From an optimization exercise on the open Yosys and OpenROAD flow, aimed at small area and a short achievable clock period; shortcuts taken in it are not production practice. At most, simulation tests tie the RTL to the original design; equivalence was not proved. Some runs may be left out. An edit can pass the tests and still lose a function that they never use. No functional check of the RTL was part of runs 2 to 4.

==> flow/design.v <==
`timescale 1ns / 1ps
module adder_32(
    input [31:0] value1,
    input [31:0] value2,
    output reg [31:0] out_value
    );
    always @(*) begin
        out_value = value1 + value2;
    end
endmodule
module or2to1_1bit(
    input in1,
    input in2,
    output out
    );
    assign out = in1 | in2;
endmodule
module mux4to1_32(
    input [1:0] switch,
    input [31:0] input00,
    input [31:0] input01,
    input [31:0] input10,
    input [31:0] input11,
    output reg [31:0] out
    );
    always @(*) begin
        case(switch)
            2'b00: out = input00;
            2'b01: out = input01;
            2'b10: out = input10;
            2'b11: out = input11;
        endcase
        end
endmodule
module mux2to1_32(
    input switch,
    input [31:0] input0,
    input [31:0] input1,
    output reg [31:0] out
    );
    always @(*) begin
        if(switch) out = input1;
        else out = input0;
    end
endmodule
`timescale 1ns / 1ps
module program_counter(
    input [31:0] pc_in,
    input rst,
    input clk,
    output reg [31:0] pc_out  
    );
    always @(posedge clk) begin
        if(rst) pc_out <= 32'h00010000;  
        else pc_out <= pc_in;
    end
endmodule
`timescale 1ns / 1ps
module decoder_core(
    input [31:0] inst,
    output reg rd_e,
    output reg [4:0] rd,
    output reg rs1_e,
    output reg [4:0] rs1,
    output reg rs2_e,
    output reg [4:0] rs2,
    output reg imm_e,  
    output reg [31:0] imm,
    output reg pc_e,  
    output reg jump_e,  
    output reg [16:0] full_inst  
    );
    always @(*) begin
        case(inst[6:0])
            7'b0110011: begin  
                full_inst = {inst[31:25], inst[14:12], inst[6:0]};  
                rd_e = 1;
                rd = inst[11:7];
                rs1_e = 1;
                rs1 = inst[19:15];
                rs2_e = 1;
                rs2 = inst[24:20];
                imm_e = 0;
                imm = 32'b0;
                pc_e = 0;
                jump_e = 0;
            end
            7'b0010011,  
            7'b0000011,  
            7'b1110011,  
            7'b0001111: begin  
                full_inst = {7'b0, inst[14:12], inst[6:0]};  
                rd_e = 1;
                rd = inst[11:7];
                rs1_e = 1;
                rs1 = inst[19:15];
                rs2_e = 0;
                rs2 = 5'b0;
                imm_e = 1;
                imm = {{20{inst[31]}}, inst[31:20]};
                pc_e = 0;
                jump_e = 0;
            end
            7'b0100011: begin  
                full_inst = {7'b0, inst[14:12], inst[6:0]};  
                rd_e = 0;
                rd = 5'b0;
                rs1_e = 1;
                rs1 = inst[19:15];
                rs2_e = 1;
                rs2 = inst[24:20];
                imm_e = 1;
                imm = {{20{inst[31]}}, inst[31:25], inst[11:7]};
                pc_e = 0;
                jump_e = 0;
            end
            7'b1100011: begin  
                full_inst = {7'b0, inst[14:12], inst[6:0]};  
                rd_e = 0;
                rd = 5'b0;
                rs1_e = 1;
                rs1 = inst[19:15];
                rs2_e = 1;
                rs2 = inst[24:20];
                imm_e = 1;
                imm = {{20{inst[31]}}, inst[7], inst[30:25], inst[11:8], 1'b0};
                pc_e = 1;
                jump_e = 0;
            end
            7'b0110111 : begin  
                full_inst = {10'b0, inst[6:0]};  
                rd_e = 1;
                rd = inst[11:7];
                rs1_e = 1;
                rs1 = 5'b0;  
                rs2_e = 0;
                rs2 = 5'b0;
                imm_e = 1;
                imm = {inst[31:12], 12'b0};
                pc_e = 0;  
                jump_e = 0;
            end
            7'b0010111 : begin  
                full_inst = {10'b0, inst[6:0]};  
                rd_e = 1;
                rd = inst[11:7];
                rs1_e = 0;
                rs1 = 5'b0;
                rs2_e = 0;
                rs2 = 5'b0;
                imm_e = 1;
                imm = {inst[31:12], 12'b0};
                pc_e = 1;
                jump_e = 0;
            end
            7'b1101111: begin  
                full_inst = {10'b0, inst[6:0]};  
                rd_e = 1;
                rd = inst[11:7];
                rs1_e = 0;
                rs1 = 5'b0;
                rs2_e = 0;
                rs2 = 5'b0;
                imm_e = 1;
                imm = {{12{inst[31]}}, inst[19:12], inst[20], inst[30:21], 1'b0};
                pc_e = 1;
                jump_e = 1;
            end
             7'b1100111: begin  
                full_inst = {10'b0, inst[6:0]};  
                rd_e = 1;
                rd = inst[11:7];
                rs1_e = 1;
                rs1 = inst[19:15];
                rs2_e = 0;
                rs2 = 5'b0;
                imm_e = 1;
                imm = {{20{inst[31]}}, inst[31:20]};
                pc_e = 0;
                jump_e = 1;
            end
            default: begin  
                full_inst = 17'b0;
                rd_e = 0;
                rd = 5'b0;
                rs1_e = 0;
                rs1 = 5'b0;
                rs2_e = 0;
                rs2 = 5'b0;
                imm_e = 0;
                imm = 32'b0;
                pc_e = 0;
                jump_e = 0;
            end
        endcase
    end
endmodule
`timescale 1ns / 1ps
module register(
    input rd_e,
    input [4:0] rd,
    input [31:0] rd_v,
    input rs1_e,
    input [4:0] rs1,
    input rs2_e,
    input [4:0] rs2,
    input clk,
    output reg [31:0] rs1_v,
    output reg [31:0] rs2_v 
    );
    reg [31:0] registers[31:1];  
    always @(posedge clk) begin
        if (rd_e && (rd != 5'b0)) begin
            registers[rd] <= rd_v;
        end
    end
    always @(*) begin
        rs1_v = 32'b0;
        rs2_v = 32'b0;
        if (rs1_e && (rs1 != 5'b0)) rs1_v = registers[rs1];
        if (rs2_e && (rs2 != 5'b0)) rs2_v = registers[rs2];
    end
endmodule
`timescale 1ns / 1ps
module alu(
    input [16:0] full_op,
    input [31:0] in_value1,
    input [31:0] in_value2,
    output reg [31:0] out_value
    );
    always @(*) begin
        out_value = 32'b0;
        case(full_op[6:0])
            7'b0110011,  
            7'b0010011:  
                case(full_op[9:7])
                    3'b000:  
                        if(full_op[16:10]==7'b0000000) out_value = in_value1 + in_value2;
                        else if(full_op[6:0]==7'b0110011 && full_op[16:10]==7'b0100000) out_value = in_value1 - in_value2;
                    3'b001:  
                        if(full_op[16:10]==7'b0000000) out_value = in_value1 << in_value2[4:0];
                    3'b010:  
                        if(full_op[16:10]==7'b0000000) out_value = $signed(in_value1) < $signed(in_value2);
                    3'b011:  
                        if(full_op[16:10]==7'b0000000) out_value = in_value1 < in_value2;
                    3'b100:  
                        if(full_op[16:10]==7'b0000000) out_value = in_value1 ^ in_value2;
                    3'b101:  
                        if(full_op[16:10]==7'b0000000) out_value = in_value1 >> in_value2[4:0];
                        else if(full_op[16:10]==7'b0100000) out_value = $signed(in_value1) >>> in_value2[4:0];
                    3'b110:  
                        if(full_op[16:10]==7'b0000000) out_value = in_value1 | in_value2;
                    3'b111:  
                        if(full_op[16:10]==7'b0000000) out_value = in_value1 & in_value2;
                endcase
            7'b1101111,  
            7'b1100111,  
            7'b0110111,  
            7'b0010111,  
            7'b1100011: begin  
                out_value = in_value1 + in_value2;
            end
            default:
                out_value = 32'hdeadbeef;
        endcase
    end
endmodule
`timescale 1ns / 1ps
module branch(
    input [9:0] branch_inst,
    input [31:0] rs1_v,
    input [31:0] rs2_v,
    output reg branch_e
    );
    always @(*) begin
        case(branch_inst[6:0])
            7'b1100011: begin  
                case(branch_inst[9:7])
                    3'b000:  
                        branch_e = (rs1_v == rs2_v) ? 1 : 0;
                    3'b001:  
                        branch_e = (rs1_v == rs2_v) ? 0 : 1;
                    3'b100:  
                        branch_e = ($signed(rs1_v) < $signed(rs2_v)) ? 1 : 0;
                    3'b101:  
                        branch_e = ($signed(rs1_v) < $signed(rs2_v)) ? 0 : 1;
                    3'b110:  
                        branch_e = (rs1_v < rs2_v) ? 1 : 0;
                    3'b111:  
                        branch_e = (rs1_v < rs2_v) ? 0 : 1;
                    default:
                        branch_e = 0;
                endcase
            end
            default:
                branch_e = 0;
        endcase
    end
endmodule
`timescale 1ns / 1ps
module cpu(
        input clk,
        input reset,
        input [31:0] op_code,  
        output reg [31:0] im_addr  
    );
    wire branch_e, jump_e, jumpmux_e;
    wire [31:0] pc_in, pc_out, next_pc;
    wire rd_e, rs1_e, rs2_e, imm_e, pc_e;
    wire [4:0] rd, rs1, rs2;
    wire [16:0] full_inst;  
    wire [31:0] rd_v, rs1_v, rs2_v, imm;
    wire [31:0] value_1, value_2;
    wire [31:0] alu_out;
    or2to1_1bit _jumpsw(branch_e, jump_e, jumpmux_e);  
    mux2to1_32 _jumpmux(jumpmux_e, next_pc, alu_out, pc_in);  
    adder_32 _pcadd(32'd4, pc_out, next_pc);  
    program_counter _pc(pc_in, reset, clk, pc_out);  
    decoder_core _dc(op_code, rd_e, rd, rs1_e, rs1, rs2_e, rs2, imm_e, imm, pc_e, jump_e, full_inst);
    register _re(rd_e, rd, rd_v, rs1_e, rs1, rs2_e, rs2, clk, rs1_v, rs2_v);
    mux2to1_32 _pcsw(pc_e, rs1_v, pc_out, value_1);  
    mux2to1_32 _immsw(imm_e, rs2_v, imm, value_2);  
    alu _alu(full_inst, value_1, value_2, alu_out);
    branch _branch(full_inst[9:0], rs1_v, rs2_v, branch_e);
    mux4to1_32 _rdsw({1'b0, jump_e}, alu_out, next_pc, 32'b0, 32'b0, rd_v);  
    always @(posedge clk) begin
        im_addr <= pc_out;
    end
endmodule
==> flow/run.sh <==
#!/bin/bash
# synth_recipe.tcl (not shown) runs the flow's synth.tcl, then flattens the netlist and writes it again
# the make line also repeats each setting of config.mk as NAME=value (left out here)
make -C /OpenROAD-flow-scripts/flow DESIGN_CONFIG=/design/flow/config.mk WORK_HOME=/design/flow/orfs CLKGATE_MAP_FILE= SYNTH_SCRIPT=/design/flow/synth_recipe.tcl finish
==> flow/config.mk <==
export PLATFORM = sky130hd
export DESIGN_NAME = cpu
export DESIGN_NICKNAME = cpu
export VERILOG_FILES = /design/flow/design.v
export SDC_FILE = /design/flow/constraint.sdc
export NUM_CORES = 4
export LEC_CHECK = 0
export CAP_MARGIN = 20
export CORE_MARGIN = 2
export CORE_UTILIZATION = 40
export SLEW_MARGIN = 20
==> flow/constraint.sdc <==
create_clock -name core_clock -period 10.0 [get_ports {clk}]
set_input_delay 2.0000 -clock core_clock [delete_from_list [all_inputs] [get_ports {clk}]]
set_output_delay 2.0000 -clock core_clock [all_outputs]
set_load 0.01 [all_outputs]
==> run notes, run 1 <==
R2R depth=20; Clock transition at path regs=about 0.06 ns; top sig layer=met5; vias in the first global route=around 55,000; CP arrival=10.31 ns; drt drc=0; #FFs+latches synth=around 1,100; ys flop type=edfxtp_1; register area share after synthesis=0.489; Min Hold Slack=0.448 ns; critical path peak fanout=40; htree depth=3; Clock Tree Buf Depth=3; flip-flop and latch count=approximately 1,100; synthesis-to-layout area growth=13.9%; Setup WS post-layout=0.308 ns; routed wl met2=~130,000 µm; asr flop ratio synth=0; complex-gate fraction of the synthesized area=0.192; critical path type=in2reg; fin. max-slew vios=0; Top Usage Layer GRT=met2; Bufs and invs on worst path=7; total stage count of the critical path=29; Slew @ Worst Pin=about 1.3 ns; Layout Nets=6,362; Slew HR=0.158; mapped cell area=0.0635 mm²; mean post-synth cell area=10.4 µm²; Buffers excl. clock=438; Worst Hold Launch=_pc.pc_out[31]; multi-input combinational area share=0.418; Final Hold Vio Count=0; most instantiated cells after synthesis=992 x edfxtp_1, 785 x nand2_1, 416 x nor2_1; # diodes=10; placed cell count=roughly 8,100; setup violation total in the final timing report=0; largest family of logic cells by synthesized area=compound AO/OA/AOI/OAI gates; Routed met1 length=116,000 µm; Critical Path Most Common Cell=buf_12; worst r2r src=_re.registers[26][7]; share of the synthesized area in the top cell type=0.469; Filler cells=around 15,000; number of cell rows=146; final non-filler cell total=8,374; xor and xnor area share after synthesis=0.00966; Final Instance Area=0.0723 mm²; unrepaired setup endpoints after global routing=false; Worst Hold Path EP=im_addr[31]; pin count of the biggest net entering global routing=approximately 110; clk root buf=clkbuf_16; Well-Tap Cells=2,072; Cells after Synth=6,114; Detailed Route Iter0 Violations=10,400; outcome=timing/DRC/antenna clean; area of the multi-input gates=slightly above 0.03 mm²; Inverters=161; cts repair resizes=0; register area=0.0311 mm²; final-layout clock buffer total=137; Reg2Reg Capture Point=_re.registers[4][31]; CP max stage delay=about 0.82 ns; fin crit period=9.69 ns; CP Capture Point=_re.registers[4][31]; CTS tree=done; commonest cells after routing, fill and taps aside=992 x edfxtp_1, 784 x nand2_1, 392 x mux2i_1, 375 x nor2_1, 338 x buf_4; Layout Skew=~0.044 ns; multiplexer share of the synthesized area=0.101; core area=approximately 0.16 mm²; Leading cell kind=sequential cells; die height=402 µm; post-synthesis adder-cell area fraction=0.0263; Post-Route Setup TNS=0 ns; Critical Path RT=between 10 and 15 ns
==> run_1/congestion_map.png <==
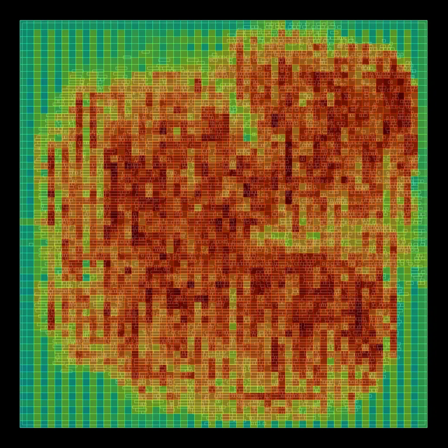
Total GRT Usage: 0.381
met2 Usage GRT: 0.541
met3 global-route usage: 0.123

==> run_1/clock_wires.png <==
Scale: 1 px per µm.
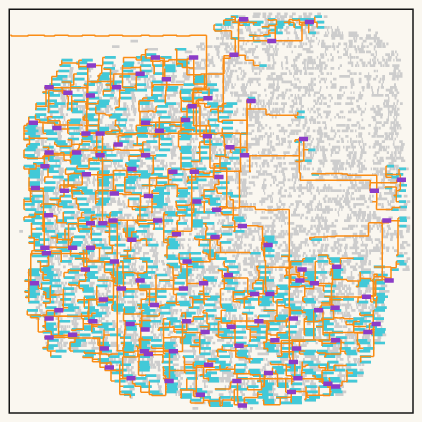
clock-net drivers: shown in purple, count 117. clock wires: shown in orange, length 14,400 µm. flip-flops: shown in cyan, count 1,056.
There are 118 routed clock nets. Position of the flops: spread over the die.

==> run_1/clock_nets.png <==
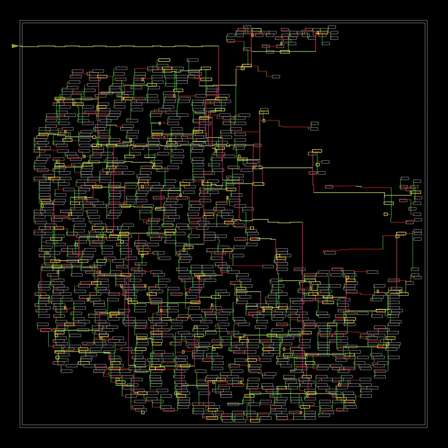
Clk Latency, worst-skew pair: 0.79 ns
# clock sinks: 1,056

==> run_1/ff_map.png <==
Scale: 1.5 px per µm.
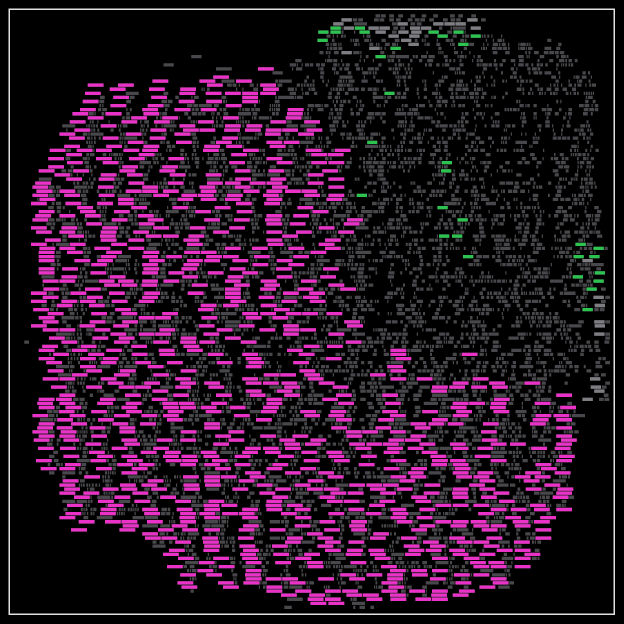
_pc.pc_out: shown in green, flops 32. _re.registers: shown in magenta, flops 992, where spread over the die.
Another 32 sequential cells are not colored.

==> run_1/port_trees.png <==
Scale: 1.5 px per µm.
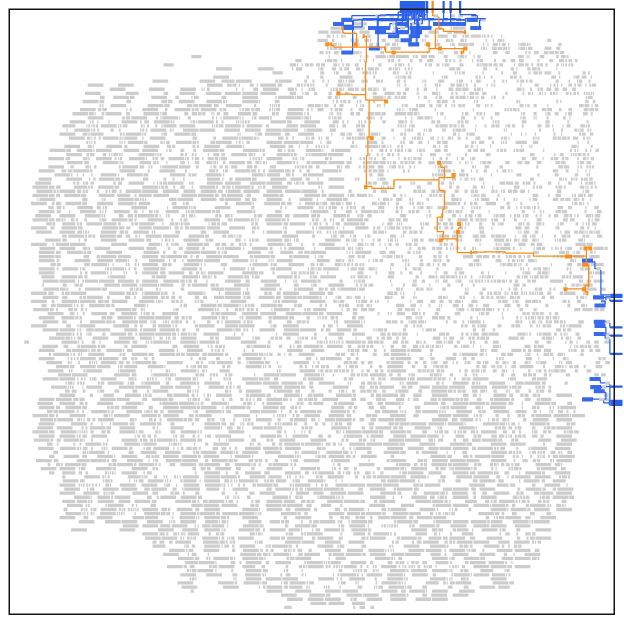

## Run 2: files that changed since run 1, shown whole
==> flow/design.v <==
module cpu(
        input clk,
        input reset,
        input [31:0] op_code,
        output reg [31:0] im_addr
    );
    wire [6:0] opc = op_code[6:0];
    wire [2:0] f3  = op_code[14:12];
    wire [6:0] f7  = op_code[31:25];
    wire [4:0] rd  = op_code[11:7];
    wire [4:0] rs1 = op_code[19:15];
    wire [4:0] rs2 = op_code[24:20];
    wire is_op    = opc == 7'b0110011;
    wire is_imm   = opc == 7'b0010011;
    wire is_lui   = opc == 7'b0110111;
    wire is_auipc = opc == 7'b0010111;
    wire is_jal   = opc == 7'b1101111;
    wire is_jalr  = opc == 7'b1100111;
    wire is_br    = opc == 7'b1100011;
    wire is_sys   = opc == 7'b0000011 || opc == 7'b1110011 || opc == 7'b0001111;
    wire f7_0  = f7 == 7'b0000000;
    wire f7_32 = f7 == 7'b0100000;
    wire arith = is_imm || (is_op && (f7_0 || (f7_32 && (f3 == 3'd0 || f3 == 3'd5))));
    wire rd_e  = is_op || is_imm || is_lui || is_auipc || is_jal || is_jalr || is_sys;
    wire we    = rd_e && rd != 5'd0;
    wire use2  = is_op || is_br;
    reg [31:0] imm;
    always @(*) begin
        if (is_imm || is_jalr)
            imm = {{20{op_code[31]}}, op_code[31:20]};
        else if (is_br)
            imm = {{20{op_code[31]}}, op_code[7], op_code[30:25], op_code[11:8], 1'b0};
        else if (is_jal)
            imm = {{12{op_code[31]}}, op_code[19:12], op_code[20], op_code[30:21], 1'b0};
        else
            imm = {op_code[31:12], 12'b0};
    end
    reg        rst_q;
    reg [31:0] imm_q;
    reg [31:1] s1_q, s2_q;      
    reg        f1_q, f2_q;      
    reg        imm2_q;          
    reg [4:0]  rd_q;
    reg        we_q;
    reg        add_q, sll_q, slt_q, sltu_q, xor_q, sr_q, or_q, and_q;
    reg        lui_q, auipc_q, link_q, dead_q, sub_q, sra_q;
    reg        jal_q, jalr_q, beq_q, blt_q, bltu_q, binv_q;
    reg [31:0] res_q;
    reg [4:0]  wrd_q;
    reg        wwe_q;
    wire fwd1 = we_q && rs1 == rd_q;
    wire fwd2 = we_q && rs2 == rd_q && use2;
    integer k;
    always @(posedge clk) begin
        rst_q  <= reset;
        imm_q  <= imm;
        for (k = 1; k < 32; k = k + 1) begin
            s1_q[k] <= rs1 == k && !fwd1;
            s2_q[k] <= rs2 == k && use2 && !fwd2;
        end
        f1_q   <= fwd1;
        f2_q   <= fwd2;
        imm2_q <= is_imm || is_jalr;
        rd_q   <= rd;
        we_q   <= we;
        add_q  <= arith && f3 == 3'd0;
        sll_q  <= arith && f3 == 3'd1;
        slt_q  <= arith && f3 == 3'd2;
        sltu_q <= arith && f3 == 3'd3;
        xor_q  <= arith && f3 == 3'd4;
        sr_q   <= arith && f3 == 3'd5;
        or_q   <= arith && f3 == 3'd6;
        and_q  <= arith && f3 == 3'd7;
        lui_q  <= is_lui;
        auipc_q <= is_auipc;
        link_q <= is_jal || is_jalr;
        dead_q <= is_sys;
        sub_q  <= (is_op && f7_32 && f3 == 3'd0) || (arith && (f3 == 3'd2 || f3 == 3'd3)) || is_br;
        sra_q  <= is_op && f7_32 && f3 == 3'd5;
        jal_q  <= is_jal;
        jalr_q <= is_jalr;
        beq_q  <= is_br && f3[2:1] == 2'b00;
        blt_q  <= is_br && f3[2:1] == 2'b10;
        bltu_q <= is_br && f3[2:1] == 2'b11;
        binv_q <= f3[0];
    end
    reg [31:0] rf [1:31];
    always @(posedge clk) begin
        if (wwe_q) rf[wrd_q] <= res_q;
    end
    reg [31:0] a, b;
    integer i;
    always @(*) begin
        a = {32{f1_q}} & res_q;
        b = ({32{f2_q}} & res_q) | ({32{imm2_q}} & imm_q);
        for (i = 1; i < 32; i = i + 1) begin
            a = a | ({32{s1_q[i]}} & rf[i]);
            b = b | ({32{s2_q[i]}} & rf[i]);
        end
    end
    wire [31:0] bx = b ^ {32{sub_q}};
    wire [32:0] sum = {1'b0, a} + {1'b0, bx} + {32'b0, sub_q};
    wire ltu = !sum[32];
    wire lt  = (a[31] ^ b[31]) ? a[31] : sum[31];
    wire eq  = a == b;
    reg [31:0] a_rev, shl;
    always @(*) for (i = 0; i < 32; i = i + 1) a_rev[i] = a[31 - i];
    wire [31:0] sh_in = sll_q ? a_rev : a;
    wire [31:0] shr = $signed({sra_q & a[31], sh_in}) >>> b[4:0];
    always @(*) for (i = 0; i < 32; i = i + 1) shl[i] = shr[31 - i];
    wire [31:0] pc4   = im_addr + 32'd4;
    wire [31:0] pcimm = im_addr + imm_q;
    wire [31:0] res =
          ({32{add_q}}   & sum[31:0])
        | ({32{slt_q}}   & {31'b0, lt})
        | ({32{sltu_q}}  & {31'b0, ltu})
        | ({32{xor_q}}   & (a ^ b))
        | ({32{or_q}}    & (a | b))
        | ({32{and_q}}   & (a & b))
        | ({32{sll_q}}   & shl)
        | ({32{sr_q}}    & shr)
        | ({32{lui_q}}   & imm_q)
        | ({32{auipc_q}} & pcimm)
        | ({32{link_q}}  & pc4)
        | ({32{dead_q}}  & 32'hdeadbeef);
    wire taken = (beq_q && (eq ^ binv_q)) || (blt_q && (lt ^ binv_q)) || (bltu_q && (ltu ^ binv_q));
    always @(posedge clk) begin
        res_q <= res;
        wrd_q <= rd_q;
        wwe_q <= we_q;
        if (rst_q)       im_addr <= 32'h00010000;
        else if (jalr_q) im_addr <= sum[31:0];
        else if (jal_q || taken) im_addr <= pcimm;
        else             im_addr <= pc4;
    end
endmodule
==> run_2/port_trees.png <==
Scale: 2 px per µm.
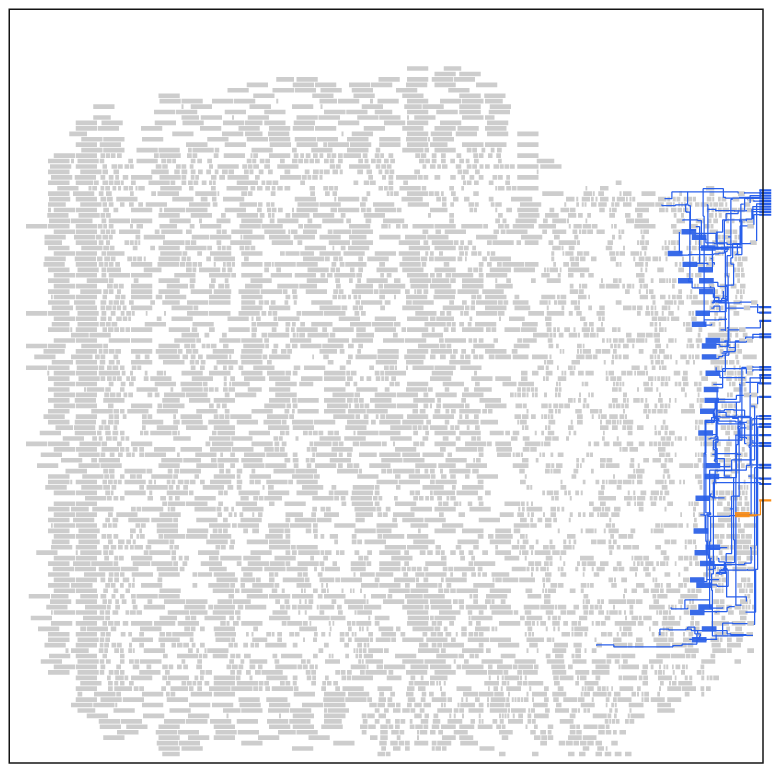
im_addr: shown in blue, bits 32, direction output, edge east, end cells 32, buffers 32, wire 3,070 µm. reset: shown in orange, bits 1, direction input, edge east, end cells 1, buffers 1, wire 22.3 µm.

==> run_2/clock_nets.png <==
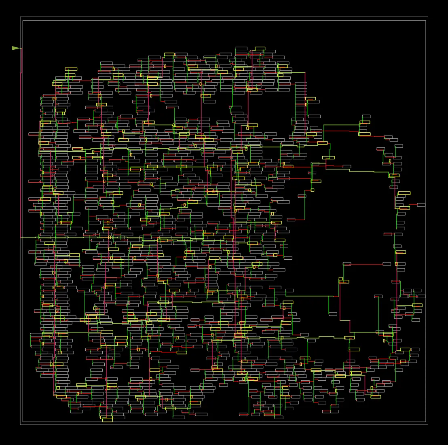
final-layout clock buffer total: 167
Layout Skew: 0.101 ns
CTS buffer count: 120
# clock sinks: 1,186

==> run 2 against run 1 <==
Against the previous run: still clean on timing, DRC and antenna; wire length shrank 11%; clock skew rose by 0.058 ns; first-iteration DRC count up 6.3%; die area down 13%; sequential share of layout area is 11 points higher; critical path depth decreased by 9; clock-buffer cell count increased by 30; largest cell class unchanged.
==> run notes, run 2 <==
outcome=timing/DRC/antenna clean; Post-synth EDFFs=992; Ys Warns=1; total gr overflow=0; Post-CTS Setup Inserts=0; Routed met1 length=95,200 µm (-18%); setup violation total in the final timing report=0 (unchanged); CTS tree=done; placed cell count=6,118 (-25%); Final Instance Area=0.0628 mm² (-13%); dpl ws=2.97 ns; CP Capture Type=flop; # IOs=66; largest area contributor in the netlist=edfxtp_1; CP max stage delay=0.79 ns (-0.03 ns); Worst Hold Path EP=wwe_q; R2R setup slack=2.68 ns; layout cell share with drive strength beyond 1=0.117; register area share after synthesis=0.608 (+0.119); post-DP HPWL=159,000 µm; Filler cells=12,400 (-15%); Area contributors post-synth=edfxtp_1 54%, a22oi_1 11%, dfxtp_1 7.0%; Initial Util=0.403; drt drc=0 (unchanged); Hold WC Path Type=reg2reg; multiplexer share of the synthesized area=0.0214 (-0.0798); cts repair resizes=0 (unchanged); crit-path leading delay family=compound AO/OA/AOI/OAI gates; share of the synthesized area in the top cell type=0.538 (+0.0687); ys flop type=edfxtp_1; # diodes=10 (unchanged); distinct cell type count after synthesis=84; syn_nets=4,531; simple-gate share of the synthesized area=0.0870; Worst Setup SP=s2_q[20]; core area=0.137 mm² (-13%); Buffers excl. clock=247 (-44%); dpl cell area=0.0589 mm²; Setup WS post-layout=2.68 ns (+2.38 ns); vias per cell=7.62; die height=376 µm (-6.5%); met2 Usage GRT=0.553 (+0.0122); area of the multi-input gates=0.0205 mm² (-32%); Clock Tree Buf Depth=3 (unchanged); Cells after Synth=4,368 (-29%); Clk Latency, worst-skew pair=0.80 ns (about the same); commonest cells after routing, fill and taps aside=992 x edfxtp_1, 776 x a22oi_1, 209 x nand4_1, 208 x nand2_1, 182 x buf_4; unrepaired setup endpoints after global routing=false; Bufs and invs on worst path=3 (-4); multi-input combinational area share=0.326 (-0.0912); complex-gate fraction of the synthesized area=0.207 (+0.0152); Final Hold Vio Count=0 (unchanged); htree depth=3 (unchanged); Clock transition at path regs=0.06 ns (about the same); Worst Hold Launch=we_q; buffers added on ports=65; Slew @ Worst Pin=1.34 ns (+0.0915 ns); Max Fclk=137 MHz; number of cell rows=136 (-6.8%); comb_multi_in=2,802; DR WL met3=49,300 µm; pin count of the biggest net entering global routing=41 (-64%); CP arrival=7.90 ns (-2.41 ns); total stage count of the critical path=20 (-31%); Critical Path RT=10.59 ns (-0.03 ns); R2R depth=20 (unchanged); Critical-path top delay cell=nand3_1; critical path type=reg2reg; period utilization=0.732; synthesis-to-layout area growth=13.4%; routed wl met2=115,000 µm (-11%); met3 global-route usage=0.183 (+0.0597); final non-filler cell total=6,354 (-24%); Top Usage Layer GRT=met2; Slew HR=0.105 (-0.0533); Post-Route Setup TNS=0 ns (unchanged); Seq/total area=0.538; clk root buf=clkbuf_16; mean post-synth cell area=12.7 µm² (+22%); Top reg by flops=rf; post-synthesis adder-cell area fraction=0.0294 (+0.00316); hold_buf cts=0; Largest register FFs=992; Max Cap Viol=0; top sig layer=met5; Chip Width=about 380 µm; most common cell after layout, fill and taps aside=edfxtp_1; most frequent cell after synthesis=edfxtp_1; Die Area=0.141 mm²; worst hold stages=0; Well-Tap Cells=1,794 (-13%); Util after Layout=0.457; Min Hold Slack=0.364 ns (-0.0840 ns); DRT Pass-1 Iters=12; vias=48,400; wire per inst=44.6 µm; xor and xnor area share after synthesis=0.0207 (+0.0110); vias in the first global route=45,200 (-18%); Leading cell kind=sequential cells; Detailed Route Iter0 Violations=11,000 (+6.3%); first-pass GRT wire length=378,000 µm; fin crit period=7.32 ns (-2.38 ns); register area=0.0338 mm² (+8.6%); Inverters=89 (-45%); Layout Nets=4,609 (-28%); most instantiated cells after synthesis=992 x edfxtp_1, 776 x a22oi_1, 238 x clkbuf_1; fin. max-slew vios=0 (unchanged); clock network area share=0.0624; flip-flop and latch count=1,186 (+12%); Total GRT Usage=0.389 (+0.00783); largest family of logic cells by synthesized area=compound AO/OA/AOI/OAI gates; mapped cell area=0.0554 mm² (-13%); met1 Resource Use GR=0.473; Reg2Reg Capture Point=im_addr[11]; worst r2r src=s2_q[20]; Post-DRT Antenna Nets=0; GP Congestion=0.977; critical path peak fanout=40 (unchanged); crit-path cells=buf_4 -> a221oi_1 -> nand3_1 -> nor3_1 -> nand3_1 -> inv_1 -> xnor2_1 -> ha_1 -> and2_1 -> a221oi_2 -> a311oi_1 -> a311oi_2 -> o2111ai_2 -> a311oi_2 -> o211a_1 -> o21bai_1 -> a311oi_4 -> buf_4 -> nor3_1 -> a2111oi_1; NonClk Buf Share=0.0321; crit start category=flop; initial antenna violation count=11; post-detailed-routing wire length=283,000 µm; #FFs+latches synth=1,186 (+12%); asr flop ratio synth=0 (unchanged); CP Capture Point=im_addr[11]
==> run_2/congestion_map.png <==
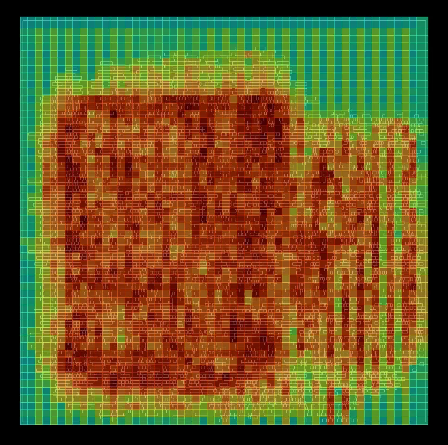

## Run 3: what changed since run 2
--- a/flow/config.mk
+++ b/flow/config.mk
@@ -8,4 +8,5 @@
 export CAP_MARGIN = 20
 export CORE_MARGIN = 2
 export CORE_UTILIZATION = 40
+export SETUP_SLACK_MARGIN = 5
 export SLEW_MARGIN = 20
==> run_3/congestion_map.png <==
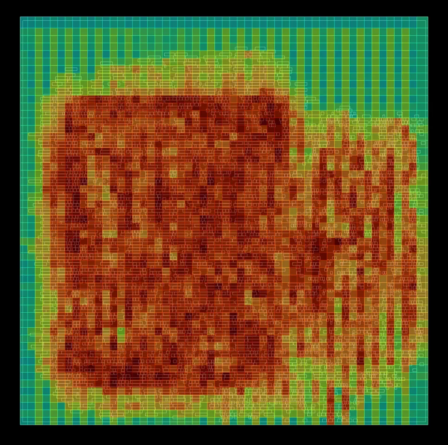
wire per inst: 45.1 µm
Top Usage Layer GRT: met2
Total GRT Usage: 0.401
met1 Resource Use GR: 0.479
met3 global-route usage: 0.196

==> run 3 against run 2 <==
Against the previous run: worst setup slack better by 2.1 ns; still clean; largest cell class unchanged; cell count is 3.0% higher; sequential share of layout area is 2.8 points lower; die area stayed put; area after synthesis stayed put; wire length is 4.1% higher; maximum frequency is 41% higher; clock skew is 0.0044 ns higher; synthesized cell count stayed put.
==> run notes, run 3 <==
worst hold stages=0 (unchanged); Chip Width=376 µm (unchanged); Worst Hold Launch=rd_q[2]; Bufs and invs on worst path=7 (+4); Critical Path RT=10.63 ns (+0.04 ns); vias in the first global route=46,000 (+1.9%); comb_multi_in=2,803 (+0.036%); # diodes=30 (+20); Post-synth EDFFs=992 (unchanged); placed cell count=6,118 (unchanged); post-detailed-routing wire length=295,000 µm (+4.1%); core area=0.137 mm² (unchanged); Inverters=89 (unchanged); Top reg by flops=rf; vias=50,400 (+4.2%); synthesis-to-layout area growth=19.8%; Reg2Reg Capture Point=im_addr[24]; Final Instance Area=0.0663 mm² (+5.6%); Critical-path top delay cell=nor4_1; mapped cell area=0.0554 mm² (unchanged); vias per cell=7.71 (+1.2%); asr flop ratio synth=0 (unchanged); Leading cell kind=sequential cells; met2 Usage GRT=0.562 (+0.00891); pin count of the biggest net entering global routing=39 (-4.9%); Post-DRT Antenna Nets=0 (unchanged); layout cell share with drive strength beyond 1=0.182 (+0.0655); register area share after synthesis=0.608 (unchanged); Worst Setup SP=s1_q[24]; Routed met1 length=97,500 µm (+2.4%); clk root buf=clkbuf_16; register area=0.0338 mm² (+0.16%); Clock transition at path regs=0.06 ns (about the same); routed wl met2=117,000 µm (+1.7%); Max Fclk=193 MHz (+41%); most frequent cell after synthesis=edfxtp_1; CP max stage delay=0.45 ns (-0.34 ns); crit-path cells=buf_6 -> a22oi_1 -> nand4_1 -> nor4_1 -> buf_4 -> inv_1 -> ha_1 -> and4_4 -> nand2_1 -> a311oi_2 -> a311oi_2 -> buf_4 -> o2111ai_4 -> a311oi_4 -> o211a_1 -> o21bai_2 -> a311oi_4 -> buf_6 -> buf_12 -> clkbuf_16 -> or2_2 -> a311oi_1; xor and xnor area share after synthesis=0.0207 (unchanged); ys flop type=edfxtp_1; Post-CTS Setup Inserts=106 (+106); Initial Util=0.403 (unchanged); crit-path leading delay family=compound AO/OA/AOI/OAI gates; DRT Pass-1 Iters=14 (+2); unrepaired setup endpoints after global routing=true; Area contributors post-synth=edfxtp_1 54%, a22oi_1 11%, dfxtp_1 7.0%; Hold WC Path Type=reg2reg; dpl cell area=0.0589 mm² (unchanged); outcome=timing/DRC/antenna clean; Setup WS post-layout=4.81 ns (+2.12 ns); worst r2r src=s1_q[24]; CP arrival=5.82 ns (-2.08 ns); fin crit period=5.19 ns (-2.12 ns); multiplexer share of the synthesized area=0.0214 (unchanged); first-pass GRT wire length=388,000 µm (+2.8%); Slew @ Worst Pin=1.18 ns (-0.165 ns); Worst Hold Path EP=wrd_q[2]; DR WL met3=51,400 µm (+4.2%); CTS buffer count=120 (unchanged); # IOs=66 (unchanged); Seq/total area=0.510 (-0.0277); critical path peak fanout=32 (-20%); complex-gate fraction of the synthesized area=0.207 (unchanged); #FFs+latches synth=1,186 (unchanged); most common cell after layout, fill and taps aside=edfxtp_1; period utilization=0.519 (-0.212); Cells after Synth=4,368 (unchanged); CP Capture Type=flop; clock network area share=0.0591 (-0.00331); initial antenna violation count=22 (+11); area of the multi-input gates=0.0215 mm² (+4.7%); R2R setup slack=4.81 ns (+2.12 ns); simple-gate share of the synthesized area=0.0870 (unchanged); final-layout clock buffer total=167 (unchanged); Detailed Route Iter0 Violations=11,700 (+6.7%); setup violation total in the final timing report=0 (unchanged); total stage count of the critical path=22 (+10%); critical path type=reg2reg; Max Cap Viol=0 (unchanged); Clock Tree Buf Depth=3 (unchanged); NonClk Buf Share=0.0672 (+0.0351); Filler cells=12,100 (-2.3%); Layout Nets=4,778 (+3.7%); dpl ws=2.97 ns (unchanged); cts repair resizes=307 (+307); commonest cells after routing, fill and taps aside=992 x edfxtp_1, 766 x a22oi_1, 242 x buf_4, 209 x nand4_1, 179 x nand2_1; crit start category=flop; hold_buf cts=0 (unchanged); htree depth=3 (unchanged); Min Hold Slack=0.373 ns (+0.00972 ns); Final Hold Vio Count=0 (unchanged); final non-filler cell total=6,543 (+3.0%); drt drc=0 (unchanged); largest family of logic cells by synthesized area=compound AO/OA/AOI/OAI gates; distinct cell type count after synthesis=84 (unchanged); total gr overflow=0 (unchanged); Post-Route Setup TNS=0 ns (unchanged); Die Area=0.141 mm² (unchanged); syn_nets=4,531 (unchanged); fin. max-slew vios=0 (unchanged); CP Capture Point=im_addr[24]; Slew HR=0.215 (+0.110); Util after Layout=0.482 (+0.0256); Largest register FFs=992 (unchanged); GP Congestion=0.977 (unchanged); multi-input combinational area share=0.324 (-0.00283); post-synthesis adder-cell area fraction=0.0294 (unchanged); number of cell rows=136 (unchanged); Ys Warns=1 (unchanged); buffers added on ports=65 (unchanged); # clock sinks=1,186 (unchanged); mean post-synth cell area=12.7 µm² (unchanged); Well-Tap Cells=1,794 (unchanged); CTS tree=done; R2R depth=22 (+10%); post-DP HPWL=159,000 µm (unchanged); most instantiated cells after synthesis=992 x edfxtp_1, 776 x a22oi_1, 238 x clkbuf_1; Buffers excl. clock=415 (+68%)
==> run_3/clock_nets.png <==
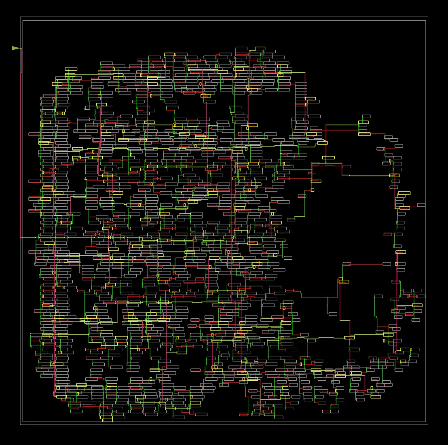
flip-flop and latch count: 1,186
Clk Latency, worst-skew pair: 0.81 ns
Layout Skew: 0.106 ns

==> run_3/clock_wires.png <==
Scale: 1 px per µm.
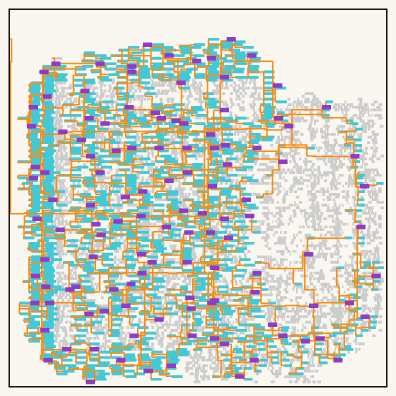

## Run 4: what changed since run 3
==> flow/flow/run.sh (new file) <==
#!/bin/bash
# Standard ORFS layout, with repair_timing aiming for more setup slack than the
# period needs (the SDC and clock period are the standard flow's, unchanged).
set -euo pipefail
bash standard.sh SETUP_SLACK_MARGIN=6.5 finish > standard.log 2>&1
==> flow/standard.sh (new file) <==
#!/bin/bash
# synth_recipe.tcl (not shown) runs the flow's synth.tcl, then flattens the netlist and writes it again
# the make line also repeats each setting of config.mk as NAME=value (left out here)
make -C /OpenROAD-flow-scripts/flow DESIGN_CONFIG=/design/flow/config.mk WORK_HOME=/design/flow/orfs CLKGATE_MAP_FILE= SYNTH_SCRIPT=/design/flow/synth_recipe.tcl "${@:-finish}"
--- a/flow/config.mk
+++ b/flow/config.mk
@@ -8,5 +8,4 @@
 export CAP_MARGIN = 20
 export CORE_MARGIN = 2
 export CORE_UTILIZATION = 40
-export SETUP_SLACK_MARGIN = 5
 export SLEW_MARGIN = 20
removed: flow/run.sh
==> run_4/clock_wires.png <==
Scale: 1 px per µm.
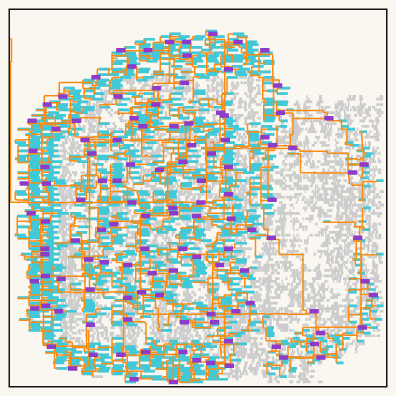
clock-net drivers: shown in purple, count 120. clock wires: shown in orange, length 14,400 µm. flip-flops: shown in cyan, count 1,186.
There are 121 routed clock nets.

==> run_4/ff_map.png <==
Scale: 1.5 px per µm.
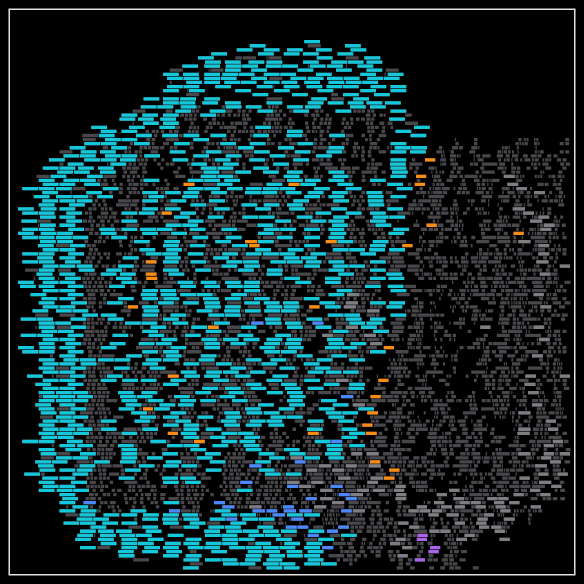
s1_q: shown in blue, flops 31, where south. rd_q: shown in purple, flops 5, where south-east. rf: shown in cyan, flops 992. res_q: shown in orange, flops 32.
Another 126 sequential cells are not colored.

==> run 4 against run 3 <==
Against the previous run: highest routed layer unchanged; area after synthesis unchanged; clock-buffer cell count decreased by 15; non-clock buffer count increased by 166; cell count increased by 2.6%; via count increased by 4.4%; worst setup slack improved by 0.031 ns.
==> run notes, run 4 <==
post-DP HPWL=174,000 µm (+9.1%); Clock transition at path regs=0.07 ns (about the same); DR WL met3=57,300 µm (+11%); Clock Tree Buf Depth=3 (unchanged); Top Usage Layer GRT=met2; Well-Tap Cells=1,794 (unchanged); comb_multi_in=2,802 (-0.036%); Area contributors post-synth=edfxtp_1 54%, a22oi_1 11%, dfxtp_1 7.0%; asr flop ratio synth=0 (unchanged); vias in the first global route=48,400 (+5.2%); unrepaired setup endpoints after global routing=true; post-synthesis adder-cell area fraction=0.0294 (unchanged); most frequent cell after synthesis=edfxtp_1; dpl ws=3.52 ns (+0.556 ns); Post-DRT Antenna Nets=0 (unchanged); initial antenna violation count=39 (+77%); most common cell after layout, fill and taps aside=edfxtp_1; Bufs and invs on worst path=5 (-2); number of cell rows=136 (unchanged); Buffers excl. clock=581 (+40%); Routed met1 length=99,400 µm (+2.0%); met1 Resource Use GR=0.483 (+0.00428); complex-gate fraction of the synthesized area=0.207 (unchanged); distinct cell type count after synthesis=84 (unchanged); cts repair resizes=692 (+130%); Inverters=89 (unchanged); final-layout clock buffer total=152 (-9.0%); GP Congestion=1.01 (+3.4%); crit-path leading delay family=compound AO/OA/AOI/OAI gates; Worst Hold Path EP=wwe_q; critical path type=reg2reg; Clk Latency, worst-skew pair=0.82 ns (about the same); mean post-synth cell area=12.7 µm² (unchanged); critical path peak fanout=7 (-78%); CP arrival=5.76 ns (-0.06 ns); #FFs+latches synth=1,186 (unchanged); xor and xnor area share after synthesis=0.0207 (unchanged); fin crit period=5.16 ns (-0.0313 ns); largest family of logic cells by synthesized area=compound AO/OA/AOI/OAI gates; multi-input combinational area share=0.324 (+0.000837); crit start category=flop; Largest register FFs=992 (unchanged); CP Capture Point=im_addr[8]; crit-path cells=bufbuf_16 -> buf_4 -> a22oi_1 -> nand4_1 -> nor3_2 -> nand2_4 -> xnor2_4 -> ha_4 -> a21oi_4 -> o21bai_1 -> a21oi_1 -> o21ai_2 -> a211oi_2 -> nand2b_4 -> o21ai_4 -> xnor3_1 -> a311oi_4 -> buf_6 -> buf_12 -> buf_16 -> mux2i_1 -> a21oi_1; ys flop type=edfxtp_1; Seq/total area=0.481 (-0.0293); Reg2Reg Capture Point=im_addr[8]; Setup WS post-layout=4.84 ns (+0.0313 ns); drt drc=0 (unchanged); clk root buf=clkbuf_16; Die Area=0.141 mm² (unchanged); clock network area share=0.0605 (+0.00148); setup violation total in the final timing report=0 (unchanged); commonest cells after routing, fill and taps aside=992 x edfxtp_1, 751 x a22oi_1, 331 x buf_4, 209 x nand4_1, 174 x nand2_1; Layout Nets=4,943 (+3.5%); outcome=timing/DRC/antenna clean; synthesis-to-layout area growth=27.6%; final non-filler cell total=6,713 (+2.6%); syn_nets=4,531 (unchanged); CP max stage delay=0.43 ns (-0.02 ns); Detailed Route Iter0 Violations=12,700 (+8.0%); Final Hold Vio Count=0 (unchanged); multiplexer share of the synthesized area=0.0214 (unchanged); Ys Warns=1 (unchanged); Final Instance Area=0.0706 mm² (+6.5%); core area=0.137 mm² (unchanged); post-detailed-routing wire length=311,000 µm (+5.3%); layout cell share with drive strength beyond 1=0.266 (+0.0841); Chip Width=376 µm (unchanged); period utilization=0.516 (-0.00313); R2R depth=22 (unchanged); Critical-path top delay cell=dfxtp_4; # IOs=66 (unchanged); register area share after synthesis=0.608 (unchanged); vias=52,600 (+4.4%); Leading cell kind=sequential cells; NonClk Buf Share=0.0964 (+0.0292); Post-CTS Setup Inserts=251 (+140%); Filler cells=11,600 (-4.6%); Min Hold Slack=0.392 ns (+0.0183 ns); vias per cell=7.84 (+1.7%); worst r2r src=s2_q[20]; dpl cell area=0.0591 mm² (+0.36%); CTS buffer count=120 (unchanged); worst hold stages=0 (unchanged); Util after Layout=0.514 (+0.0315); placed cell count=6,122 (+0.065%); # clock sinks=1,186 (unchanged); Cells after Synth=4,368 (unchanged); # diodes=34 (+13%); Hold WC Path Type=reg2reg; Slew @ Worst Pin=1.21 ns (+0.0279 ns); Worst Hold Launch=we_q; DRT Pass-1 Iters=14 (unchanged); Total GRT Usage=0.424 (+0.0233); met2 Usage GRT=0.573 (+0.0104)
==> run_4/congestion_map.png <==
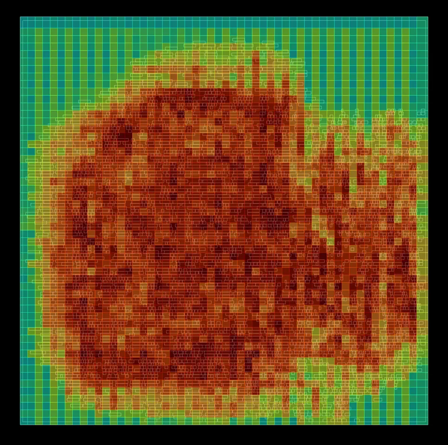

==> run 5: a larger rewrite; changed files in full <==
removed: flow/flow/run.sh
removed: flow/standard.sh
==> flow/design.v <==
module cpu(
        input clk,
        input reset,
        input [31:0] op_code,
        output reg [31:0] im_addr
    );
    wire [6:0] opc = op_code[6:0];
    wire [2:0] f3  = op_code[14:12];
    wire [6:0] f7  = op_code[31:25];
    wire [4:0] rd  = op_code[11:7];
    wire [4:0] rs1 = op_code[19:15];
    wire [4:0] rs2 = op_code[24:20];
    wire is_op    = opc == 7'b0110011;
    wire is_imm   = opc == 7'b0010011;
    wire is_lui   = opc == 7'b0110111;
    wire is_auipc = opc == 7'b0010111;
    wire is_jal   = opc == 7'b1101111;
    wire is_jalr  = opc == 7'b1100111;
    wire is_br    = opc == 7'b1100011;
    wire is_sys   = opc == 7'b0000011 || opc == 7'b1110011 || opc == 7'b0001111;
    wire f7_0  = f7 == 7'b0000000;
    wire f7_32 = f7 == 7'b0100000;
    wire arith = is_imm || (is_op && (f7_0 || (f7_32 && (f3 == 3'd0 || f3 == 3'd5))));
    wire rd_e  = is_op || is_imm || is_lui || is_auipc || is_jal || is_jalr || is_sys;
    wire we    = rd_e && rd != 5'd0;
    wire use2  = is_op || is_br;
    wire imm2  = is_imm || is_jalr;
    wire [31:0] imm_i = {{20{op_code[31]}}, op_code[31:20]};
    reg [31:0] imm_p;
    always @(*) begin
        if (is_br)
            imm_p = {{20{op_code[31]}}, op_code[7], op_code[30:25], op_code[11:8], 1'b0};
        else if (is_jal)
            imm_p = {{12{op_code[31]}}, op_code[19:12], op_code[20], op_code[30:21], 1'b0};
        else
            imm_p = {op_code[31:12], 12'b0};
    end
    reg        rst_q;
    reg [31:0] a_q, b_q;        
    reg        fa_q, fb_q;      
    reg [31:0] imm_q;
    reg [4:0]  rd_q;
    reg        we_q;
    reg        add_q, sll_q, slt_q, sltu_q, xor_q, sr_q, or_q, and_q;
    reg        lui_q, auipc_q, link_q, dead_q, sub_q, sra_q;
    reg        jal_q, jalr_q, beq_q, blt_q, bltu_q, binv_q;
    reg [31:0] res_q;           
    reg [4:0]  wrd_q;
    reg        wwe_q;
    reg [31:0] rf [1:31];
    wire ra_w = wwe_q && rs1 == wrd_q;
    wire rb_w = wwe_q && rs2 == wrd_q;
    reg [31:0] ra, rb;
    integer i;
    always @(*) begin
        ra = {32{ra_w}} & res_q;
        rb = ({32{use2 && rb_w}} & res_q) | ({32{imm2}} & imm_i);
        for (i = 1; i < 32; i = i + 1) begin
            ra = ra | ({32{rs1 == i && !ra_w}} & rf[i]);
            rb = rb | ({32{rs2 == i && use2 && !rb_w}} & rf[i]);
        end
    end
    always @(posedge clk) begin
        rst_q  <= reset;
        a_q    <= ra;
        b_q    <= rb;
        fa_q   <= we_q && rs1 == rd_q;
        fb_q   <= we_q && rs2 == rd_q && use2;
        imm_q  <= imm_p;
        rd_q   <= rd;
        we_q   <= we;
        add_q  <= arith && f3 == 3'd0;
        sll_q  <= arith && f3 == 3'd1;
        slt_q  <= arith && f3 == 3'd2;
        sltu_q <= arith && f3 == 3'd3;
        xor_q  <= arith && f3 == 3'd4;
        sr_q   <= arith && f3 == 3'd5;
        or_q   <= arith && f3 == 3'd6;
        and_q  <= arith && f3 == 3'd7;
        lui_q  <= is_lui;
        auipc_q <= is_auipc;
        link_q <= is_jal || is_jalr;
        dead_q <= is_sys;
        sub_q  <= is_op && f7_32 && f3 == 3'd0;
        sra_q  <= is_op && f7_32 && f3 == 3'd5;
        jal_q  <= is_jal;
        jalr_q <= is_jalr;
        beq_q  <= is_br && f3[2:1] == 2'b00;
        blt_q  <= is_br && f3[2:1] == 2'b10;
        bltu_q <= is_br && f3[2:1] == 2'b11;
        binv_q <= f3[0];
    end
    always @(posedge clk) begin
        if (wwe_q) rf[wrd_q] <= res_q;
    end
    wire [31:0] a = fa_q ? res_q : a_q;
    wire [31:0] b = fb_q ? res_q : b_q;
    wire [31:0] bx  = b ^ {32{sub_q}};
    wire [31:0] sum = a + bx + {31'b0, sub_q};
    wire lt31 = a[30:0] < b[30:0];
    wire ltu = (a[31] ^ b[31]) ? b[31] : lt31;
    wire lt  = (a[31] ^ b[31]) ? a[31] : lt31;
    wire eq  = a == b;
    reg [31:0] a_rev, shl;
    always @(*) for (i = 0; i < 32; i = i + 1) a_rev[i] = a[31 - i];
    wire [31:0] sh_in = sll_q ? a_rev : a;
    wire [31:0] shr = $signed({sra_q & a[31], sh_in}) >>> b[4:0];
    always @(*) for (i = 0; i < 32; i = i + 1) shl[i] = shr[31 - i];
    wire [31:0] pc4   = im_addr + 32'd4;
    wire [31:0] pcimm = im_addr + imm_q;
    wire [31:0] res =
          ({32{add_q}}   & sum)
        | ({32{slt_q}}   & {31'b0, lt})
        | ({32{sltu_q}}  & {31'b0, ltu})
        | ({32{xor_q}}   & (a ^ b))
        | ({32{or_q}}    & (a | b))
        | ({32{and_q}}   & (a & b))
        | ({32{sll_q}}   & shl)
        | ({32{sr_q}}    & shr)
        | ({32{lui_q}}   & imm_q)
        | ({32{auipc_q}} & pcimm)
        | ({32{link_q}}  & pc4)
        | ({32{dead_q}}  & 32'hdeadbeef);
    wire taken = (beq_q && (eq ^ binv_q)) || (blt_q && (lt ^ binv_q)) || (bltu_q && (ltu ^ binv_q));
    always @(posedge clk) begin
        res_q <= res;
        wrd_q <= rd_q;
        wwe_q <= we_q;
        if (rst_q)       im_addr <= 32'h00010000;
        else if (jalr_q) im_addr <= sum;
        else if (jal_q || taken) im_addr <= pcimm;
        else             im_addr <= pc4;
    end
endmodule
==> flow/run.sh <==
#!/bin/bash
# synth_recipe.tcl (not shown) runs the flow's synth.tcl, then flattens the netlist and writes it again
# the make line also repeats each setting of config.mk as NAME=value (left out here)
make -C /OpenROAD-flow-scripts/flow DESIGN_CONFIG=/design/flow/config.mk WORK_HOME=/design/flow/orfs CLKGATE_MAP_FILE= SYNTH_SCRIPT=/design/flow/synth_recipe.tcl finish
==> flow/config.mk <==
export PLATFORM = sky130hd
export DESIGN_NAME = cpu
export DESIGN_NICKNAME = cpu
export VERILOG_FILES = /design/flow/design.v
export SDC_FILE = /design/flow/constraint.sdc
export NUM_CORES = 4
export LEC_CHECK = 0
export CAP_MARGIN = 20
export CORE_MARGIN = 2
export CORE_UTILIZATION = 40
export CTS_BUF_LIST = sky130_fd_sc_hd__clkbuf_16
export CTS_CLUSTER_DIAMETER = 80
export CTS_CLUSTER_SIZE = 24
export SETUP_SLACK_MARGIN = 5
export SLEW_MARGIN = 20
==> run_5/congestion_map.png <==
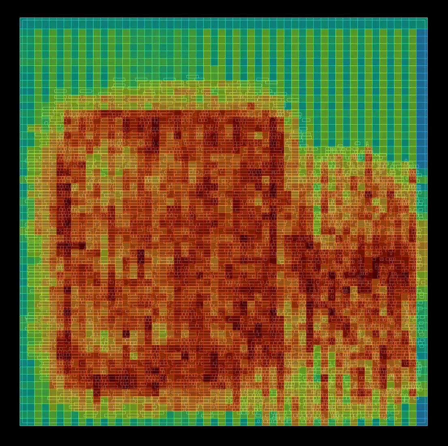
met3 global-route usage: 0.160
Total GRT Usage: 0.364
met1 Resource Use GR: 0.452
Util after Layout: 0.444
wire per inst: 42.2 µm

==> run_5/port_trees.png <==
Scale: 1.5 px per µm.
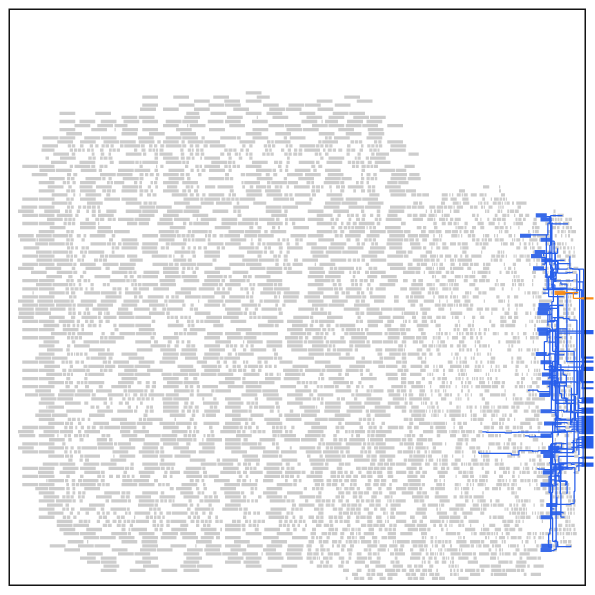
reset: shown in orange, bits 1, direction input, edge east, end cells 1, buffers 1, wire 24.9 µm. im_addr: shown in blue, bits 32, direction output, edge east, end cells 32, buffers 32, wire 3,120 µm.

==> run 5 against run 4 <==
Against the previous run: final area down 10%; non-clock buffer count decreased by 328; critical path depth down 12; worst setup slack better by 0.13 ns; clock skew fell by 0.010 ns; highest routed layer unchanged.
==> run notes, run 5 <==
Clock Tree Buf Depth=3 (unchanged); post-synthesis adder-cell area fraction=0.0347 (+0.00524); multiplexer share of the synthesized area=0.0359 (+0.0145); complex-gate fraction of the synthesized area=0.207 (-0.000353); drt drc=0 (unchanged); commonest cells after routing, fill and taps aside=992 x edfxtp_1, 675 x a22oi_1, 232 x a221oi_1, 208 x nand2_1, 201 x nand4_1; Chip Width=383 µm (+1.9%); NonClk Buf Share=0.0360 (-0.0604); Inverters=113 (+27%); Die Area=0.147 mm² (+3.8%); outcome=timing/DRC/antenna clean; asr flop ratio synth=0 (unchanged); CP arrival=5.58 ns (-0.18 ns); Well-Tap Cells=1,903 (+6.1%); dpl ws=3.43 ns (-0.0960 ns); critical path peak fanout=22 (+15); Routed met1 length=94,100 µm (-5.4%); Layout Nets=4,794 (-3.0%); layout cell share with drive strength beyond 1=0.103 (-0.164); Bufs and invs on worst path=2 (-3); Hold WC Path Type=reg2reg; Clock transition at path regs=0.09 ns (+0.02 ns); mean post-synth cell area=12.5 µm² (-1.6%); Leading cell kind=sequential cells; Ys Warns=1 (unchanged); # clock sinks=1,186 (unchanged); Cells after Synth=4,605 (+5.4%); crit-path leading delay family=simple AND/OR/NAND/NOR gates; initial antenna violation count=10 (-74%); setup violation total in the final timing report=0 (unchanged); Clk Latency, worst-skew pair=0.78 ns (-0.04 ns); CP Capture Point=b_q[1]; Buffers excl. clock=253 (-56%); Final Hold Vio Count=0 (unchanged); Post-CTS Setup Inserts=12 (-95%); CP max stage delay=0.52 ns (+0.09 ns); post-DP HPWL=153,000 µm (-12%); Worst Hold Path EP=wwe_q; GP Congestion=1.00 (-0.85%); period utilization=0.503 (-0.0130); dpl cell area=0.0612 mm² (+3.6%); crit start category=input port; fin crit period=5.03 ns (-0.130 ns); vias in the first global route=45,900 (-5.2%); post-detailed-routing wire length=277,000 µm (-11%); vias=49,800 (-5.4%); comb_multi_in=2,988 (+6.6%); Top Usage Layer GRT=met2; Filler cells=13,000 (+12%); worst hold stages=0 (unchanged); Min Hold Slack=0.381 ns (-0.0103 ns); synthesis-to-layout area growth=10.6%; vias per cell=7.58 (-3.2%); register area share after synthesis=0.586 (-0.0222); Seq/total area=0.530 (+0.0492); core area=0.143 mm² (+4.1%); syn_nets=4,797 (+5.9%); Reg2Reg Capture Point=res_q[16]; number of cell rows=139 (+2.2%); DR WL met3=47,500 µm (-17%); Final Instance Area=0.0636 mm² (-10%); # diodes=8 (-76%); clock network area share=0.0293 (-0.0312); Critical-path top delay cell=buf_4; multi-input combinational area share=0.361 (+0.0361); largest family of logic cells by synthesized area=compound AO/OA/AOI/OAI gates; most common cell after layout, fill and taps aside=edfxtp_1; met2 Usage GRT=0.512 (-0.0611); worst r2r src=fb_q; crit-path cells=clkdlybuf4s50_1 -> nand2_1 -> or2_2 -> nor4_2 -> nand3_1 -> nor2_4 -> buf_4 -> a22oi_1 -> nand4_1 -> or3_1; clk root buf=clkbuf_16; Detailed Route Iter0 Violations=12,000 (-5.5%)
==> run_5/ff_map.png <==
Scale: 1.5 px per µm.
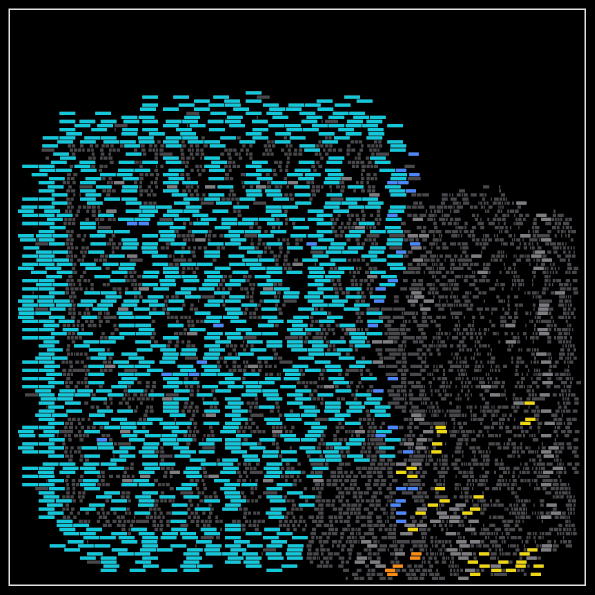

## Run 6: what changed since run 5
--- a/flow/design.v
+++ b/flow/design.v
@@ -23,7 +23,6 @@
     wire arith = is_imm || (is_op && (f7_0 || (f7_32 && (f3 == 3'd0 || f3 == 3'd5))));
     wire rd_e  = is_op || is_imm || is_lui || is_auipc || is_jal || is_jalr || is_sys;
     wire we    = rd_e && rd != 5'd0;
-    wire use2  = is_op || is_br;
     wire imm2  = is_imm || is_jalr;
     wire [31:0] imm_i = {{20{op_code[31]}}, op_code[31:20]};
     reg [31:0] imm_p;
@@ -37,7 +36,6 @@
     end
     reg        rst_q;
     reg [31:0] a_q, b_q;        
-    reg        fa_q, fb_q;      
     reg [31:0] imm_q;
     reg [4:0]  rd_q;
     reg        we_q;
@@ -48,24 +46,27 @@
     reg [4:0]  wrd_q;
     reg        wwe_q;
     reg [31:0] rf [1:31];
+    reg [31:0] rf1, rf2;
+    integer i;
+    always @(*) begin
+        rf1 = 32'b0;
+        rf2 = 32'b0;
+        for (i = 1; i < 32; i = i + 1) begin
+            rf1 = rf1 | ({32{rs1 == i}} & rf[i]);
+            rf2 = rf2 | ({32{rs2 == i}} & rf[i]);
+        end
+    end
+    wire ra_x = we_q && rs1 == rd_q;
+    wire rb_x = we_q && rs2 == rd_q;
     wire ra_w = wwe_q && rs1 == wrd_q;
     wire rb_w = wwe_q && rs2 == wrd_q;
-    reg [31:0] ra, rb;
-    integer i;
-    always @(*) begin
-        ra = {32{ra_w}} & res_q;
-        rb = ({32{use2 && rb_w}} & res_q) | ({32{imm2}} & imm_i);
-        for (i = 1; i < 32; i = i + 1) begin
-            ra = ra | ({32{rs1 == i && !ra_w}} & rf[i]);
-            rb = rb | ({32{rs2 == i && use2 && !rb_w}} & rf[i]);
-        end
-    end
+    wire [31:0] res;
+    wire [31:0] ra = ra_x ? res : ra_w ? res_q : rf1;
+    wire [31:0] rb = imm2 ? imm_i : rb_x ? res : rb_w ? res_q : rf2;
     always @(posedge clk) begin
         rst_q  <= reset;
         a_q    <= ra;
         b_q    <= rb;
-        fa_q   <= we_q && rs1 == rd_q;
-        fb_q   <= we_q && rs2 == rd_q && use2;
         imm_q  <= imm_p;
         rd_q   <= rd;
         we_q   <= we;
@@ -93,8 +94,8 @@
     always @(posedge clk) begin
         if (wwe_q) rf[wrd_q] <= res_q;
     end
-    wire [31:0] a = fa_q ? res_q : a_q;
-    wire [31:0] b = fb_q ? res_q : b_q;
+    wire [31:0] a = a_q;
+    wire [31:0] b = b_q;
     wire [31:0] bx  = b ^ {32{sub_q}};
     wire [31:0] sum = a + bx + {31'b0, sub_q};
     wire lt31 = a[30:0] < b[30:0];
@@ -108,7 +109,7 @@
     always @(*) for (i = 0; i < 32; i = i + 1) shl[i] = shr[31 - i];
     wire [31:0] pc4   = im_addr + 32'd4;
     wire [31:0] pcimm = im_addr + imm_q;
-    wire [31:0] res =
+    assign res =
           ({32{add_q}}   & sum)
         | ({32{slt_q}}   & {31'b0, lt})
         | ({32{sltu_q}}  & {31'b0, ltu})
==> flow/flow/run.sh (new file) <==
#!/bin/bash
# The standard ORFS layout (standard.sh), with repair_timing asked for
# more setup slack than the clock period needs, so it keeps shortening the
# critical paths. The SDC, clock period and every other step are the standard flow's.
set -euo pipefail
bash standard.sh SETUP_SLACK_MARGIN=6.3 finish > standard.log 2>&1
==> flow/standard.sh (new file) <==
#!/bin/bash
# synth_recipe.tcl (not shown) runs the flow's synth.tcl, then flattens the netlist and writes it again
# the make line also repeats each setting of config.mk as NAME=value (left out here)
make -C /OpenROAD-flow-scripts/flow DESIGN_CONFIG=/design/flow/config.mk WORK_HOME=/design/flow/orfs CLKGATE_MAP_FILE= SYNTH_SCRIPT=/design/flow/synth_recipe.tcl "${@:-finish}"
--- a/flow/config.mk
+++ b/flow/config.mk
@@ -11,5 +11,4 @@
 export CTS_BUF_LIST = sky130_fd_sc_hd__clkbuf_16
 export CTS_CLUSTER_DIAMETER = 80
 export CTS_CLUSTER_SIZE = 24
-export SETUP_SLACK_MARGIN = 5
 export SLEW_MARGIN = 20
removed: flow/run.sh
==> run_6/ff_map.png <==
Scale: 1.5 px per µm.
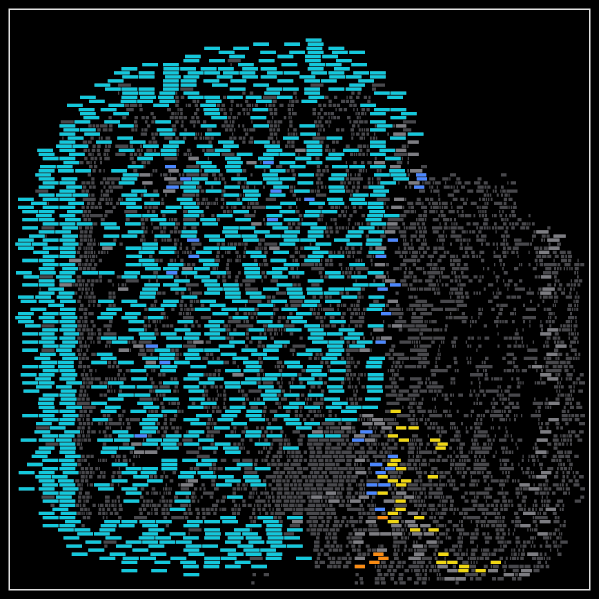
rf: shown in cyan, flops 992. rd_q: shown in orange, flops 5. b_q: shown in blue, flops 32. imm_q: shown in yellow, flops 31.

==> run_6/congestion_map.png <==
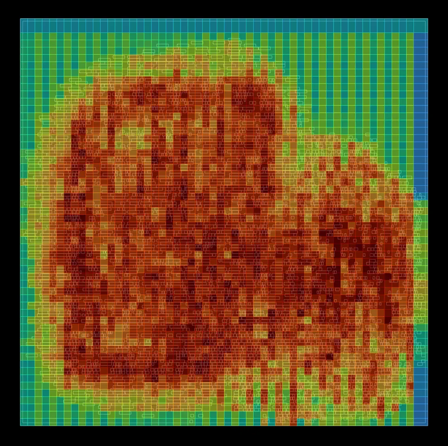
met2 Usage GRT: 0.570
met3 global-route usage: 0.175
wire per inst: 42.9 µm

==> run 6 against run 5 <==
Against the previous run: still clean; wire length increased by 11%; sequential share of layout area down 3.4 points; cell count is 8.9% higher; first-iteration DRC count grew 7.4%; die area increased by 1.5%; synthesized cell count increased by 9.3%; non-clock buffer count is 134 higher; utilization grew 2.5 points; area after synthesis up 1.5%; largest cell class unchanged; highest routed layer unchanged.
==> run notes, run 6 <==
mean post-synth cell area=11.6 µm² (-7.1%); # IOs=66; ys flop type=edfxtp_1; complex-gate fraction of the synthesized area=0.206 (-0.000408); post-synthesis adder-cell area fraction=0.0341 (-0.000525); outcome=timing/DRC/antenna clean; asr flop ratio synth=0 (unchanged); Top reg by flops=rf; total stage count of the critical path=10; share of the synthesized area in the top cell type=0.510; largest area contributor in the netlist=edfxtp_1; Critical Path Most Common Cell=buf_4; register area=0.0338 mm²; number of cell rows=140 (+0.72%); Worst Hold Launch=rd_q[2]; Post-DRT Antenna Nets=0; Cells after Synth=5,034 (+9.3%); NonClk Buf Share=0.0645 (+0.0285); Setup WS post-layout=~6.1 ns; Filler cells=12,900 (-0.37%); multi-input combinational area share=0.362 (+0.00155); Area contributors post-synth=edfxtp_1 51%, a22oi_1 11%, dfxtp_1 6.6%; xor and xnor area share after synthesis=0.0207; Die Area=0.149 mm² (+1.5%); clock network area share=0.0350 (+0.00567); mapped cell area=0.0584 mm²; R2R depth=14; Leading cell kind=sequential cells; Post-synth EDFFs=roughly 990; Largest register FFs=992; Final Hold Vio Count=0 (unchanged); die height=386 µm; Post-CTS Setup Inserts=120 (+108); critical path type=in2reg; Max Cap Viol=0; Final Instance Area=0.0682 mm² (+7.2%); Min Hold Slack=0.405 ns (+0.0240 ns); total gr overflow=0; Slew @ Worst Pin=1.19 ns; DRT Pass-1 Iters=13; post-DP HPWL=172,000 µm (+13%); routed wl met2=124,000 µm; multiplexer share of the synthesized area=0.0251 (-0.0107); Seq/total area=0.495 (-0.0343); Critical-path top delay cell=buf_6; crit-path cells=buf_4 -> or2_4 -> buf_4 -> nor2_4 -> buf_6 -> a22oi_1 -> nand4_1 -> nor3_1 -> a31oi_1 -> o221a_2; worst r2r src=sub_q; top sig layer=met5; Clk Latency, worst-skew pair=0.76 ns (-0.02 ns); Well-Tap Cells=1,917 (+0.74%); #FFs+latches synth=1,184; Ys Warns=1 (unchanged); Hold WC Path Type=reg2reg; setup violation total in the final timing report=0 (unchanged); synthesis-to-layout area growth=16.8%; worst hold stages=0 (unchanged); most frequent cell after synthesis=edfxtp_1; CP Capture Point=b_q[31]; pin count of the biggest net entering global routing=66; crit start category=input port; # clock sinks=1,184 (-0.17%); syn_nets=5,226 (+8.9%); placed cell count=6,828; Total GRT Usage=0.399 (+0.0343); htree depth=3; most common cell after layout, fill and taps aside=edfxtp_1; # diodes=17 (+9); vias per cell=7.43 (-2.0%); Clock transition at path regs=0.09 ns (about the same); cts repair resizes=394; CTS buffer count=71; CP arrival=4.59 ns (-0.99 ns); CTS tree=done; DR WL met3=50,400 µm (+6.1%); buffers added on ports=65; Bufs and invs on worst path=3 (+1); period utilization=0.392 (-0.112); dpl ws=4.00 ns (+0.568 ns); simple-gate share of the synthesized area=0.105; vias=53,100 (+6.6%); Worst Setup SP=op_code[24]; Post-Route Setup TNS=0 ns; flip-flop and latch count=approximately 1,200; met1 Resource Use GR=0.468 (+0.0165); Initial Util=0.402; Slew HR=0.207; Routed met1 length=100,000 µm (+6.3%); Top Usage Layer GRT=met2; Worst Hold Path EP=wrd_q[2]; CP max stage delay=0.46 ns (-0.06 ns); CP Capture Type=flop; Util after Layout=0.470 (+0.0253); drt drc=0 (unchanged); commonest cells after routing, fill and taps aside=992 x edfxtp_1, 843 x a22oi_1, 506 x nand2_1, 231 x nor2_1, 198 x buf_4; fin. max-slew vios=0; Inverters=124 (+9.7%); Detailed Route Iter0 Violations=12,900 (+7.4%); hold_buf cts=0; critical path peak fanout=32 (+45%); vias in the first global route=48,900 (+6.5%); first-pass GRT wire length=roughly 410,000 µm; Max Fclk=255 MHz; final non-filler cell total=7,144; unrepaired setup endpoints after global routing=true; Chip Width=386 µm (+0.76%); layout cell share with drive strength beyond 1=0.161 (+0.0583); most instantiated cells after synthesis=992 x edfxtp_1, 845 x a22oi_1, 508 x nand2_1; R2R setup slack=6.26 ns; core area=0.145 mm² (+1.5%); Critical Path RT=roughly 11 ns; clk root buf=clkbuf_16; Clock Tree Buf Depth=3 (unchanged); Reg2Reg Capture Point=b_q[15]; post-detailed-routing wire length=307,000 µm (+11%); dpl cell area=0.0620 mm² (+1.4%); initial antenna violation count=25 (+15); final-layout clock buffer total=between 70 and 80; register area share after synthesis=0.576 (-0.00957); crit-path leading delay family=compound AO/OA/AOI/OAI gates; comb_multi_in=3,387 (+13%); largest family of logic cells by synthesized area=compound AO/OA/AOI/OAI gates; fin crit period=3.92 ns (-1.12 ns); Layout Skew=0.0748 ns; area of the multi-input gates=between 0.02 and 0.025 mm²; GP Congestion=1.06 (+6.1%); Buffers excl. clock=387 (+53%); Layout Nets=5,347 (+12%); distinct cell type count after synthesis=86
==> run_6/clock_nets.png <==
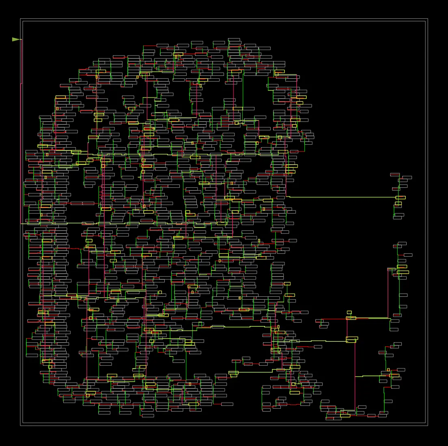

## Run 7: what changed since run 6
--- a/flow/design.v
+++ b/flow/design.v
@@ -39,7 +39,8 @@
     reg [31:0] imm_q;
     reg [4:0]  rd_q;
     reg        we_q;
-    reg        add_q, sll_q, slt_q, sltu_q, xor_q, sr_q, or_q, and_q;
+    reg        add_q, sll_q, slt_q, sltu_q, sr_q;
+    reg [3:0]  lg_q;            
     reg        lui_q, auipc_q, link_q, dead_q, sub_q, sra_q;
     reg        jal_q, jalr_q, beq_q, blt_q, bltu_q, binv_q;
     reg [31:0] res_q;           
@@ -74,10 +75,11 @@
         sll_q  <= arith && f3 == 3'd1;
         slt_q  <= arith && f3 == 3'd2;
         sltu_q <= arith && f3 == 3'd3;
-        xor_q  <= arith && f3 == 3'd4;
         sr_q   <= arith && f3 == 3'd5;
-        or_q   <= arith && f3 == 3'd6;
-        and_q  <= arith && f3 == 3'd7;
+        lg_q   <= !(arith && f3[2] && f3 != 3'd5) ? 4'b0000 :
+                  f3[1:0] == 2'b00 ? 4'b0110 :      
+                  f3[1:0] == 2'b10 ? 4'b1110 :      
+                                     4'b1000;       
         lui_q  <= is_lui;
         auipc_q <= is_auipc;
         link_q <= is_jal || is_jalr;
@@ -102,26 +104,23 @@
     wire ltu = (a[31] ^ b[31]) ? b[31] : lt31;
     wire lt  = (a[31] ^ b[31]) ? a[31] : lt31;
     wire eq  = a == b;
-    reg [31:0] a_rev, shl;
-    always @(*) for (i = 0; i < 32; i = i + 1) a_rev[i] = a[31 - i];
-    wire [31:0] sh_in = sll_q ? a_rev : a;
-    wire [31:0] shr = $signed({sra_q & a[31], sh_in}) >>> b[4:0];
-    always @(*) for (i = 0; i < 32; i = i + 1) shl[i] = shr[31 - i];
+    wire [31:0] shl = a << b[4:0];
+    wire [31:0] shr = $signed({sra_q & a[31], a}) >>> b[4:0];
     wire [31:0] pc4   = im_addr + 32'd4;
     wire [31:0] pcimm = im_addr + imm_q;
-    assign res =
-          ({32{add_q}}   & sum)
-        | ({32{slt_q}}   & {31'b0, lt})
-        | ({32{sltu_q}}  & {31'b0, ltu})
-        | ({32{xor_q}}   & (a ^ b))
-        | ({32{or_q}}    & (a | b))
-        | ({32{and_q}}   & (a & b))
-        | ({32{sll_q}}   & shl)
-        | ({32{sr_q}}    & shr)
-        | ({32{lui_q}}   & imm_q)
+    wire [31:0] early =
+          ({32{lui_q}}   & imm_q)
         | ({32{auipc_q}} & pcimm)
         | ({32{link_q}}  & pc4)
         | ({32{dead_q}}  & 32'hdeadbeef);
+    reg [31:0] lg;
+    always @(*)
+        for (i = 0; i < 32; i = i + 1)
+            lg[i] = (lg_q[3] & a[i] & b[i]) | (lg_q[2] & a[i] & !b[i])
+                  | (lg_q[1] & !a[i] & b[i]) | (lg_q[0] & !a[i] & !b[i]);
+    wire [31:0] sh = ({32{sll_q}} & shl) | ({32{sr_q}} & shr);
+    wire cmp = (slt_q & lt) | (sltu_q & ltu);
+    assign res = ({32{add_q}} & sum) | lg | sh | early | {31'b0, cmp};
     wire taken = (beq_q && (eq ^ binv_q)) || (blt_q && (lt ^ binv_q)) || (bltu_q && (ltu ^ binv_q));
     always @(posedge clk) begin
         res_q <= res;
--- a/flow/config.mk
+++ b/flow/config.mk
@@ -7,7 +7,7 @@
 export LEC_CHECK = 0
 export CAP_MARGIN = 20
 export CORE_MARGIN = 2
-export CORE_UTILIZATION = 40
+export CORE_UTILIZATION = 55
 export CTS_BUF_LIST = sky130_fd_sc_hd__clkbuf_16
 export CTS_CLUSTER_DIAMETER = 80
 export CTS_CLUSTER_SIZE = 24
==> run_7/clock_nets.png <==
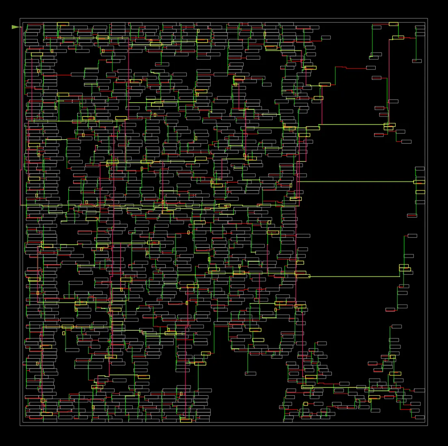
Layout Skew: 0.0630 ns
flip-flop and latch count: 1,183
Clk Latency, worst-skew pair: 0.78 ns

==> run_7/ff_map.png <==
Scale: 1.5 px per µm.
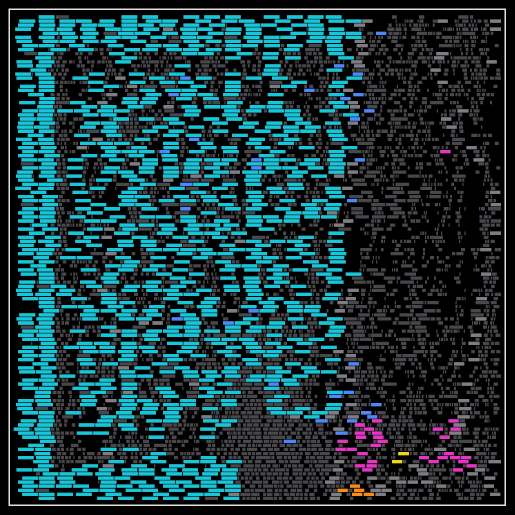
b_q: shown in blue, flops 32. imm_q: shown in magenta, flops 31, where south-east. rf: shown in cyan, flops 992. rd_q: shown in orange, flops 5. lg_q: shown in yellow, flops 2.

==> run 7 against run 6 <==
Against the previous run: sequential share of layout area grew 0.53 points; critical path depth is 2 higher; synthesized cell count is 3.1% lower; flip-flop and latch count decreased by 1; first-iteration DRC count grew 8.3%; die area decreased by 27%; maximum frequency down 0.33%; critical path type unchanged; critical endpoint is now b_q[29].
==> run notes, run 7 <==
Die Area=0.109 mm² (-27%); Detailed Route Iter0 Violations=13,900 (+8.3%); distinct cell type count after synthesis=97 (+13%); period utilization=0.393 (+0.00128); CTS buffer count=61 (-14%); Worst Hold Path EP=wrd_q[3]; cts repair resizes=338 (-14%); met1 Resource Use GR=0.621 (+0.153); setup violation total in the final timing report=0 (unchanged); simple-gate share of the synthesized area=0.0961 (-0.00893); Clock transition at path regs=0.10 ns (about the same); Total GRT Usage=0.529 (+0.130); Util after Layout=0.639 (+0.170); met3 global-route usage=0.240 (+0.0646); Min Hold Slack=0.399 ns (-0.00628 ns); mapped cell area=0.0583 mm² (about the same); worst r2r src=b_q[0]; syn_nets=5,008 (-4.2%); crit-path cells=buf_6 -> or3b_4 -> nor2_4 -> buf_12 -> buf_12 -> buf_4 -> a22oi_1 -> nand3_1 -> nor3_1 -> a31oi_2 -> o21ai_0 -> a21oi_1; first-pass GRT wire length=394,000 µm (-3.5%); Final Instance Area=0.0673 mm² (-1.3%); Critical Path RT=10.69 ns (+0.02 ns); Worst Setup SP=op_code[22]; clock network area share=0.0291 (-0.00587); # clock sinks=1,183 (-0.084%); dpl cell area=0.0612 mm² (-1.4%); met2 Usage GRT=0.739 (+0.169); Max Cap Viol=0 (unchanged); Well-Tap Cells=1,391 (-27%); ys flop type=edfxtp_1; largest family of logic cells by synthesized area=compound AO/OA/AOI/OAI gates; area of the multi-input gates=0.0246 mm² (-0.53%); CP max stage delay=0.48 ns (+0.02 ns); CP Capture Point=b_q[29]; Hold WC Path Type=reg2reg; most common cell after layout, fill and taps aside=edfxtp_1; #FFs+latches synth=1,183 (-0.084%); Ys Warns=1 (unchanged); vias per cell=8.34 (+12%); comb_multi_in=3,224 (-4.8%); Worst Hold Launch=rd_q[3]; Critical Path Most Common Cell=buf_12; post-DP HPWL=162,000 µm (-6.0%); critical path peak fanout=13 (-59%); critical path type=in2reg; Largest register FFs=992 (unchanged); Post-CTS Setup Inserts=125 (+4.2%); outcome=timing/DRC/antenna clean; core area=0.105 mm² (-28%); Slew HR=0.148 (-0.0590); layout cell share with drive strength beyond 1=0.169 (+0.00863); vias=53,800 (+1.4%); Post-Route Setup TNS=0 ns (unchanged); Reg2Reg Capture Point=b_q[3]; multi-input combinational area share=0.365 (+0.00273); Chip Width=330 µm (-15%); post-synthesis adder-cell area fraction=0.0206 (-0.0135); most frequent cell after synthesis=edfxtp_1; Cells after Synth=4,879 (-3.1%); fin. max-slew vios=0 (unchanged); final-layout clock buffer total=63 (-15%); routed wl met2=118,000 µm (-5.3%); dpl ws=3.94 ns (-0.0554 ns); register area share after synthesis=0.576 (about the same); GP Congestion=1.02 (-4.4%); initial antenna violation count=17 (-32%); fin crit period=3.93 ns (+0.0128 ns); R2R setup slack=6.23 ns (-0.03 ns); R2R depth=10 (-4); Setup WS post-layout=6.07 ns (-0.0128 ns); Critical-path top delay cell=or3b_4; asr flop ratio synth=0 (unchanged); NonClk Buf Share=0.0738 (+0.00927); buffers added on ports=65 (unchanged); Top Usage Layer GRT=met2; hold_buf cts=0 (unchanged); Slew @ Worst Pin=1.28 ns (+0.0884 ns); pin count of the biggest net entering global routing=59 (-11%); synthesis-to-layout area growth=15.4%; number of cell rows=119 (-15%); multiplexer share of the synthesized area=0.0423 (+0.0172); Post-synth EDFFs=992 (unchanged); DRT Pass-1 Iters=14 (+1); wire per inst=46.2 µm (+7.6%); mean post-synth cell area=12.0 µm² (+3.2%); crit-path leading delay family=simple AND/OR/NAND/NOR gates; Post-DRT Antenna Nets=0 (unchanged); Clock Tree Buf Depth=3 (unchanged); crit start category=input port; Initial Util=0.554 (+0.152); CTS tree=done; Filler cells=7,939 (-39%); share of the synthesized area in the top cell type=0.511 (about the same); Leading cell kind=sequential cells; CP arrival=4.62 ns (+0.03 ns); xor and xnor area share after synthesis=0.0197 (-0.00105); Max Fclk=255 MHz (-0.33%); Layout Nets=5,121 (-4.2%); clk root buf=clkbuf_16; die height=330 µm (-15%); Routed met1 length=92,700 µm (-7.4%); placed cell count=6,108 (-11%); Seq/total area=0.501 (+0.00531); total stage count of the critical path=12 (+2); htree depth=2 (-1); Top reg by flops=rf; worst hold stages=0 (unchanged); Area contributors post-synth=edfxtp_1 51%, a22oi_1 8.2%, dfxtp_1 6.6%; Buffers excl. clock=435 (+12%); top sig layer=met5; CP Capture Type=flop; # diodes=21 (+4); largest area contributor in the netlist=edfxtp_1; # IOs=66 (unchanged); complex-gate fraction of the synthesized area=0.213 (+0.00644); most instantiated cells after synthesis=992 x edfxtp_1, 641 x a22oi_1, 315 x nor2_1; DR WL met3=52,700 µm (+4.5%); Bufs and invs on worst path=4 (+1); register area=0.0337 mm² (-0.22%); total gr overflow=0 (unchanged); post-detailed-routing wire length=298,000 µm (-2.8%); commonest cells after routing, fill and taps aside=992 x edfxtp_1, 637 x a22oi_1, 292 x nand2_1, 225 x buf_4, 224 x nor2_1; Inverters=87 (-30%); unrepaired setup endpoints after global routing=true; drt drc=0 (unchanged); Final Hold Vio Count=0 (unchanged); vias in the first global route=48,900 (+0.055%); final non-filler cell total=6,457 (-9.6%)
==> run_7/closeup.png <==
Region (155, 155) to (175, 175) µm. Cells in gray, sequential cells in the stronger gray; small squares are vias.
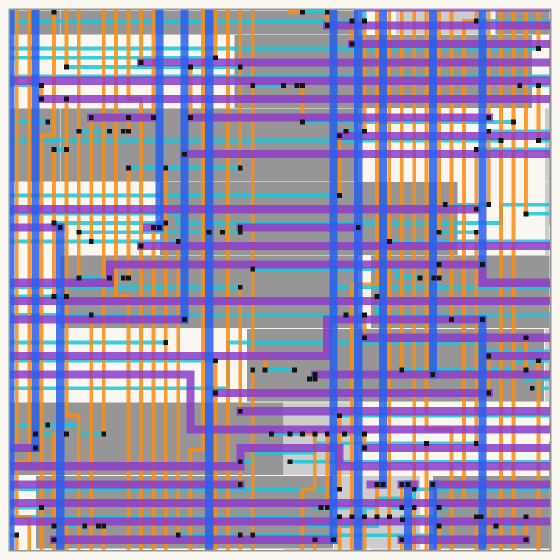

## Run 8: what changed since run 7
--- a/flow/design.v
+++ b/flow/design.v
@@ -43,9 +43,6 @@
     reg [3:0]  lg_q;            
     reg        lui_q, auipc_q, link_q, dead_q, sub_q, sra_q;
     reg        jal_q, jalr_q, beq_q, blt_q, bltu_q, binv_q;
-    reg [31:0] res_q;           
-    reg [4:0]  wrd_q;
-    reg        wwe_q;
     reg [31:0] rf [1:31];
     reg [31:0] rf1, rf2;
     integer i;
@@ -59,11 +56,9 @@
     end
     wire ra_x = we_q && rs1 == rd_q;
     wire rb_x = we_q && rs2 == rd_q;
-    wire ra_w = wwe_q && rs1 == wrd_q;
-    wire rb_w = wwe_q && rs2 == wrd_q;
     wire [31:0] res;
-    wire [31:0] ra = ra_x ? res : ra_w ? res_q : rf1;
-    wire [31:0] rb = imm2 ? imm_i : rb_x ? res : rb_w ? res_q : rf2;
+    wire [31:0] ra = ra_x ? res : rf1;
+    wire [31:0] rb = imm2 ? imm_i : rb_x ? res : rf2;
     always @(posedge clk) begin
         rst_q  <= reset;
         a_q    <= ra;
@@ -94,7 +89,7 @@
         binv_q <= f3[0];
     end
     always @(posedge clk) begin
-        if (wwe_q) rf[wrd_q] <= res_q;
+        if (we_q) rf[rd_q] <= res;
     end
     wire [31:0] a = a_q;
     wire [31:0] b = b_q;
@@ -123,9 +118,6 @@
     assign res = ({32{add_q}} & sum) | lg | sh | early | {31'b0, cmp};
     wire taken = (beq_q && (eq ^ binv_q)) || (blt_q && (lt ^ binv_q)) || (bltu_q && (ltu ^ binv_q));
     always @(posedge clk) begin
-        res_q <= res;
-        wrd_q <= rd_q;
-        wwe_q <= we_q;
         if (rst_q)       im_addr <= 32'h00010000;
         else if (jalr_q) im_addr <= sum;
         else if (jal_q || taken) im_addr <= pcimm;
--- a/flow/config.mk
+++ b/flow/config.mk
@@ -11,4 +11,5 @@
 export CTS_BUF_LIST = sky130_fd_sc_hd__clkbuf_16
 export CTS_CLUSTER_DIAMETER = 80
 export CTS_CLUSTER_SIZE = 24
+export PLACE_DENSITY = 0.75
 export SLEW_MARGIN = 20
==> run_8/closeup.png <==
Region (152, 152) to (172, 172) µm. Cells in gray, sequential cells in the stronger gray; small squares are vias.
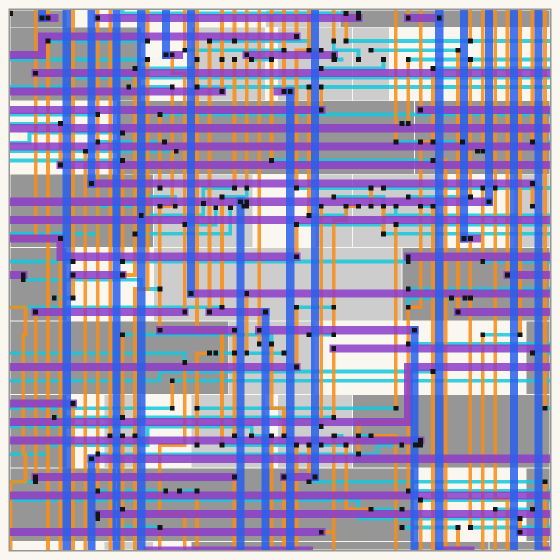
M1: shown in cyan. M3: shown in purple. M4: shown in blue. M2: shown in orange.
16 logic cells have their middle in the window. Sequential cells in the window: 5. Netlist names of flops here include rf (4), b_q (1). Most frequent: a22oi_1 (4), edfxtp_1 (4), nand2_1 (2).

==> run_8/clock_wires.png <==
Scale: 1 px per µm.
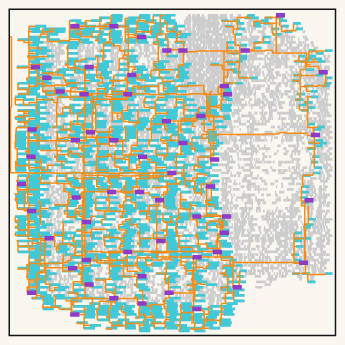
clock wires: shown in orange, length 11,500 µm. clock-net drivers: shown in purple, count 58. flip-flops: shown in cyan, count 1,145.
There are 59 routed clock nets.

==> run 8 against run 7 <==
Against the previous run: still clean on timing, DRC and antenna; synthesized cell count shrank 3.2%; clock skew shrank 0.028 ns; worst setup slack gained 0.048 ns; global-route usage shrank 2.0 points; critical path type unchanged; highest routed layer unchanged.
==> run notes, run 8 <==
CTS buffer count=58 (-4.9%); Hold WC Path Type=reg2reg; asr flop ratio synth=0 (unchanged); fin crit period=3.88 ns (-0.0477 ns); htree depth=2 (unchanged); crit start category=input port; Clock transition at path regs=0.10 ns (about the same); Critical Path RT=10.65 ns (-0.04 ns); Post-CTS Setup Inserts=126 (+0.80%); Slew @ Worst Pin=1.27 ns (-0.00431 ns); complex-gate fraction of the synthesized area=0.212 (-0.000671); CP Capture Point=b_q[2]; R2R setup slack=6.17 ns (-0.06 ns); most instantiated cells after synthesis=992 x edfxtp_1, 639 x a22oi_1, 354 x nand2_1; Layout Skew=0.0345 ns (-0.0285 ns); simple-gate share of the synthesized area=0.0976 (+0.00150); pin count of the biggest net entering global routing=83 (+41%); most common cell after layout, fill and taps aside=edfxtp_1; vias per cell=8.44 (+1.2%); Worst Hold Launch=im_addr[0]; GP Congestion=1.04 (+2.6%); drt drc=0 (unchanged); syn_nets=4,853 (-3.1%); Setup WS post-layout=6.12 ns (+0.0477 ns); Initial Util=0.556 (+0.00143); #FFs+latches synth=1,145 (-3.2%); number of cell rows=117 (-1.7%); vias=52,900 (-1.7%); worst hold stages=2 (+2); # diodes=14 (-33%); Inverters=72 (-17%); DRT Pass-1 Iters=22 (+8); post-detailed-routing wire length=281,000 µm (-5.9%); met2 Usage GRT=0.676 (-0.0637); Area contributors post-synth=edfxtp_1 53%, a22oi_1 8.5%, dfxtp_1 5.4%; Chip Width=325 µm (-1.5%); Ys Warns=1 (unchanged); Top Usage Layer GRT=met2; critical path peak fanout=19 (+6); clock network area share=0.0280 (-0.00117); Clk Latency, worst-skew pair=0.76 ns (-0.02 ns); total stage count of the critical path=12 (unchanged); largest area contributor in the netlist=edfxtp_1; xor and xnor area share after synthesis=0.0196 (about the same); comb_multi_in=3,175 (-1.5%); Largest register FFs=992 (unchanged); Die Area=0.106 mm² (-2.9%); core area=0.102 mm² (-3.2%); crit-path leading delay family=simple AND/OR/NAND/NOR gates; top sig layer=met5; final non-filler cell total=6,273 (-2.8%); wire per inst=44.8 µm (-3.1%); Reg2Reg Capture Point=b_q[22]; Well-Tap Cells=1,368 (-1.7%); die height=325 µm (-1.5%); multiplexer share of the synthesized area=0.0402 (-0.00213); unrepaired setup endpoints after global routing=true; clk root buf=clkbuf_16; Final Hold Vio Count=0 (unchanged); # clock sinks=1,145 (-3.2%); Post-Route Setup TNS=0 ns (unchanged); vias in the first global route=48,400 (-1.0%); ys flop type=edfxtp_1; dpl cell area=0.0595 mm² (-2.7%); multi-input combinational area share=0.368 (+0.00293); Cells after Synth=4,724 (-3.2%); initial antenna violation count=12 (-5); NonClk Buf Share=0.0671 (-0.00670); layout cell share with drive strength beyond 1=0.169 (-0.000184); Final Instance Area=0.0652 mm² (-3.1%); Filler cells=7,531 (-5.1%); Buffers excl. clock=391 (-10%); first-pass GRT wire length=376,000 µm (-4.5%); R2R depth=8 (-2); hold_buf cts=0 (unchanged); share of the synthesized area in the top cell type=0.526 (+0.0156); Max Cap Viol=0 (unchanged); Total GRT Usage=0.508 (-0.0202); Leading cell kind=sequential cells; Seq/total area=0.505 (+0.00448); placed cell count=5,960 (-2.4%); fin. max-slew vios=0 (unchanged); buffers added on ports=65 (unchanged); DR WL met3=56,700 µm (+7.6%); mean post-synth cell area=12.0 µm² (+0.22%); Routed met1 length=83,700 µm (-9.7%); flip-flop and latch count=1,145 (-3.2%); most frequent cell after synthesis=edfxtp_1; Max Fclk=258 MHz (+1.2%); dpl ws=4.16 ns (+0.220 ns); Clock Tree Buf Depth=3 (unchanged); # IOs=66 (unchanged); CP Capture Type=flop; largest family of logic cells by synthesized area=compound AO/OA/AOI/OAI gates; final-layout clock buffer total=59 (-6.3%); met3 global-route usage=0.299 (+0.0591); register area share after synthesis=0.580 (+0.00414); crit-path cells=clkbuf_4 -> nand3b_1 -> buf_4 -> nor2_4 -> buf_4 -> a22oi_1 -> nand2_1 -> nor4_1 -> and3_1 -> nand3_1 -> o21ai_0 -> o21ai_0; setup violation total in the final timing report=0 (unchanged); total gr overflow=0 (unchanged); area of the multi-input gates=0.0240 mm² (-2.3%); worst r2r src=im_addr[7]; Min Hold Slack=0.551 ns (+0.152 ns); met1 Resource Use GR=0.584 (-0.0375); synthesis-to-layout area growth=15.2%; post-synthesis adder-cell area fraction=0.0213 (+0.000630); mapped cell area=0.0566 mm² (-3.0%); distinct cell type count after synthesis=95 (-2.1%); commonest cells after routing, fill and taps aside=992 x edfxtp_1, 637 x a22oi_1, 345 x nand2_1, 200 x buf_4, 196 x nor2_1; CP arrival=4.53 ns (-0.09 ns); Detailed Route Iter0 Violations=15,800 (+13%); CP max stage delay=0.54 ns (+0.06 ns); routed wl met2=105,000 µm (-10%); Top reg by flops=rf; Post-synth EDFFs=992 (unchanged); Util after Layout=0.640 (about the same); CTS tree=done; outcome=timing/DRC/antenna clean; Worst Hold Path EP=im_addr[0]; critical path type=in2reg; post-DP HPWL=147,000 µm (-9.4%); period utilization=0.388 (-0.00477)
==> run_8/port_trees.png <==
Scale: 2 px per µm.
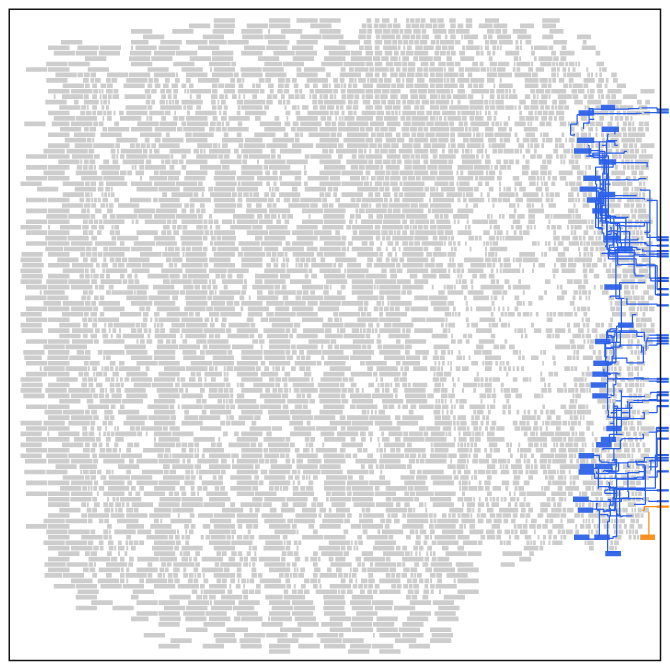

## Run 9: what changed since run 8
==> flow/flow/run.sh (replaced) <==
#!/bin/bash
# The standard ORFS layout (standard.sh), with repair_timing asked for
# more setup slack than the clock period needs, so it keeps shortening the
# critical paths. The SDC, clock period and every other step are the standard flow's.
set -euo pipefail
bash standard.sh SETUP_SLACK_MARGIN=6.45 finish > standard.log 2>&1
==> run_9/port_trees.png <==
Scale: 2 px per µm.
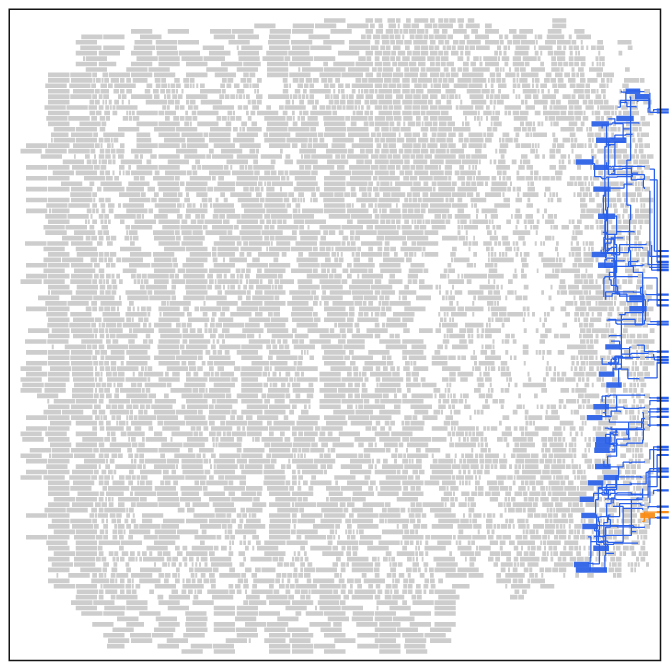
reset: shown in orange, bits 1, direction input, edge east, end cells 1, buffers 1, wire 17.5 µm. im_addr: shown in blue, bits 32, direction output, edge east, end cells 32, buffers 32, wire 2,340 µm.

==> run_9/closeup.png <==
Region (152, 152) to (172, 172) µm. Cells in gray, sequential cells in the stronger gray; small squares are vias.
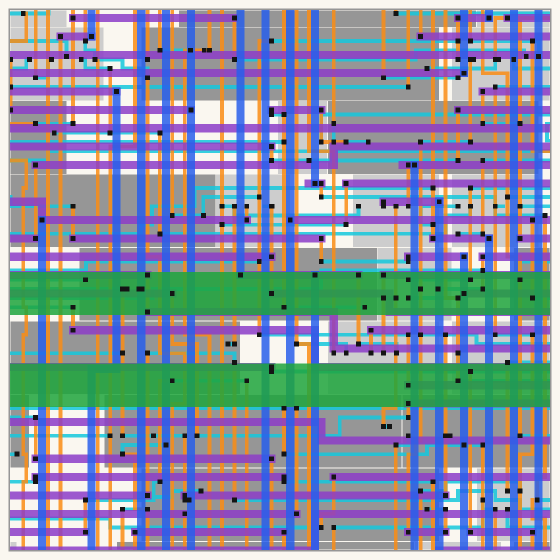
M3: shown in purple. M2: shown in orange. M4: shown in blue. M1: shown in cyan. M5: shown in green.
16 logic cells have their middle in the window. Netlist names of flops here include rf (6), b_q (1). Most frequent: edfxtp_1 (6), a22oi_1 (3), a222oi_1 (2). Sequential cells in the window: 7.

==> run 9 against run 8 <==
Against the previous run: global-route usage rose by 0.54 points; area after synthesis stayed put; flip-flop and latch count unchanged; largest cell class unchanged; critical endpoint is now a_q[28]; maximum frequency decreased by 0.22%; utilization grew 1.4 points; synthesized cell count unchanged; final area grew 2.2%; critical path depth stayed put.
==> run notes, run 9 <==
# IOs=66 (unchanged); Ys Warns=1 (unchanged); clock network area share=0.0287 (+0.000723); CP Capture Point=a_q[28]; most common cell after layout, fill and taps aside=edfxtp_1; Detailed Route Iter0 Violations=16,200 (+2.5%); final-layout clock buffer total=60 (+1.7%); synthesis-to-layout area growth=17.7%; Routed met1 length=85,300 µm (+2.0%); Filler cells=7,369 (-2.2%); post-synthesis adder-cell area fraction=0.0213 (unchanged); Buffers excl. clock=440 (+13%); register area share after synthesis=0.580 (unchanged); Clock Tree Buf Depth=3 (unchanged); Seq/total area=0.494 (-0.0108); Largest register FFs=992 (unchanged); Die Area=0.106 mm² (unchanged); worst hold stages=2 (unchanged); most frequent cell after synthesis=edfxtp_1; xor and xnor area share after synthesis=0.0196 (unchanged); complex-gate fraction of the synthesized area=0.212 (unchanged); crit-path cells=ha_1 -> o21a_1 -> o31a_1 -> o21ai_4 -> nand4bb_4 -> and3_4 -> buf_12 -> a21o_1 -> mux2i_1 -> a221o_1 -> buf_12 -> o21a_1; comb_multi_in=3,183 (+0.25%); Initial Util=0.556 (unchanged); Max Cap Viol=0 (unchanged); Min Hold Slack=0.525 ns (-0.0262 ns); NonClk Buf Share=0.0781 (+0.0110); Final Hold Vio Count=0 (unchanged); CP max stage delay=0.85 ns (+0.31 ns); Final Instance Area=0.0667 mm² (+2.2%); syn_nets=4,853 (unchanged); total gr overflow=0 (unchanged); crit start category=flop; distinct cell type count after synthesis=95 (unchanged); buffers added on ports=65 (unchanged); DR WL met3=57,100 µm (+0.68%); Post-CTS Setup Inserts=145 (+15%); commonest cells after routing, fill and taps aside=992 x edfxtp_1, 634 x a22oi_1, 343 x nand2_1, 200 x buf_4, 192 x nor2_1; largest family of logic cells by synthesized area=compound AO/OA/AOI/OAI gates; number of cell rows=117 (unchanged); vias per cell=8.53 (+1.1%); Well-Tap Cells=1,368 (unchanged); layout cell share with drive strength beyond 1=0.190 (+0.0206); CTS tree=done; multi-input combinational area share=0.367 (-0.000515); asr flop ratio synth=0 (unchanged); ys flop type=edfxtp_1; Worst Hold Path EP=im_addr[0]; total stage count of the critical path=12 (unchanged); vias in the first global route=48,600 (+0.34%); htree depth=2 (unchanged); drt drc=0 (unchanged); Chip Width=325 µm (unchanged); outcome=timing/DRC/antenna clean
==> run_9/ff_map.png <==
Scale: 2 px per µm.
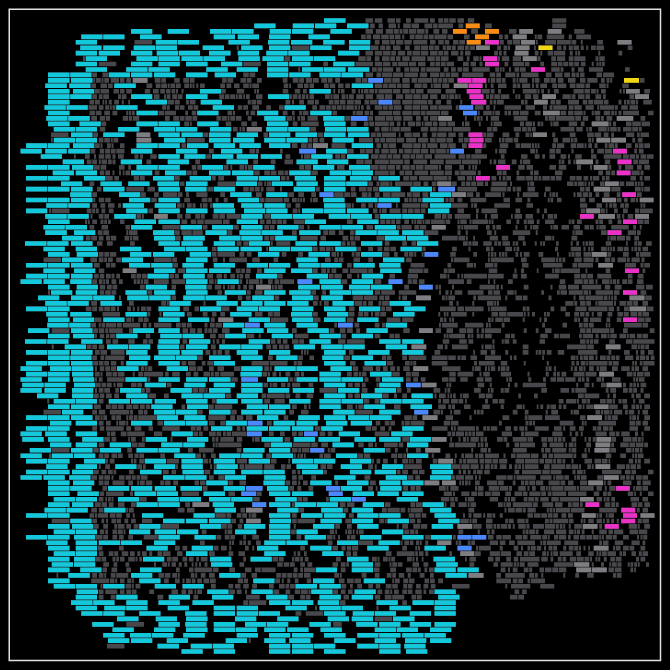

## Run 10: what changed since run 9
--- a/flow/config.mk
+++ b/flow/config.mk
@@ -7,9 +7,9 @@
 export LEC_CHECK = 0
 export CAP_MARGIN = 20
 export CORE_MARGIN = 2
-export CORE_UTILIZATION = 55
+export CORE_UTILIZATION = 50
 export CTS_BUF_LIST = sky130_fd_sc_hd__clkbuf_16
 export CTS_CLUSTER_DIAMETER = 80
 export CTS_CLUSTER_SIZE = 24
-export PLACE_DENSITY = 0.75
+export PLACE_DENSITY = 0.65
 export SLEW_MARGIN = 20
==> run_10/ff_map.png <==
Scale: 1.5 px per µm.
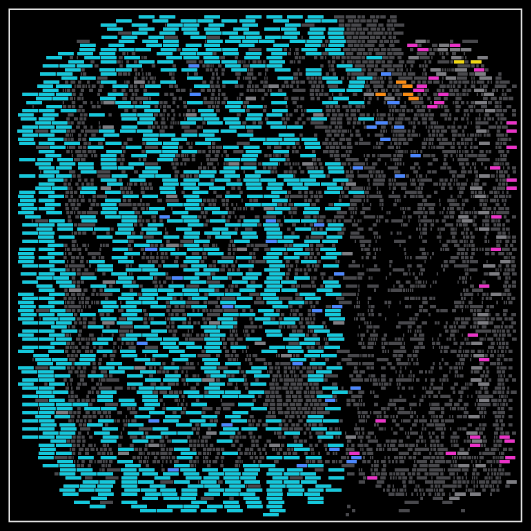
lg_q: shown in yellow, flops 2. b_q: shown in blue, flops 32. imm_q: shown in magenta, flops 31, where a column on the right. rf: shown in cyan, flops 992. rd_q: shown in orange, flops 5, where north-east.
Another 83 sequential cells are not colored.

==> run 10 against run 9 <==
Against the previous run: global-route usage down 2.1 points; largest cell class unchanged; non-clock buffer count down 2; critical path depth down 3; area after synthesis unchanged.
==> run notes, run 10 <==
Layout Nets=around 5,000; Die Area=0.116 mm² (+9.9%); vias per cell=8.19 (-4.0%); fin. max-slew vios=0; unrepaired setup endpoints after global routing=true; Final Instance Area=0.0664 mm² (-0.38%); flip-flop and latch count=~1,100; Critical Path RT=10.45 ns; post-detailed-routing wire length=300,000 µm; register area share after synthesis=0.580 (unchanged); pin count of the biggest net entering global routing=65; clk root buf=clkbuf_16; CP max stage delay=0.90 ns (+0.05 ns); Max Cap Viol=0 (unchanged); routed wl met2=119,000 µm; Filler cells=8,925 (+21%); Total GRT Usage=0.493; area of the multi-input gates=0.0241 mm²; crit start category=flop; total gr overflow=0 (unchanged); comb_multi_in=3,171 (-0.38%); Chip Width=341 µm (+4.8%); Area contributors post-synth=edfxtp_1 53%, a22oi_1 8.5%, dfxtp_1 5.4%; most common cell after layout, fill and taps aside=edfxtp_1; Top Usage Layer GRT=met2; Clock Tree Buf Depth=3 (unchanged); Min Hold Slack=0.559 ns (+0.0350 ns); largest family of logic cells by synthesized area=compound AO/OA/AOI/OAI gates; mean post-synth cell area=12.0 µm²; NonClk Buf Share=0.0732 (-0.00490); dpl cell area=0.0598 mm²; synthesis-to-layout area growth=17.3%; met1 Resource Use GR=0.575; Post-CTS Setup Inserts=133 (-8.3%); xor and xnor area share after synthesis=0.0196 (unchanged); drt drc=0 (unchanged); mapped cell area=0.0566 mm²; post-synthesis adder-cell area fraction=0.0213 (unchanged); Post-Route Setup TNS=0 ns; initial antenna violation count=11; Well-Tap Cells=1,500 (+9.6%); crit-path leading delay family=XOR/XNOR gates; layout cell share with drive strength beyond 1=0.190 (about the same); CP Capture Point=rf[1][31]; syn_nets=4,853 (unchanged); vias in the first global route=48,400 (-0.31%); Leading cell kind=sequential cells; largest area contributor in the netlist=edfxtp_1; register area=0.0330 mm²; CP Capture Type=flop; buffers added on ports=65 (unchanged); period utilization=0.382; CTS tree=done; htree depth=3 (+1); R2R setup slack=6.18 ns; Buffers excl. clock=438 (-0.45%); asr flop ratio synth=0 (unchanged); Worst Hold Path EP=im_addr[0]; ys flop type=edfxtp_1; commonest cells after routing, fill and taps aside=992 x edfxtp_1, 620 x a22oi_1, 348 x nand2_1, 232 x buf_4, 196 x nor2_1; setup violation total in the final timing report=0; met2 Usage GRT=0.683; # IOs=66 (unchanged); die height=341 µm; Largest register FFs=992 (unchanged); DR WL met3=54,600 µm (-4.4%); Critical-path top delay cell=dfxtp_1; DRT Pass-1 Iters=22; final non-filler cell total=6,459; share of the synthesized area in the top cell type=0.526; Final Hold Vio Count=0 (unchanged); worst r2r src=b_q[31]; met3 global-route usage=0.253; fin crit period=approximately 3.8 ns; multi-input combinational area share=0.363 (-0.00455); clock network area share=0.0338 (+0.00512); number of cell rows=123 (+5.1%); worst hold stages=2 (unchanged); Detailed Route Iter0 Violations=13,900 (-14%); critical path type=reg2reg; final-layout clock buffer total=71 (+18%); Initial Util=0.504 (-0.0517); Reg2Reg Capture Point=rf[1][31]; top sig layer=met5; outcome=timing/DRC/antenna clean; most frequent cell after synthesis=edfxtp_1; Worst Setup SP=b_q[31]; Layout Skew=about 0.074 ns; Ys Warns=1 (unchanged); Routed met1 length=93,000 µm (+9.0%); Clk Latency, worst-skew pair=0.71 ns; crit-path cells=xor2_1 -> xnor2_2 -> or2_2 -> o21ai_0 -> a2111oi_4 -> buf_4 -> o211ai_4 -> buf_12 -> bufbuf_16; total stage count of the critical path=9 (-3); core area=roughly 0.11 mm²; Seq/total area=0.496 (+0.00186); distinct cell type count after synthesis=95 (unchanged); complex-gate fraction of the synthesized area=0.212 (unchanged)
==> run_10/clock_wires.png <==
Scale: 1 px per µm.
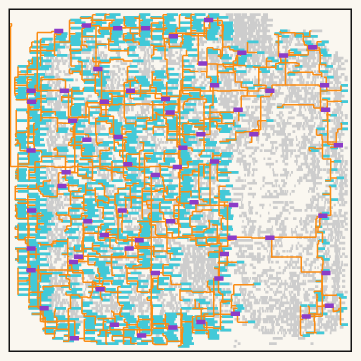
flip-flops: shown in cyan, count 1,145. clock-net drivers: shown in purple, count 67. clock wires: shown in orange, length 12,700 µm.
There are 68 routed clock nets.

==> run_10/closeup.png <==
Region (160, 160) to (180, 180) µm. Cells in gray, sequential cells in the stronger gray; small squares are vias.
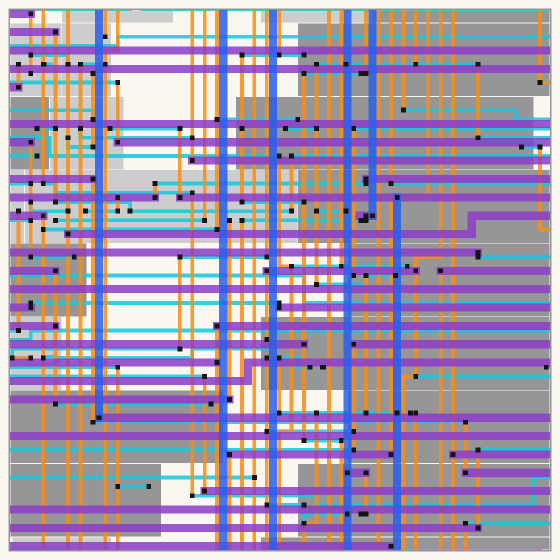

## Run 11: what changed since run 10
--- a/flow/design.v
+++ b/flow/design.v
@@ -95,10 +95,23 @@
     wire [31:0] b = b_q;
     wire [31:0] bx  = b ^ {32{sub_q}};
     wire [31:0] sum = a + bx + {31'b0, sub_q};
-    wire lt31 = a[30:0] < b[30:0];
+    reg [30:0] cl, ce;
+    reg        lt31, eq31;
+    integer w;
+    always @(*) begin
+        cl = ~a[30:0] & b[30:0];
+        ce = ~(a[30:0] ^ b[30:0]);
+        for (w = 1; w < 31; w = w * 2)
+            for (i = 0; i + w < 31; i = i + 2 * w) begin
+                cl[i] = cl[i + w] | (ce[i + w] & cl[i]);
+                ce[i] = ce[i + w] & ce[i];
+            end
+        lt31 = cl[0];
+        eq31 = ce[0];
+    end
     wire ltu = (a[31] ^ b[31]) ? b[31] : lt31;
     wire lt  = (a[31] ^ b[31]) ? a[31] : lt31;
-    wire eq  = a == b;
+    wire eq  = !(a[31] ^ b[31]) & eq31;
     wire [31:0] shl = a << b[4:0];
     wire [31:0] shr = $signed({sra_q & a[31], a}) >>> b[4:0];
     wire [31:0] pc4   = im_addr + 32'd4;
--- a/flow/config.mk
+++ b/flow/config.mk
@@ -7,9 +7,9 @@
 export LEC_CHECK = 0
 export CAP_MARGIN = 20
 export CORE_MARGIN = 2
-export CORE_UTILIZATION = 50
+export CORE_UTILIZATION = 55
 export CTS_BUF_LIST = sky130_fd_sc_hd__clkbuf_16
 export CTS_CLUSTER_DIAMETER = 80
 export CTS_CLUSTER_SIZE = 24
-export PLACE_DENSITY = 0.65
+export PLACE_DENSITY = 0.75
 export SLEW_MARGIN = 20
==> run_11/closeup.png <==
Region (153, 153) to (173, 173) µm. Cells in gray, sequential cells in the stronger gray; small squares are vias.
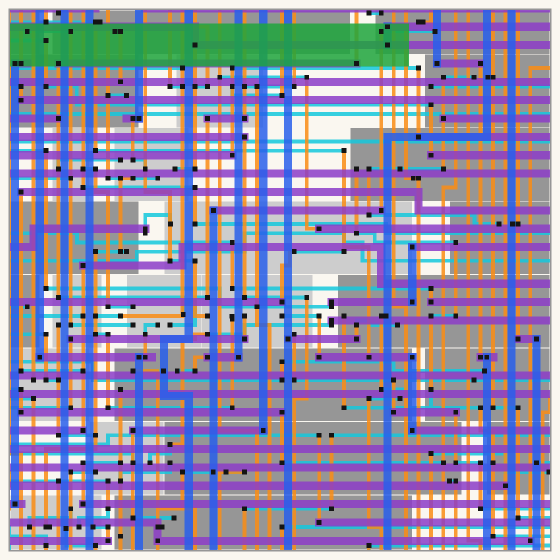
M2: shown in orange. M4: shown in blue. M3: shown in purple. M1: shown in cyan. M5: shown in green.
Netlist names of flops here include rf (7). 17 logic cells have their middle in the window. Sequential cells in the window: 7. Most frequent: edfxtp_1 (7), a22oi_1 (3).

==> run 11 against run 10 <==
Against the previous run: clock skew shrank 0.026 ns; hold slack gained 0.0061 ns; non-clock buffer count shrank 44; critical endpoint is now a_q[11].
==> run notes, run 11 <==
largest area contributor in the netlist=edfxtp_1; outcome=timing/DRC/antenna clean; unrepaired setup endpoints after global routing=true; Layout Skew=0.0477 ns (-0.0263 ns); comb_multi_in=3,153 (-0.57%); DRT Pass-1 Iters=22 (unchanged); CP arrival=4.26 ns; met1 Resource Use GR=0.584 (+0.00894); die height=326 µm (-4.2%); CTS buffer count=59; Clock transition at path regs=0.10 ns; fin crit period=3.65 ns (-0.174 ns); Buffers excl. clock=394 (-10%); flip-flop and latch count=1,145 (unchanged); Min Hold Slack=0.566 ns (+0.00615 ns); clock network area share=0.0285 (-0.00530); commonest cells after routing, fill and taps aside=992 x edfxtp_1, 546 x a22oi_1, 282 x nand2_1, 201 x buf_4, 179 x a22o_1; Top reg by flops=rf; # clock sinks=between 1,000 and 1,500; total stage count of the critical path=9 (unchanged); worst r2r src=sll_q; post-detailed-routing wire length=285,000 µm (-4.9%); drt drc=0 (unchanged); vias per cell=8.51 (+3.9%); pin count of the biggest net entering global routing=57 (-12%); Max Fclk=274 MHz; dpl cell area=0.0602 mm² (+0.65%); met2 Usage GRT=0.697 (+0.0132); Max Cap Viol=0 (unchanged); Clk Latency, worst-skew pair=0.79 ns (+0.08 ns); Routed met1 length=84,700 µm (-9.0%); Detailed Route Iter0 Violations=15,100 (+8.6%); R2R setup slack=6.42 ns (+0.24 ns); #FFs+latches synth=1,145; Bufs and invs on worst path=2; Worst Setup SP=op_code[17]; Layout Nets=4,976 (-0.99%); total gr overflow=0 (unchanged); most common cell after layout, fill and taps aside=edfxtp_1; Critical-path top delay cell=nor3_4; Worst Hold Path EP=im_addr[0]; Critical Path RT=10.62 ns (+0.17 ns); period utilization=0.365 (-0.0174); Filler cells=7,713 (-14%); xor and xnor area share after synthesis=0.0178 (-0.00187); mean post-synth cell area=12.1 µm² (+0.80%); register area share after synthesis=0.575 (-0.00531); top sig layer=met5; GP Congestion=~1.0; post-synthesis adder-cell area fraction=0.0211 (-0.000195); setup violation total in the final timing report=0 (unchanged); critical path peak fanout=32; CP Capture Type=flop; critical path type=in2reg; worst hold stages=2 (unchanged); clk root buf=clkbuf_16; Post-CTS Setup Inserts=114 (-14%); distinct cell type count after synthesis=89 (-6.3%); synthesis-to-layout area growth=15.9%; largest family of logic cells by synthesized area=compound AO/OA/AOI/OAI gates; area of the multi-input gates=0.0250 mm² (+3.8%); CP Capture Point=a_q[11]; Inverters=94; fin. max-slew vios=0 (unchanged); most frequent cell after synthesis=edfxtp_1; asr flop ratio synth=0 (unchanged); met3 global-route usage=0.283 (+0.0301); Total GRT Usage=0.510 (+0.0173); htree depth=2 (-1); mapped cell area=0.0571 mm² (+0.92%); Reg2Reg Capture Point=b_q[27]; initial antenna violation count=12 (+1); crit start category=input port; layout cell share with drive strength beyond 1=0.193 (+0.00308); dpl ws=4.52 ns; Leading cell kind=sequential cells; share of the synthesized area in the top cell type=0.521 (-0.00482); NonClk Buf Share=0.0628 (-0.0104); crit-path leading delay family=simple AND/OR/NAND/NOR gates; Post-Route Setup TNS=0 ns (unchanged); Chip Width=326 µm (-4.2%); Final Instance Area=0.0662 mm² (-0.30%); Setup WS post-layout=6.35 ns; Largest register FFs=992 (unchanged); Seq/total area=0.498 (+0.00198); register area=0.0330 mm² (about the same); # IOs=66 (unchanged); routed wl met2=111,000 µm (-6.7%); Clock Tree Buf Depth=3 (unchanged); ys flop type=edfxtp_1; multi-input combinational area share=0.378 (+0.0148); Initial Util=0.553 (+0.0489); DR WL met3=54,700 µm (+0.19%); CTS tree=done; vias in the first global route=48,500 (+0.21%); number of cell rows=118 (-4.1%); buffers added on ports=65 (unchanged); Die Area=0.106 mm² (-8.2%); # diodes=14; crit-path cells=clkbuf_4 -> or3b_4 -> nor2_4 -> buf_6 -> a22o_1 -> a221oi_1 -> nand4_1 -> nor3_4 -> a21oi_1; CP max stage delay=0.40 ns (-0.50 ns); post-DP HPWL=~150,000 µm; final non-filler cell total=6,291 (-2.6%); multiplexer share of the synthesized area=0.0476; Top Usage Layer GRT=met2; syn_nets=4,859 (+0.12%); Final Hold Vio Count=0 (unchanged); core area=0.103 mm² (-8.0%); Ys Warns=1 (unchanged); Area contributors post-synth=edfxtp_1 52%, a22oi_1 7.3%, dfxtp_1 5.4%; final-layout clock buffer total=60 (-15%); Well-Tap Cells=1,380 (-8.0%); complex-gate fraction of the synthesized area=0.213 (+0.00104)
==> run_11/port_trees.png <==
Scale: 2 px per µm.
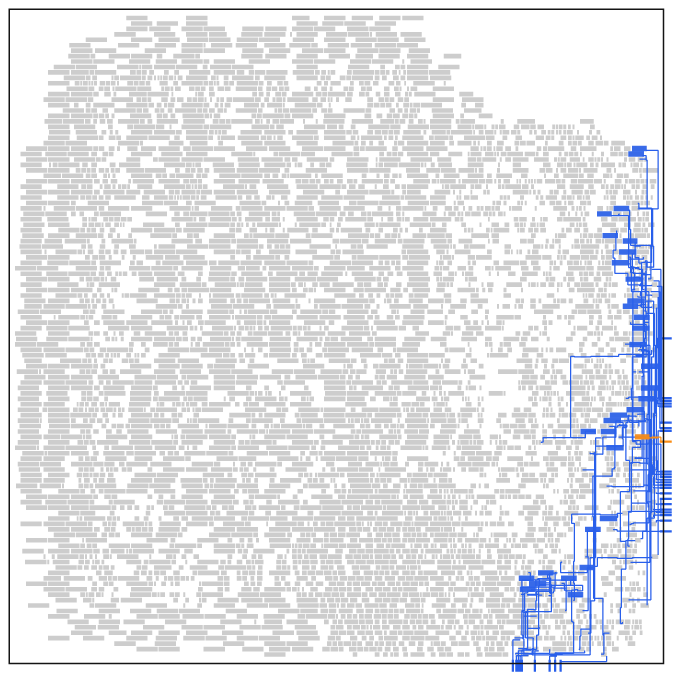
reset: shown in orange, bits 1, direction input, edge east, end cells 1, buffers 1, wire 17.7 µm. im_addr: shown in blue, bits 32, direction output, edge 23 east, 9 south, end cells 32, buffers 33, wire 4,000 µm.


==> screenshots <==
Congestion heat map.
Plate I
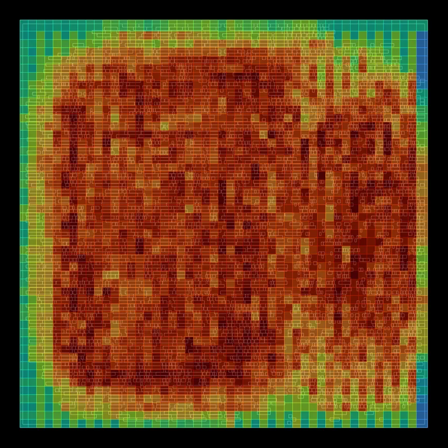
Plate II
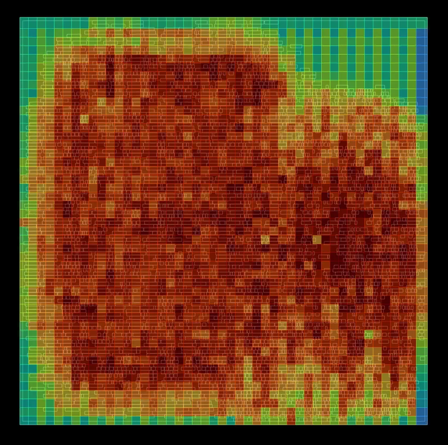
Plate III
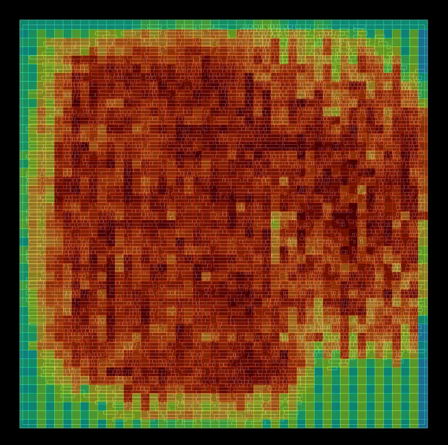
| from | picture |
|---|---|
| run 11 | Plate II |
| run 10 | Plate I |
| run 8 | Plate III |


==> layout pictures side by side <==
Clock distribution.
Scale: 1 px per µm.
shot_01.png
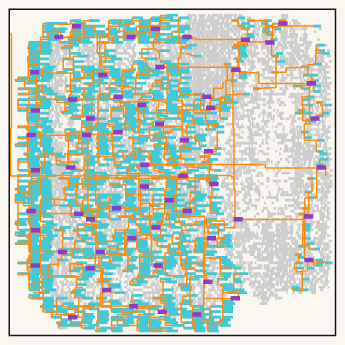
shot_02.png
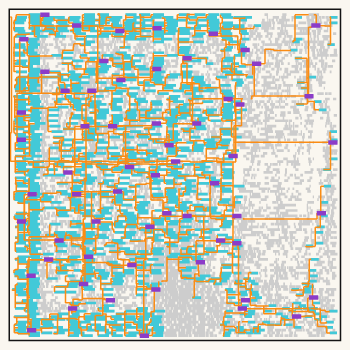
shot_03.png
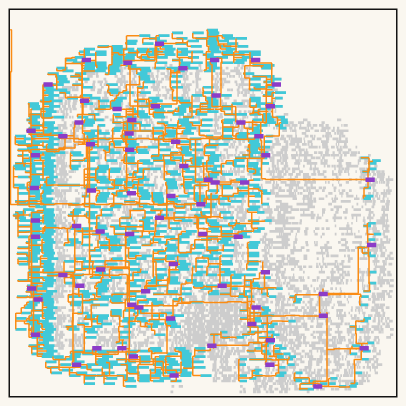
| picture | from |
|---|---|
| shot_03.png | run 6 |
| shot_01.png | run 9 |
| shot_02.png | run 7 |
The one with the largest die is shot_03.png.

## separate check: timing with driven ports
How much do the figures lean on ideal ports? The routed layouts below were timed once more, with nothing changed but the port constraints.
Step 1: set_driving_cell puts a clkbuf_16 on clk and a buf_2 on each other input, an assumption about the parent block.
Step 2 also shifts input and output timing later by t, the mid clock arrival at the registers, as if the neighbouring blocks saw the same clock.
a / b / c = ideal / step 1 / step 2; a / b = the first two.
run	shift t [ns]	setup slack, ns	clock arrival spread, ns
run 1	0.856	0.308 / 0.369 / -0.487	0.044 / 0.044
run 2	0.830	2.684 / 2.684 / 2.684	0.102 / 0.102
run 3	0.838	4.807 / 4.807 / 4.807	0.106 / 0.106
run 4	0.848	4.838 / 4.838 / 4.838	0.091 / 0.092
run 5	0.825	4.969 / 5.025 / 4.200	0.084 / 0.084
run 6	0.803	6.085 / 6.011 / 5.208	0.079 / 0.079
run 7	0.826	6.072 / 6.089 / 5.264	0.066 / 0.065
run 8	0.815	6.119 / 6.168 / 5.353	0.037 / 0.036
run 9	0.829	6.111 / 6.111 / 5.436	0.082 / 0.082
run 10	0.746	6.181 / 6.181 / 5.628	0.074 / 0.075
run 11	0.841	6.355 / 6.373 / 5.568	0.054 / 0.053
Met with ideal ports but missed after step 2: setup timing in run 1. The setup slack of run 6, which loses most, moves by -0.074 ns with the drivers and by -0.877 ns with both steps.
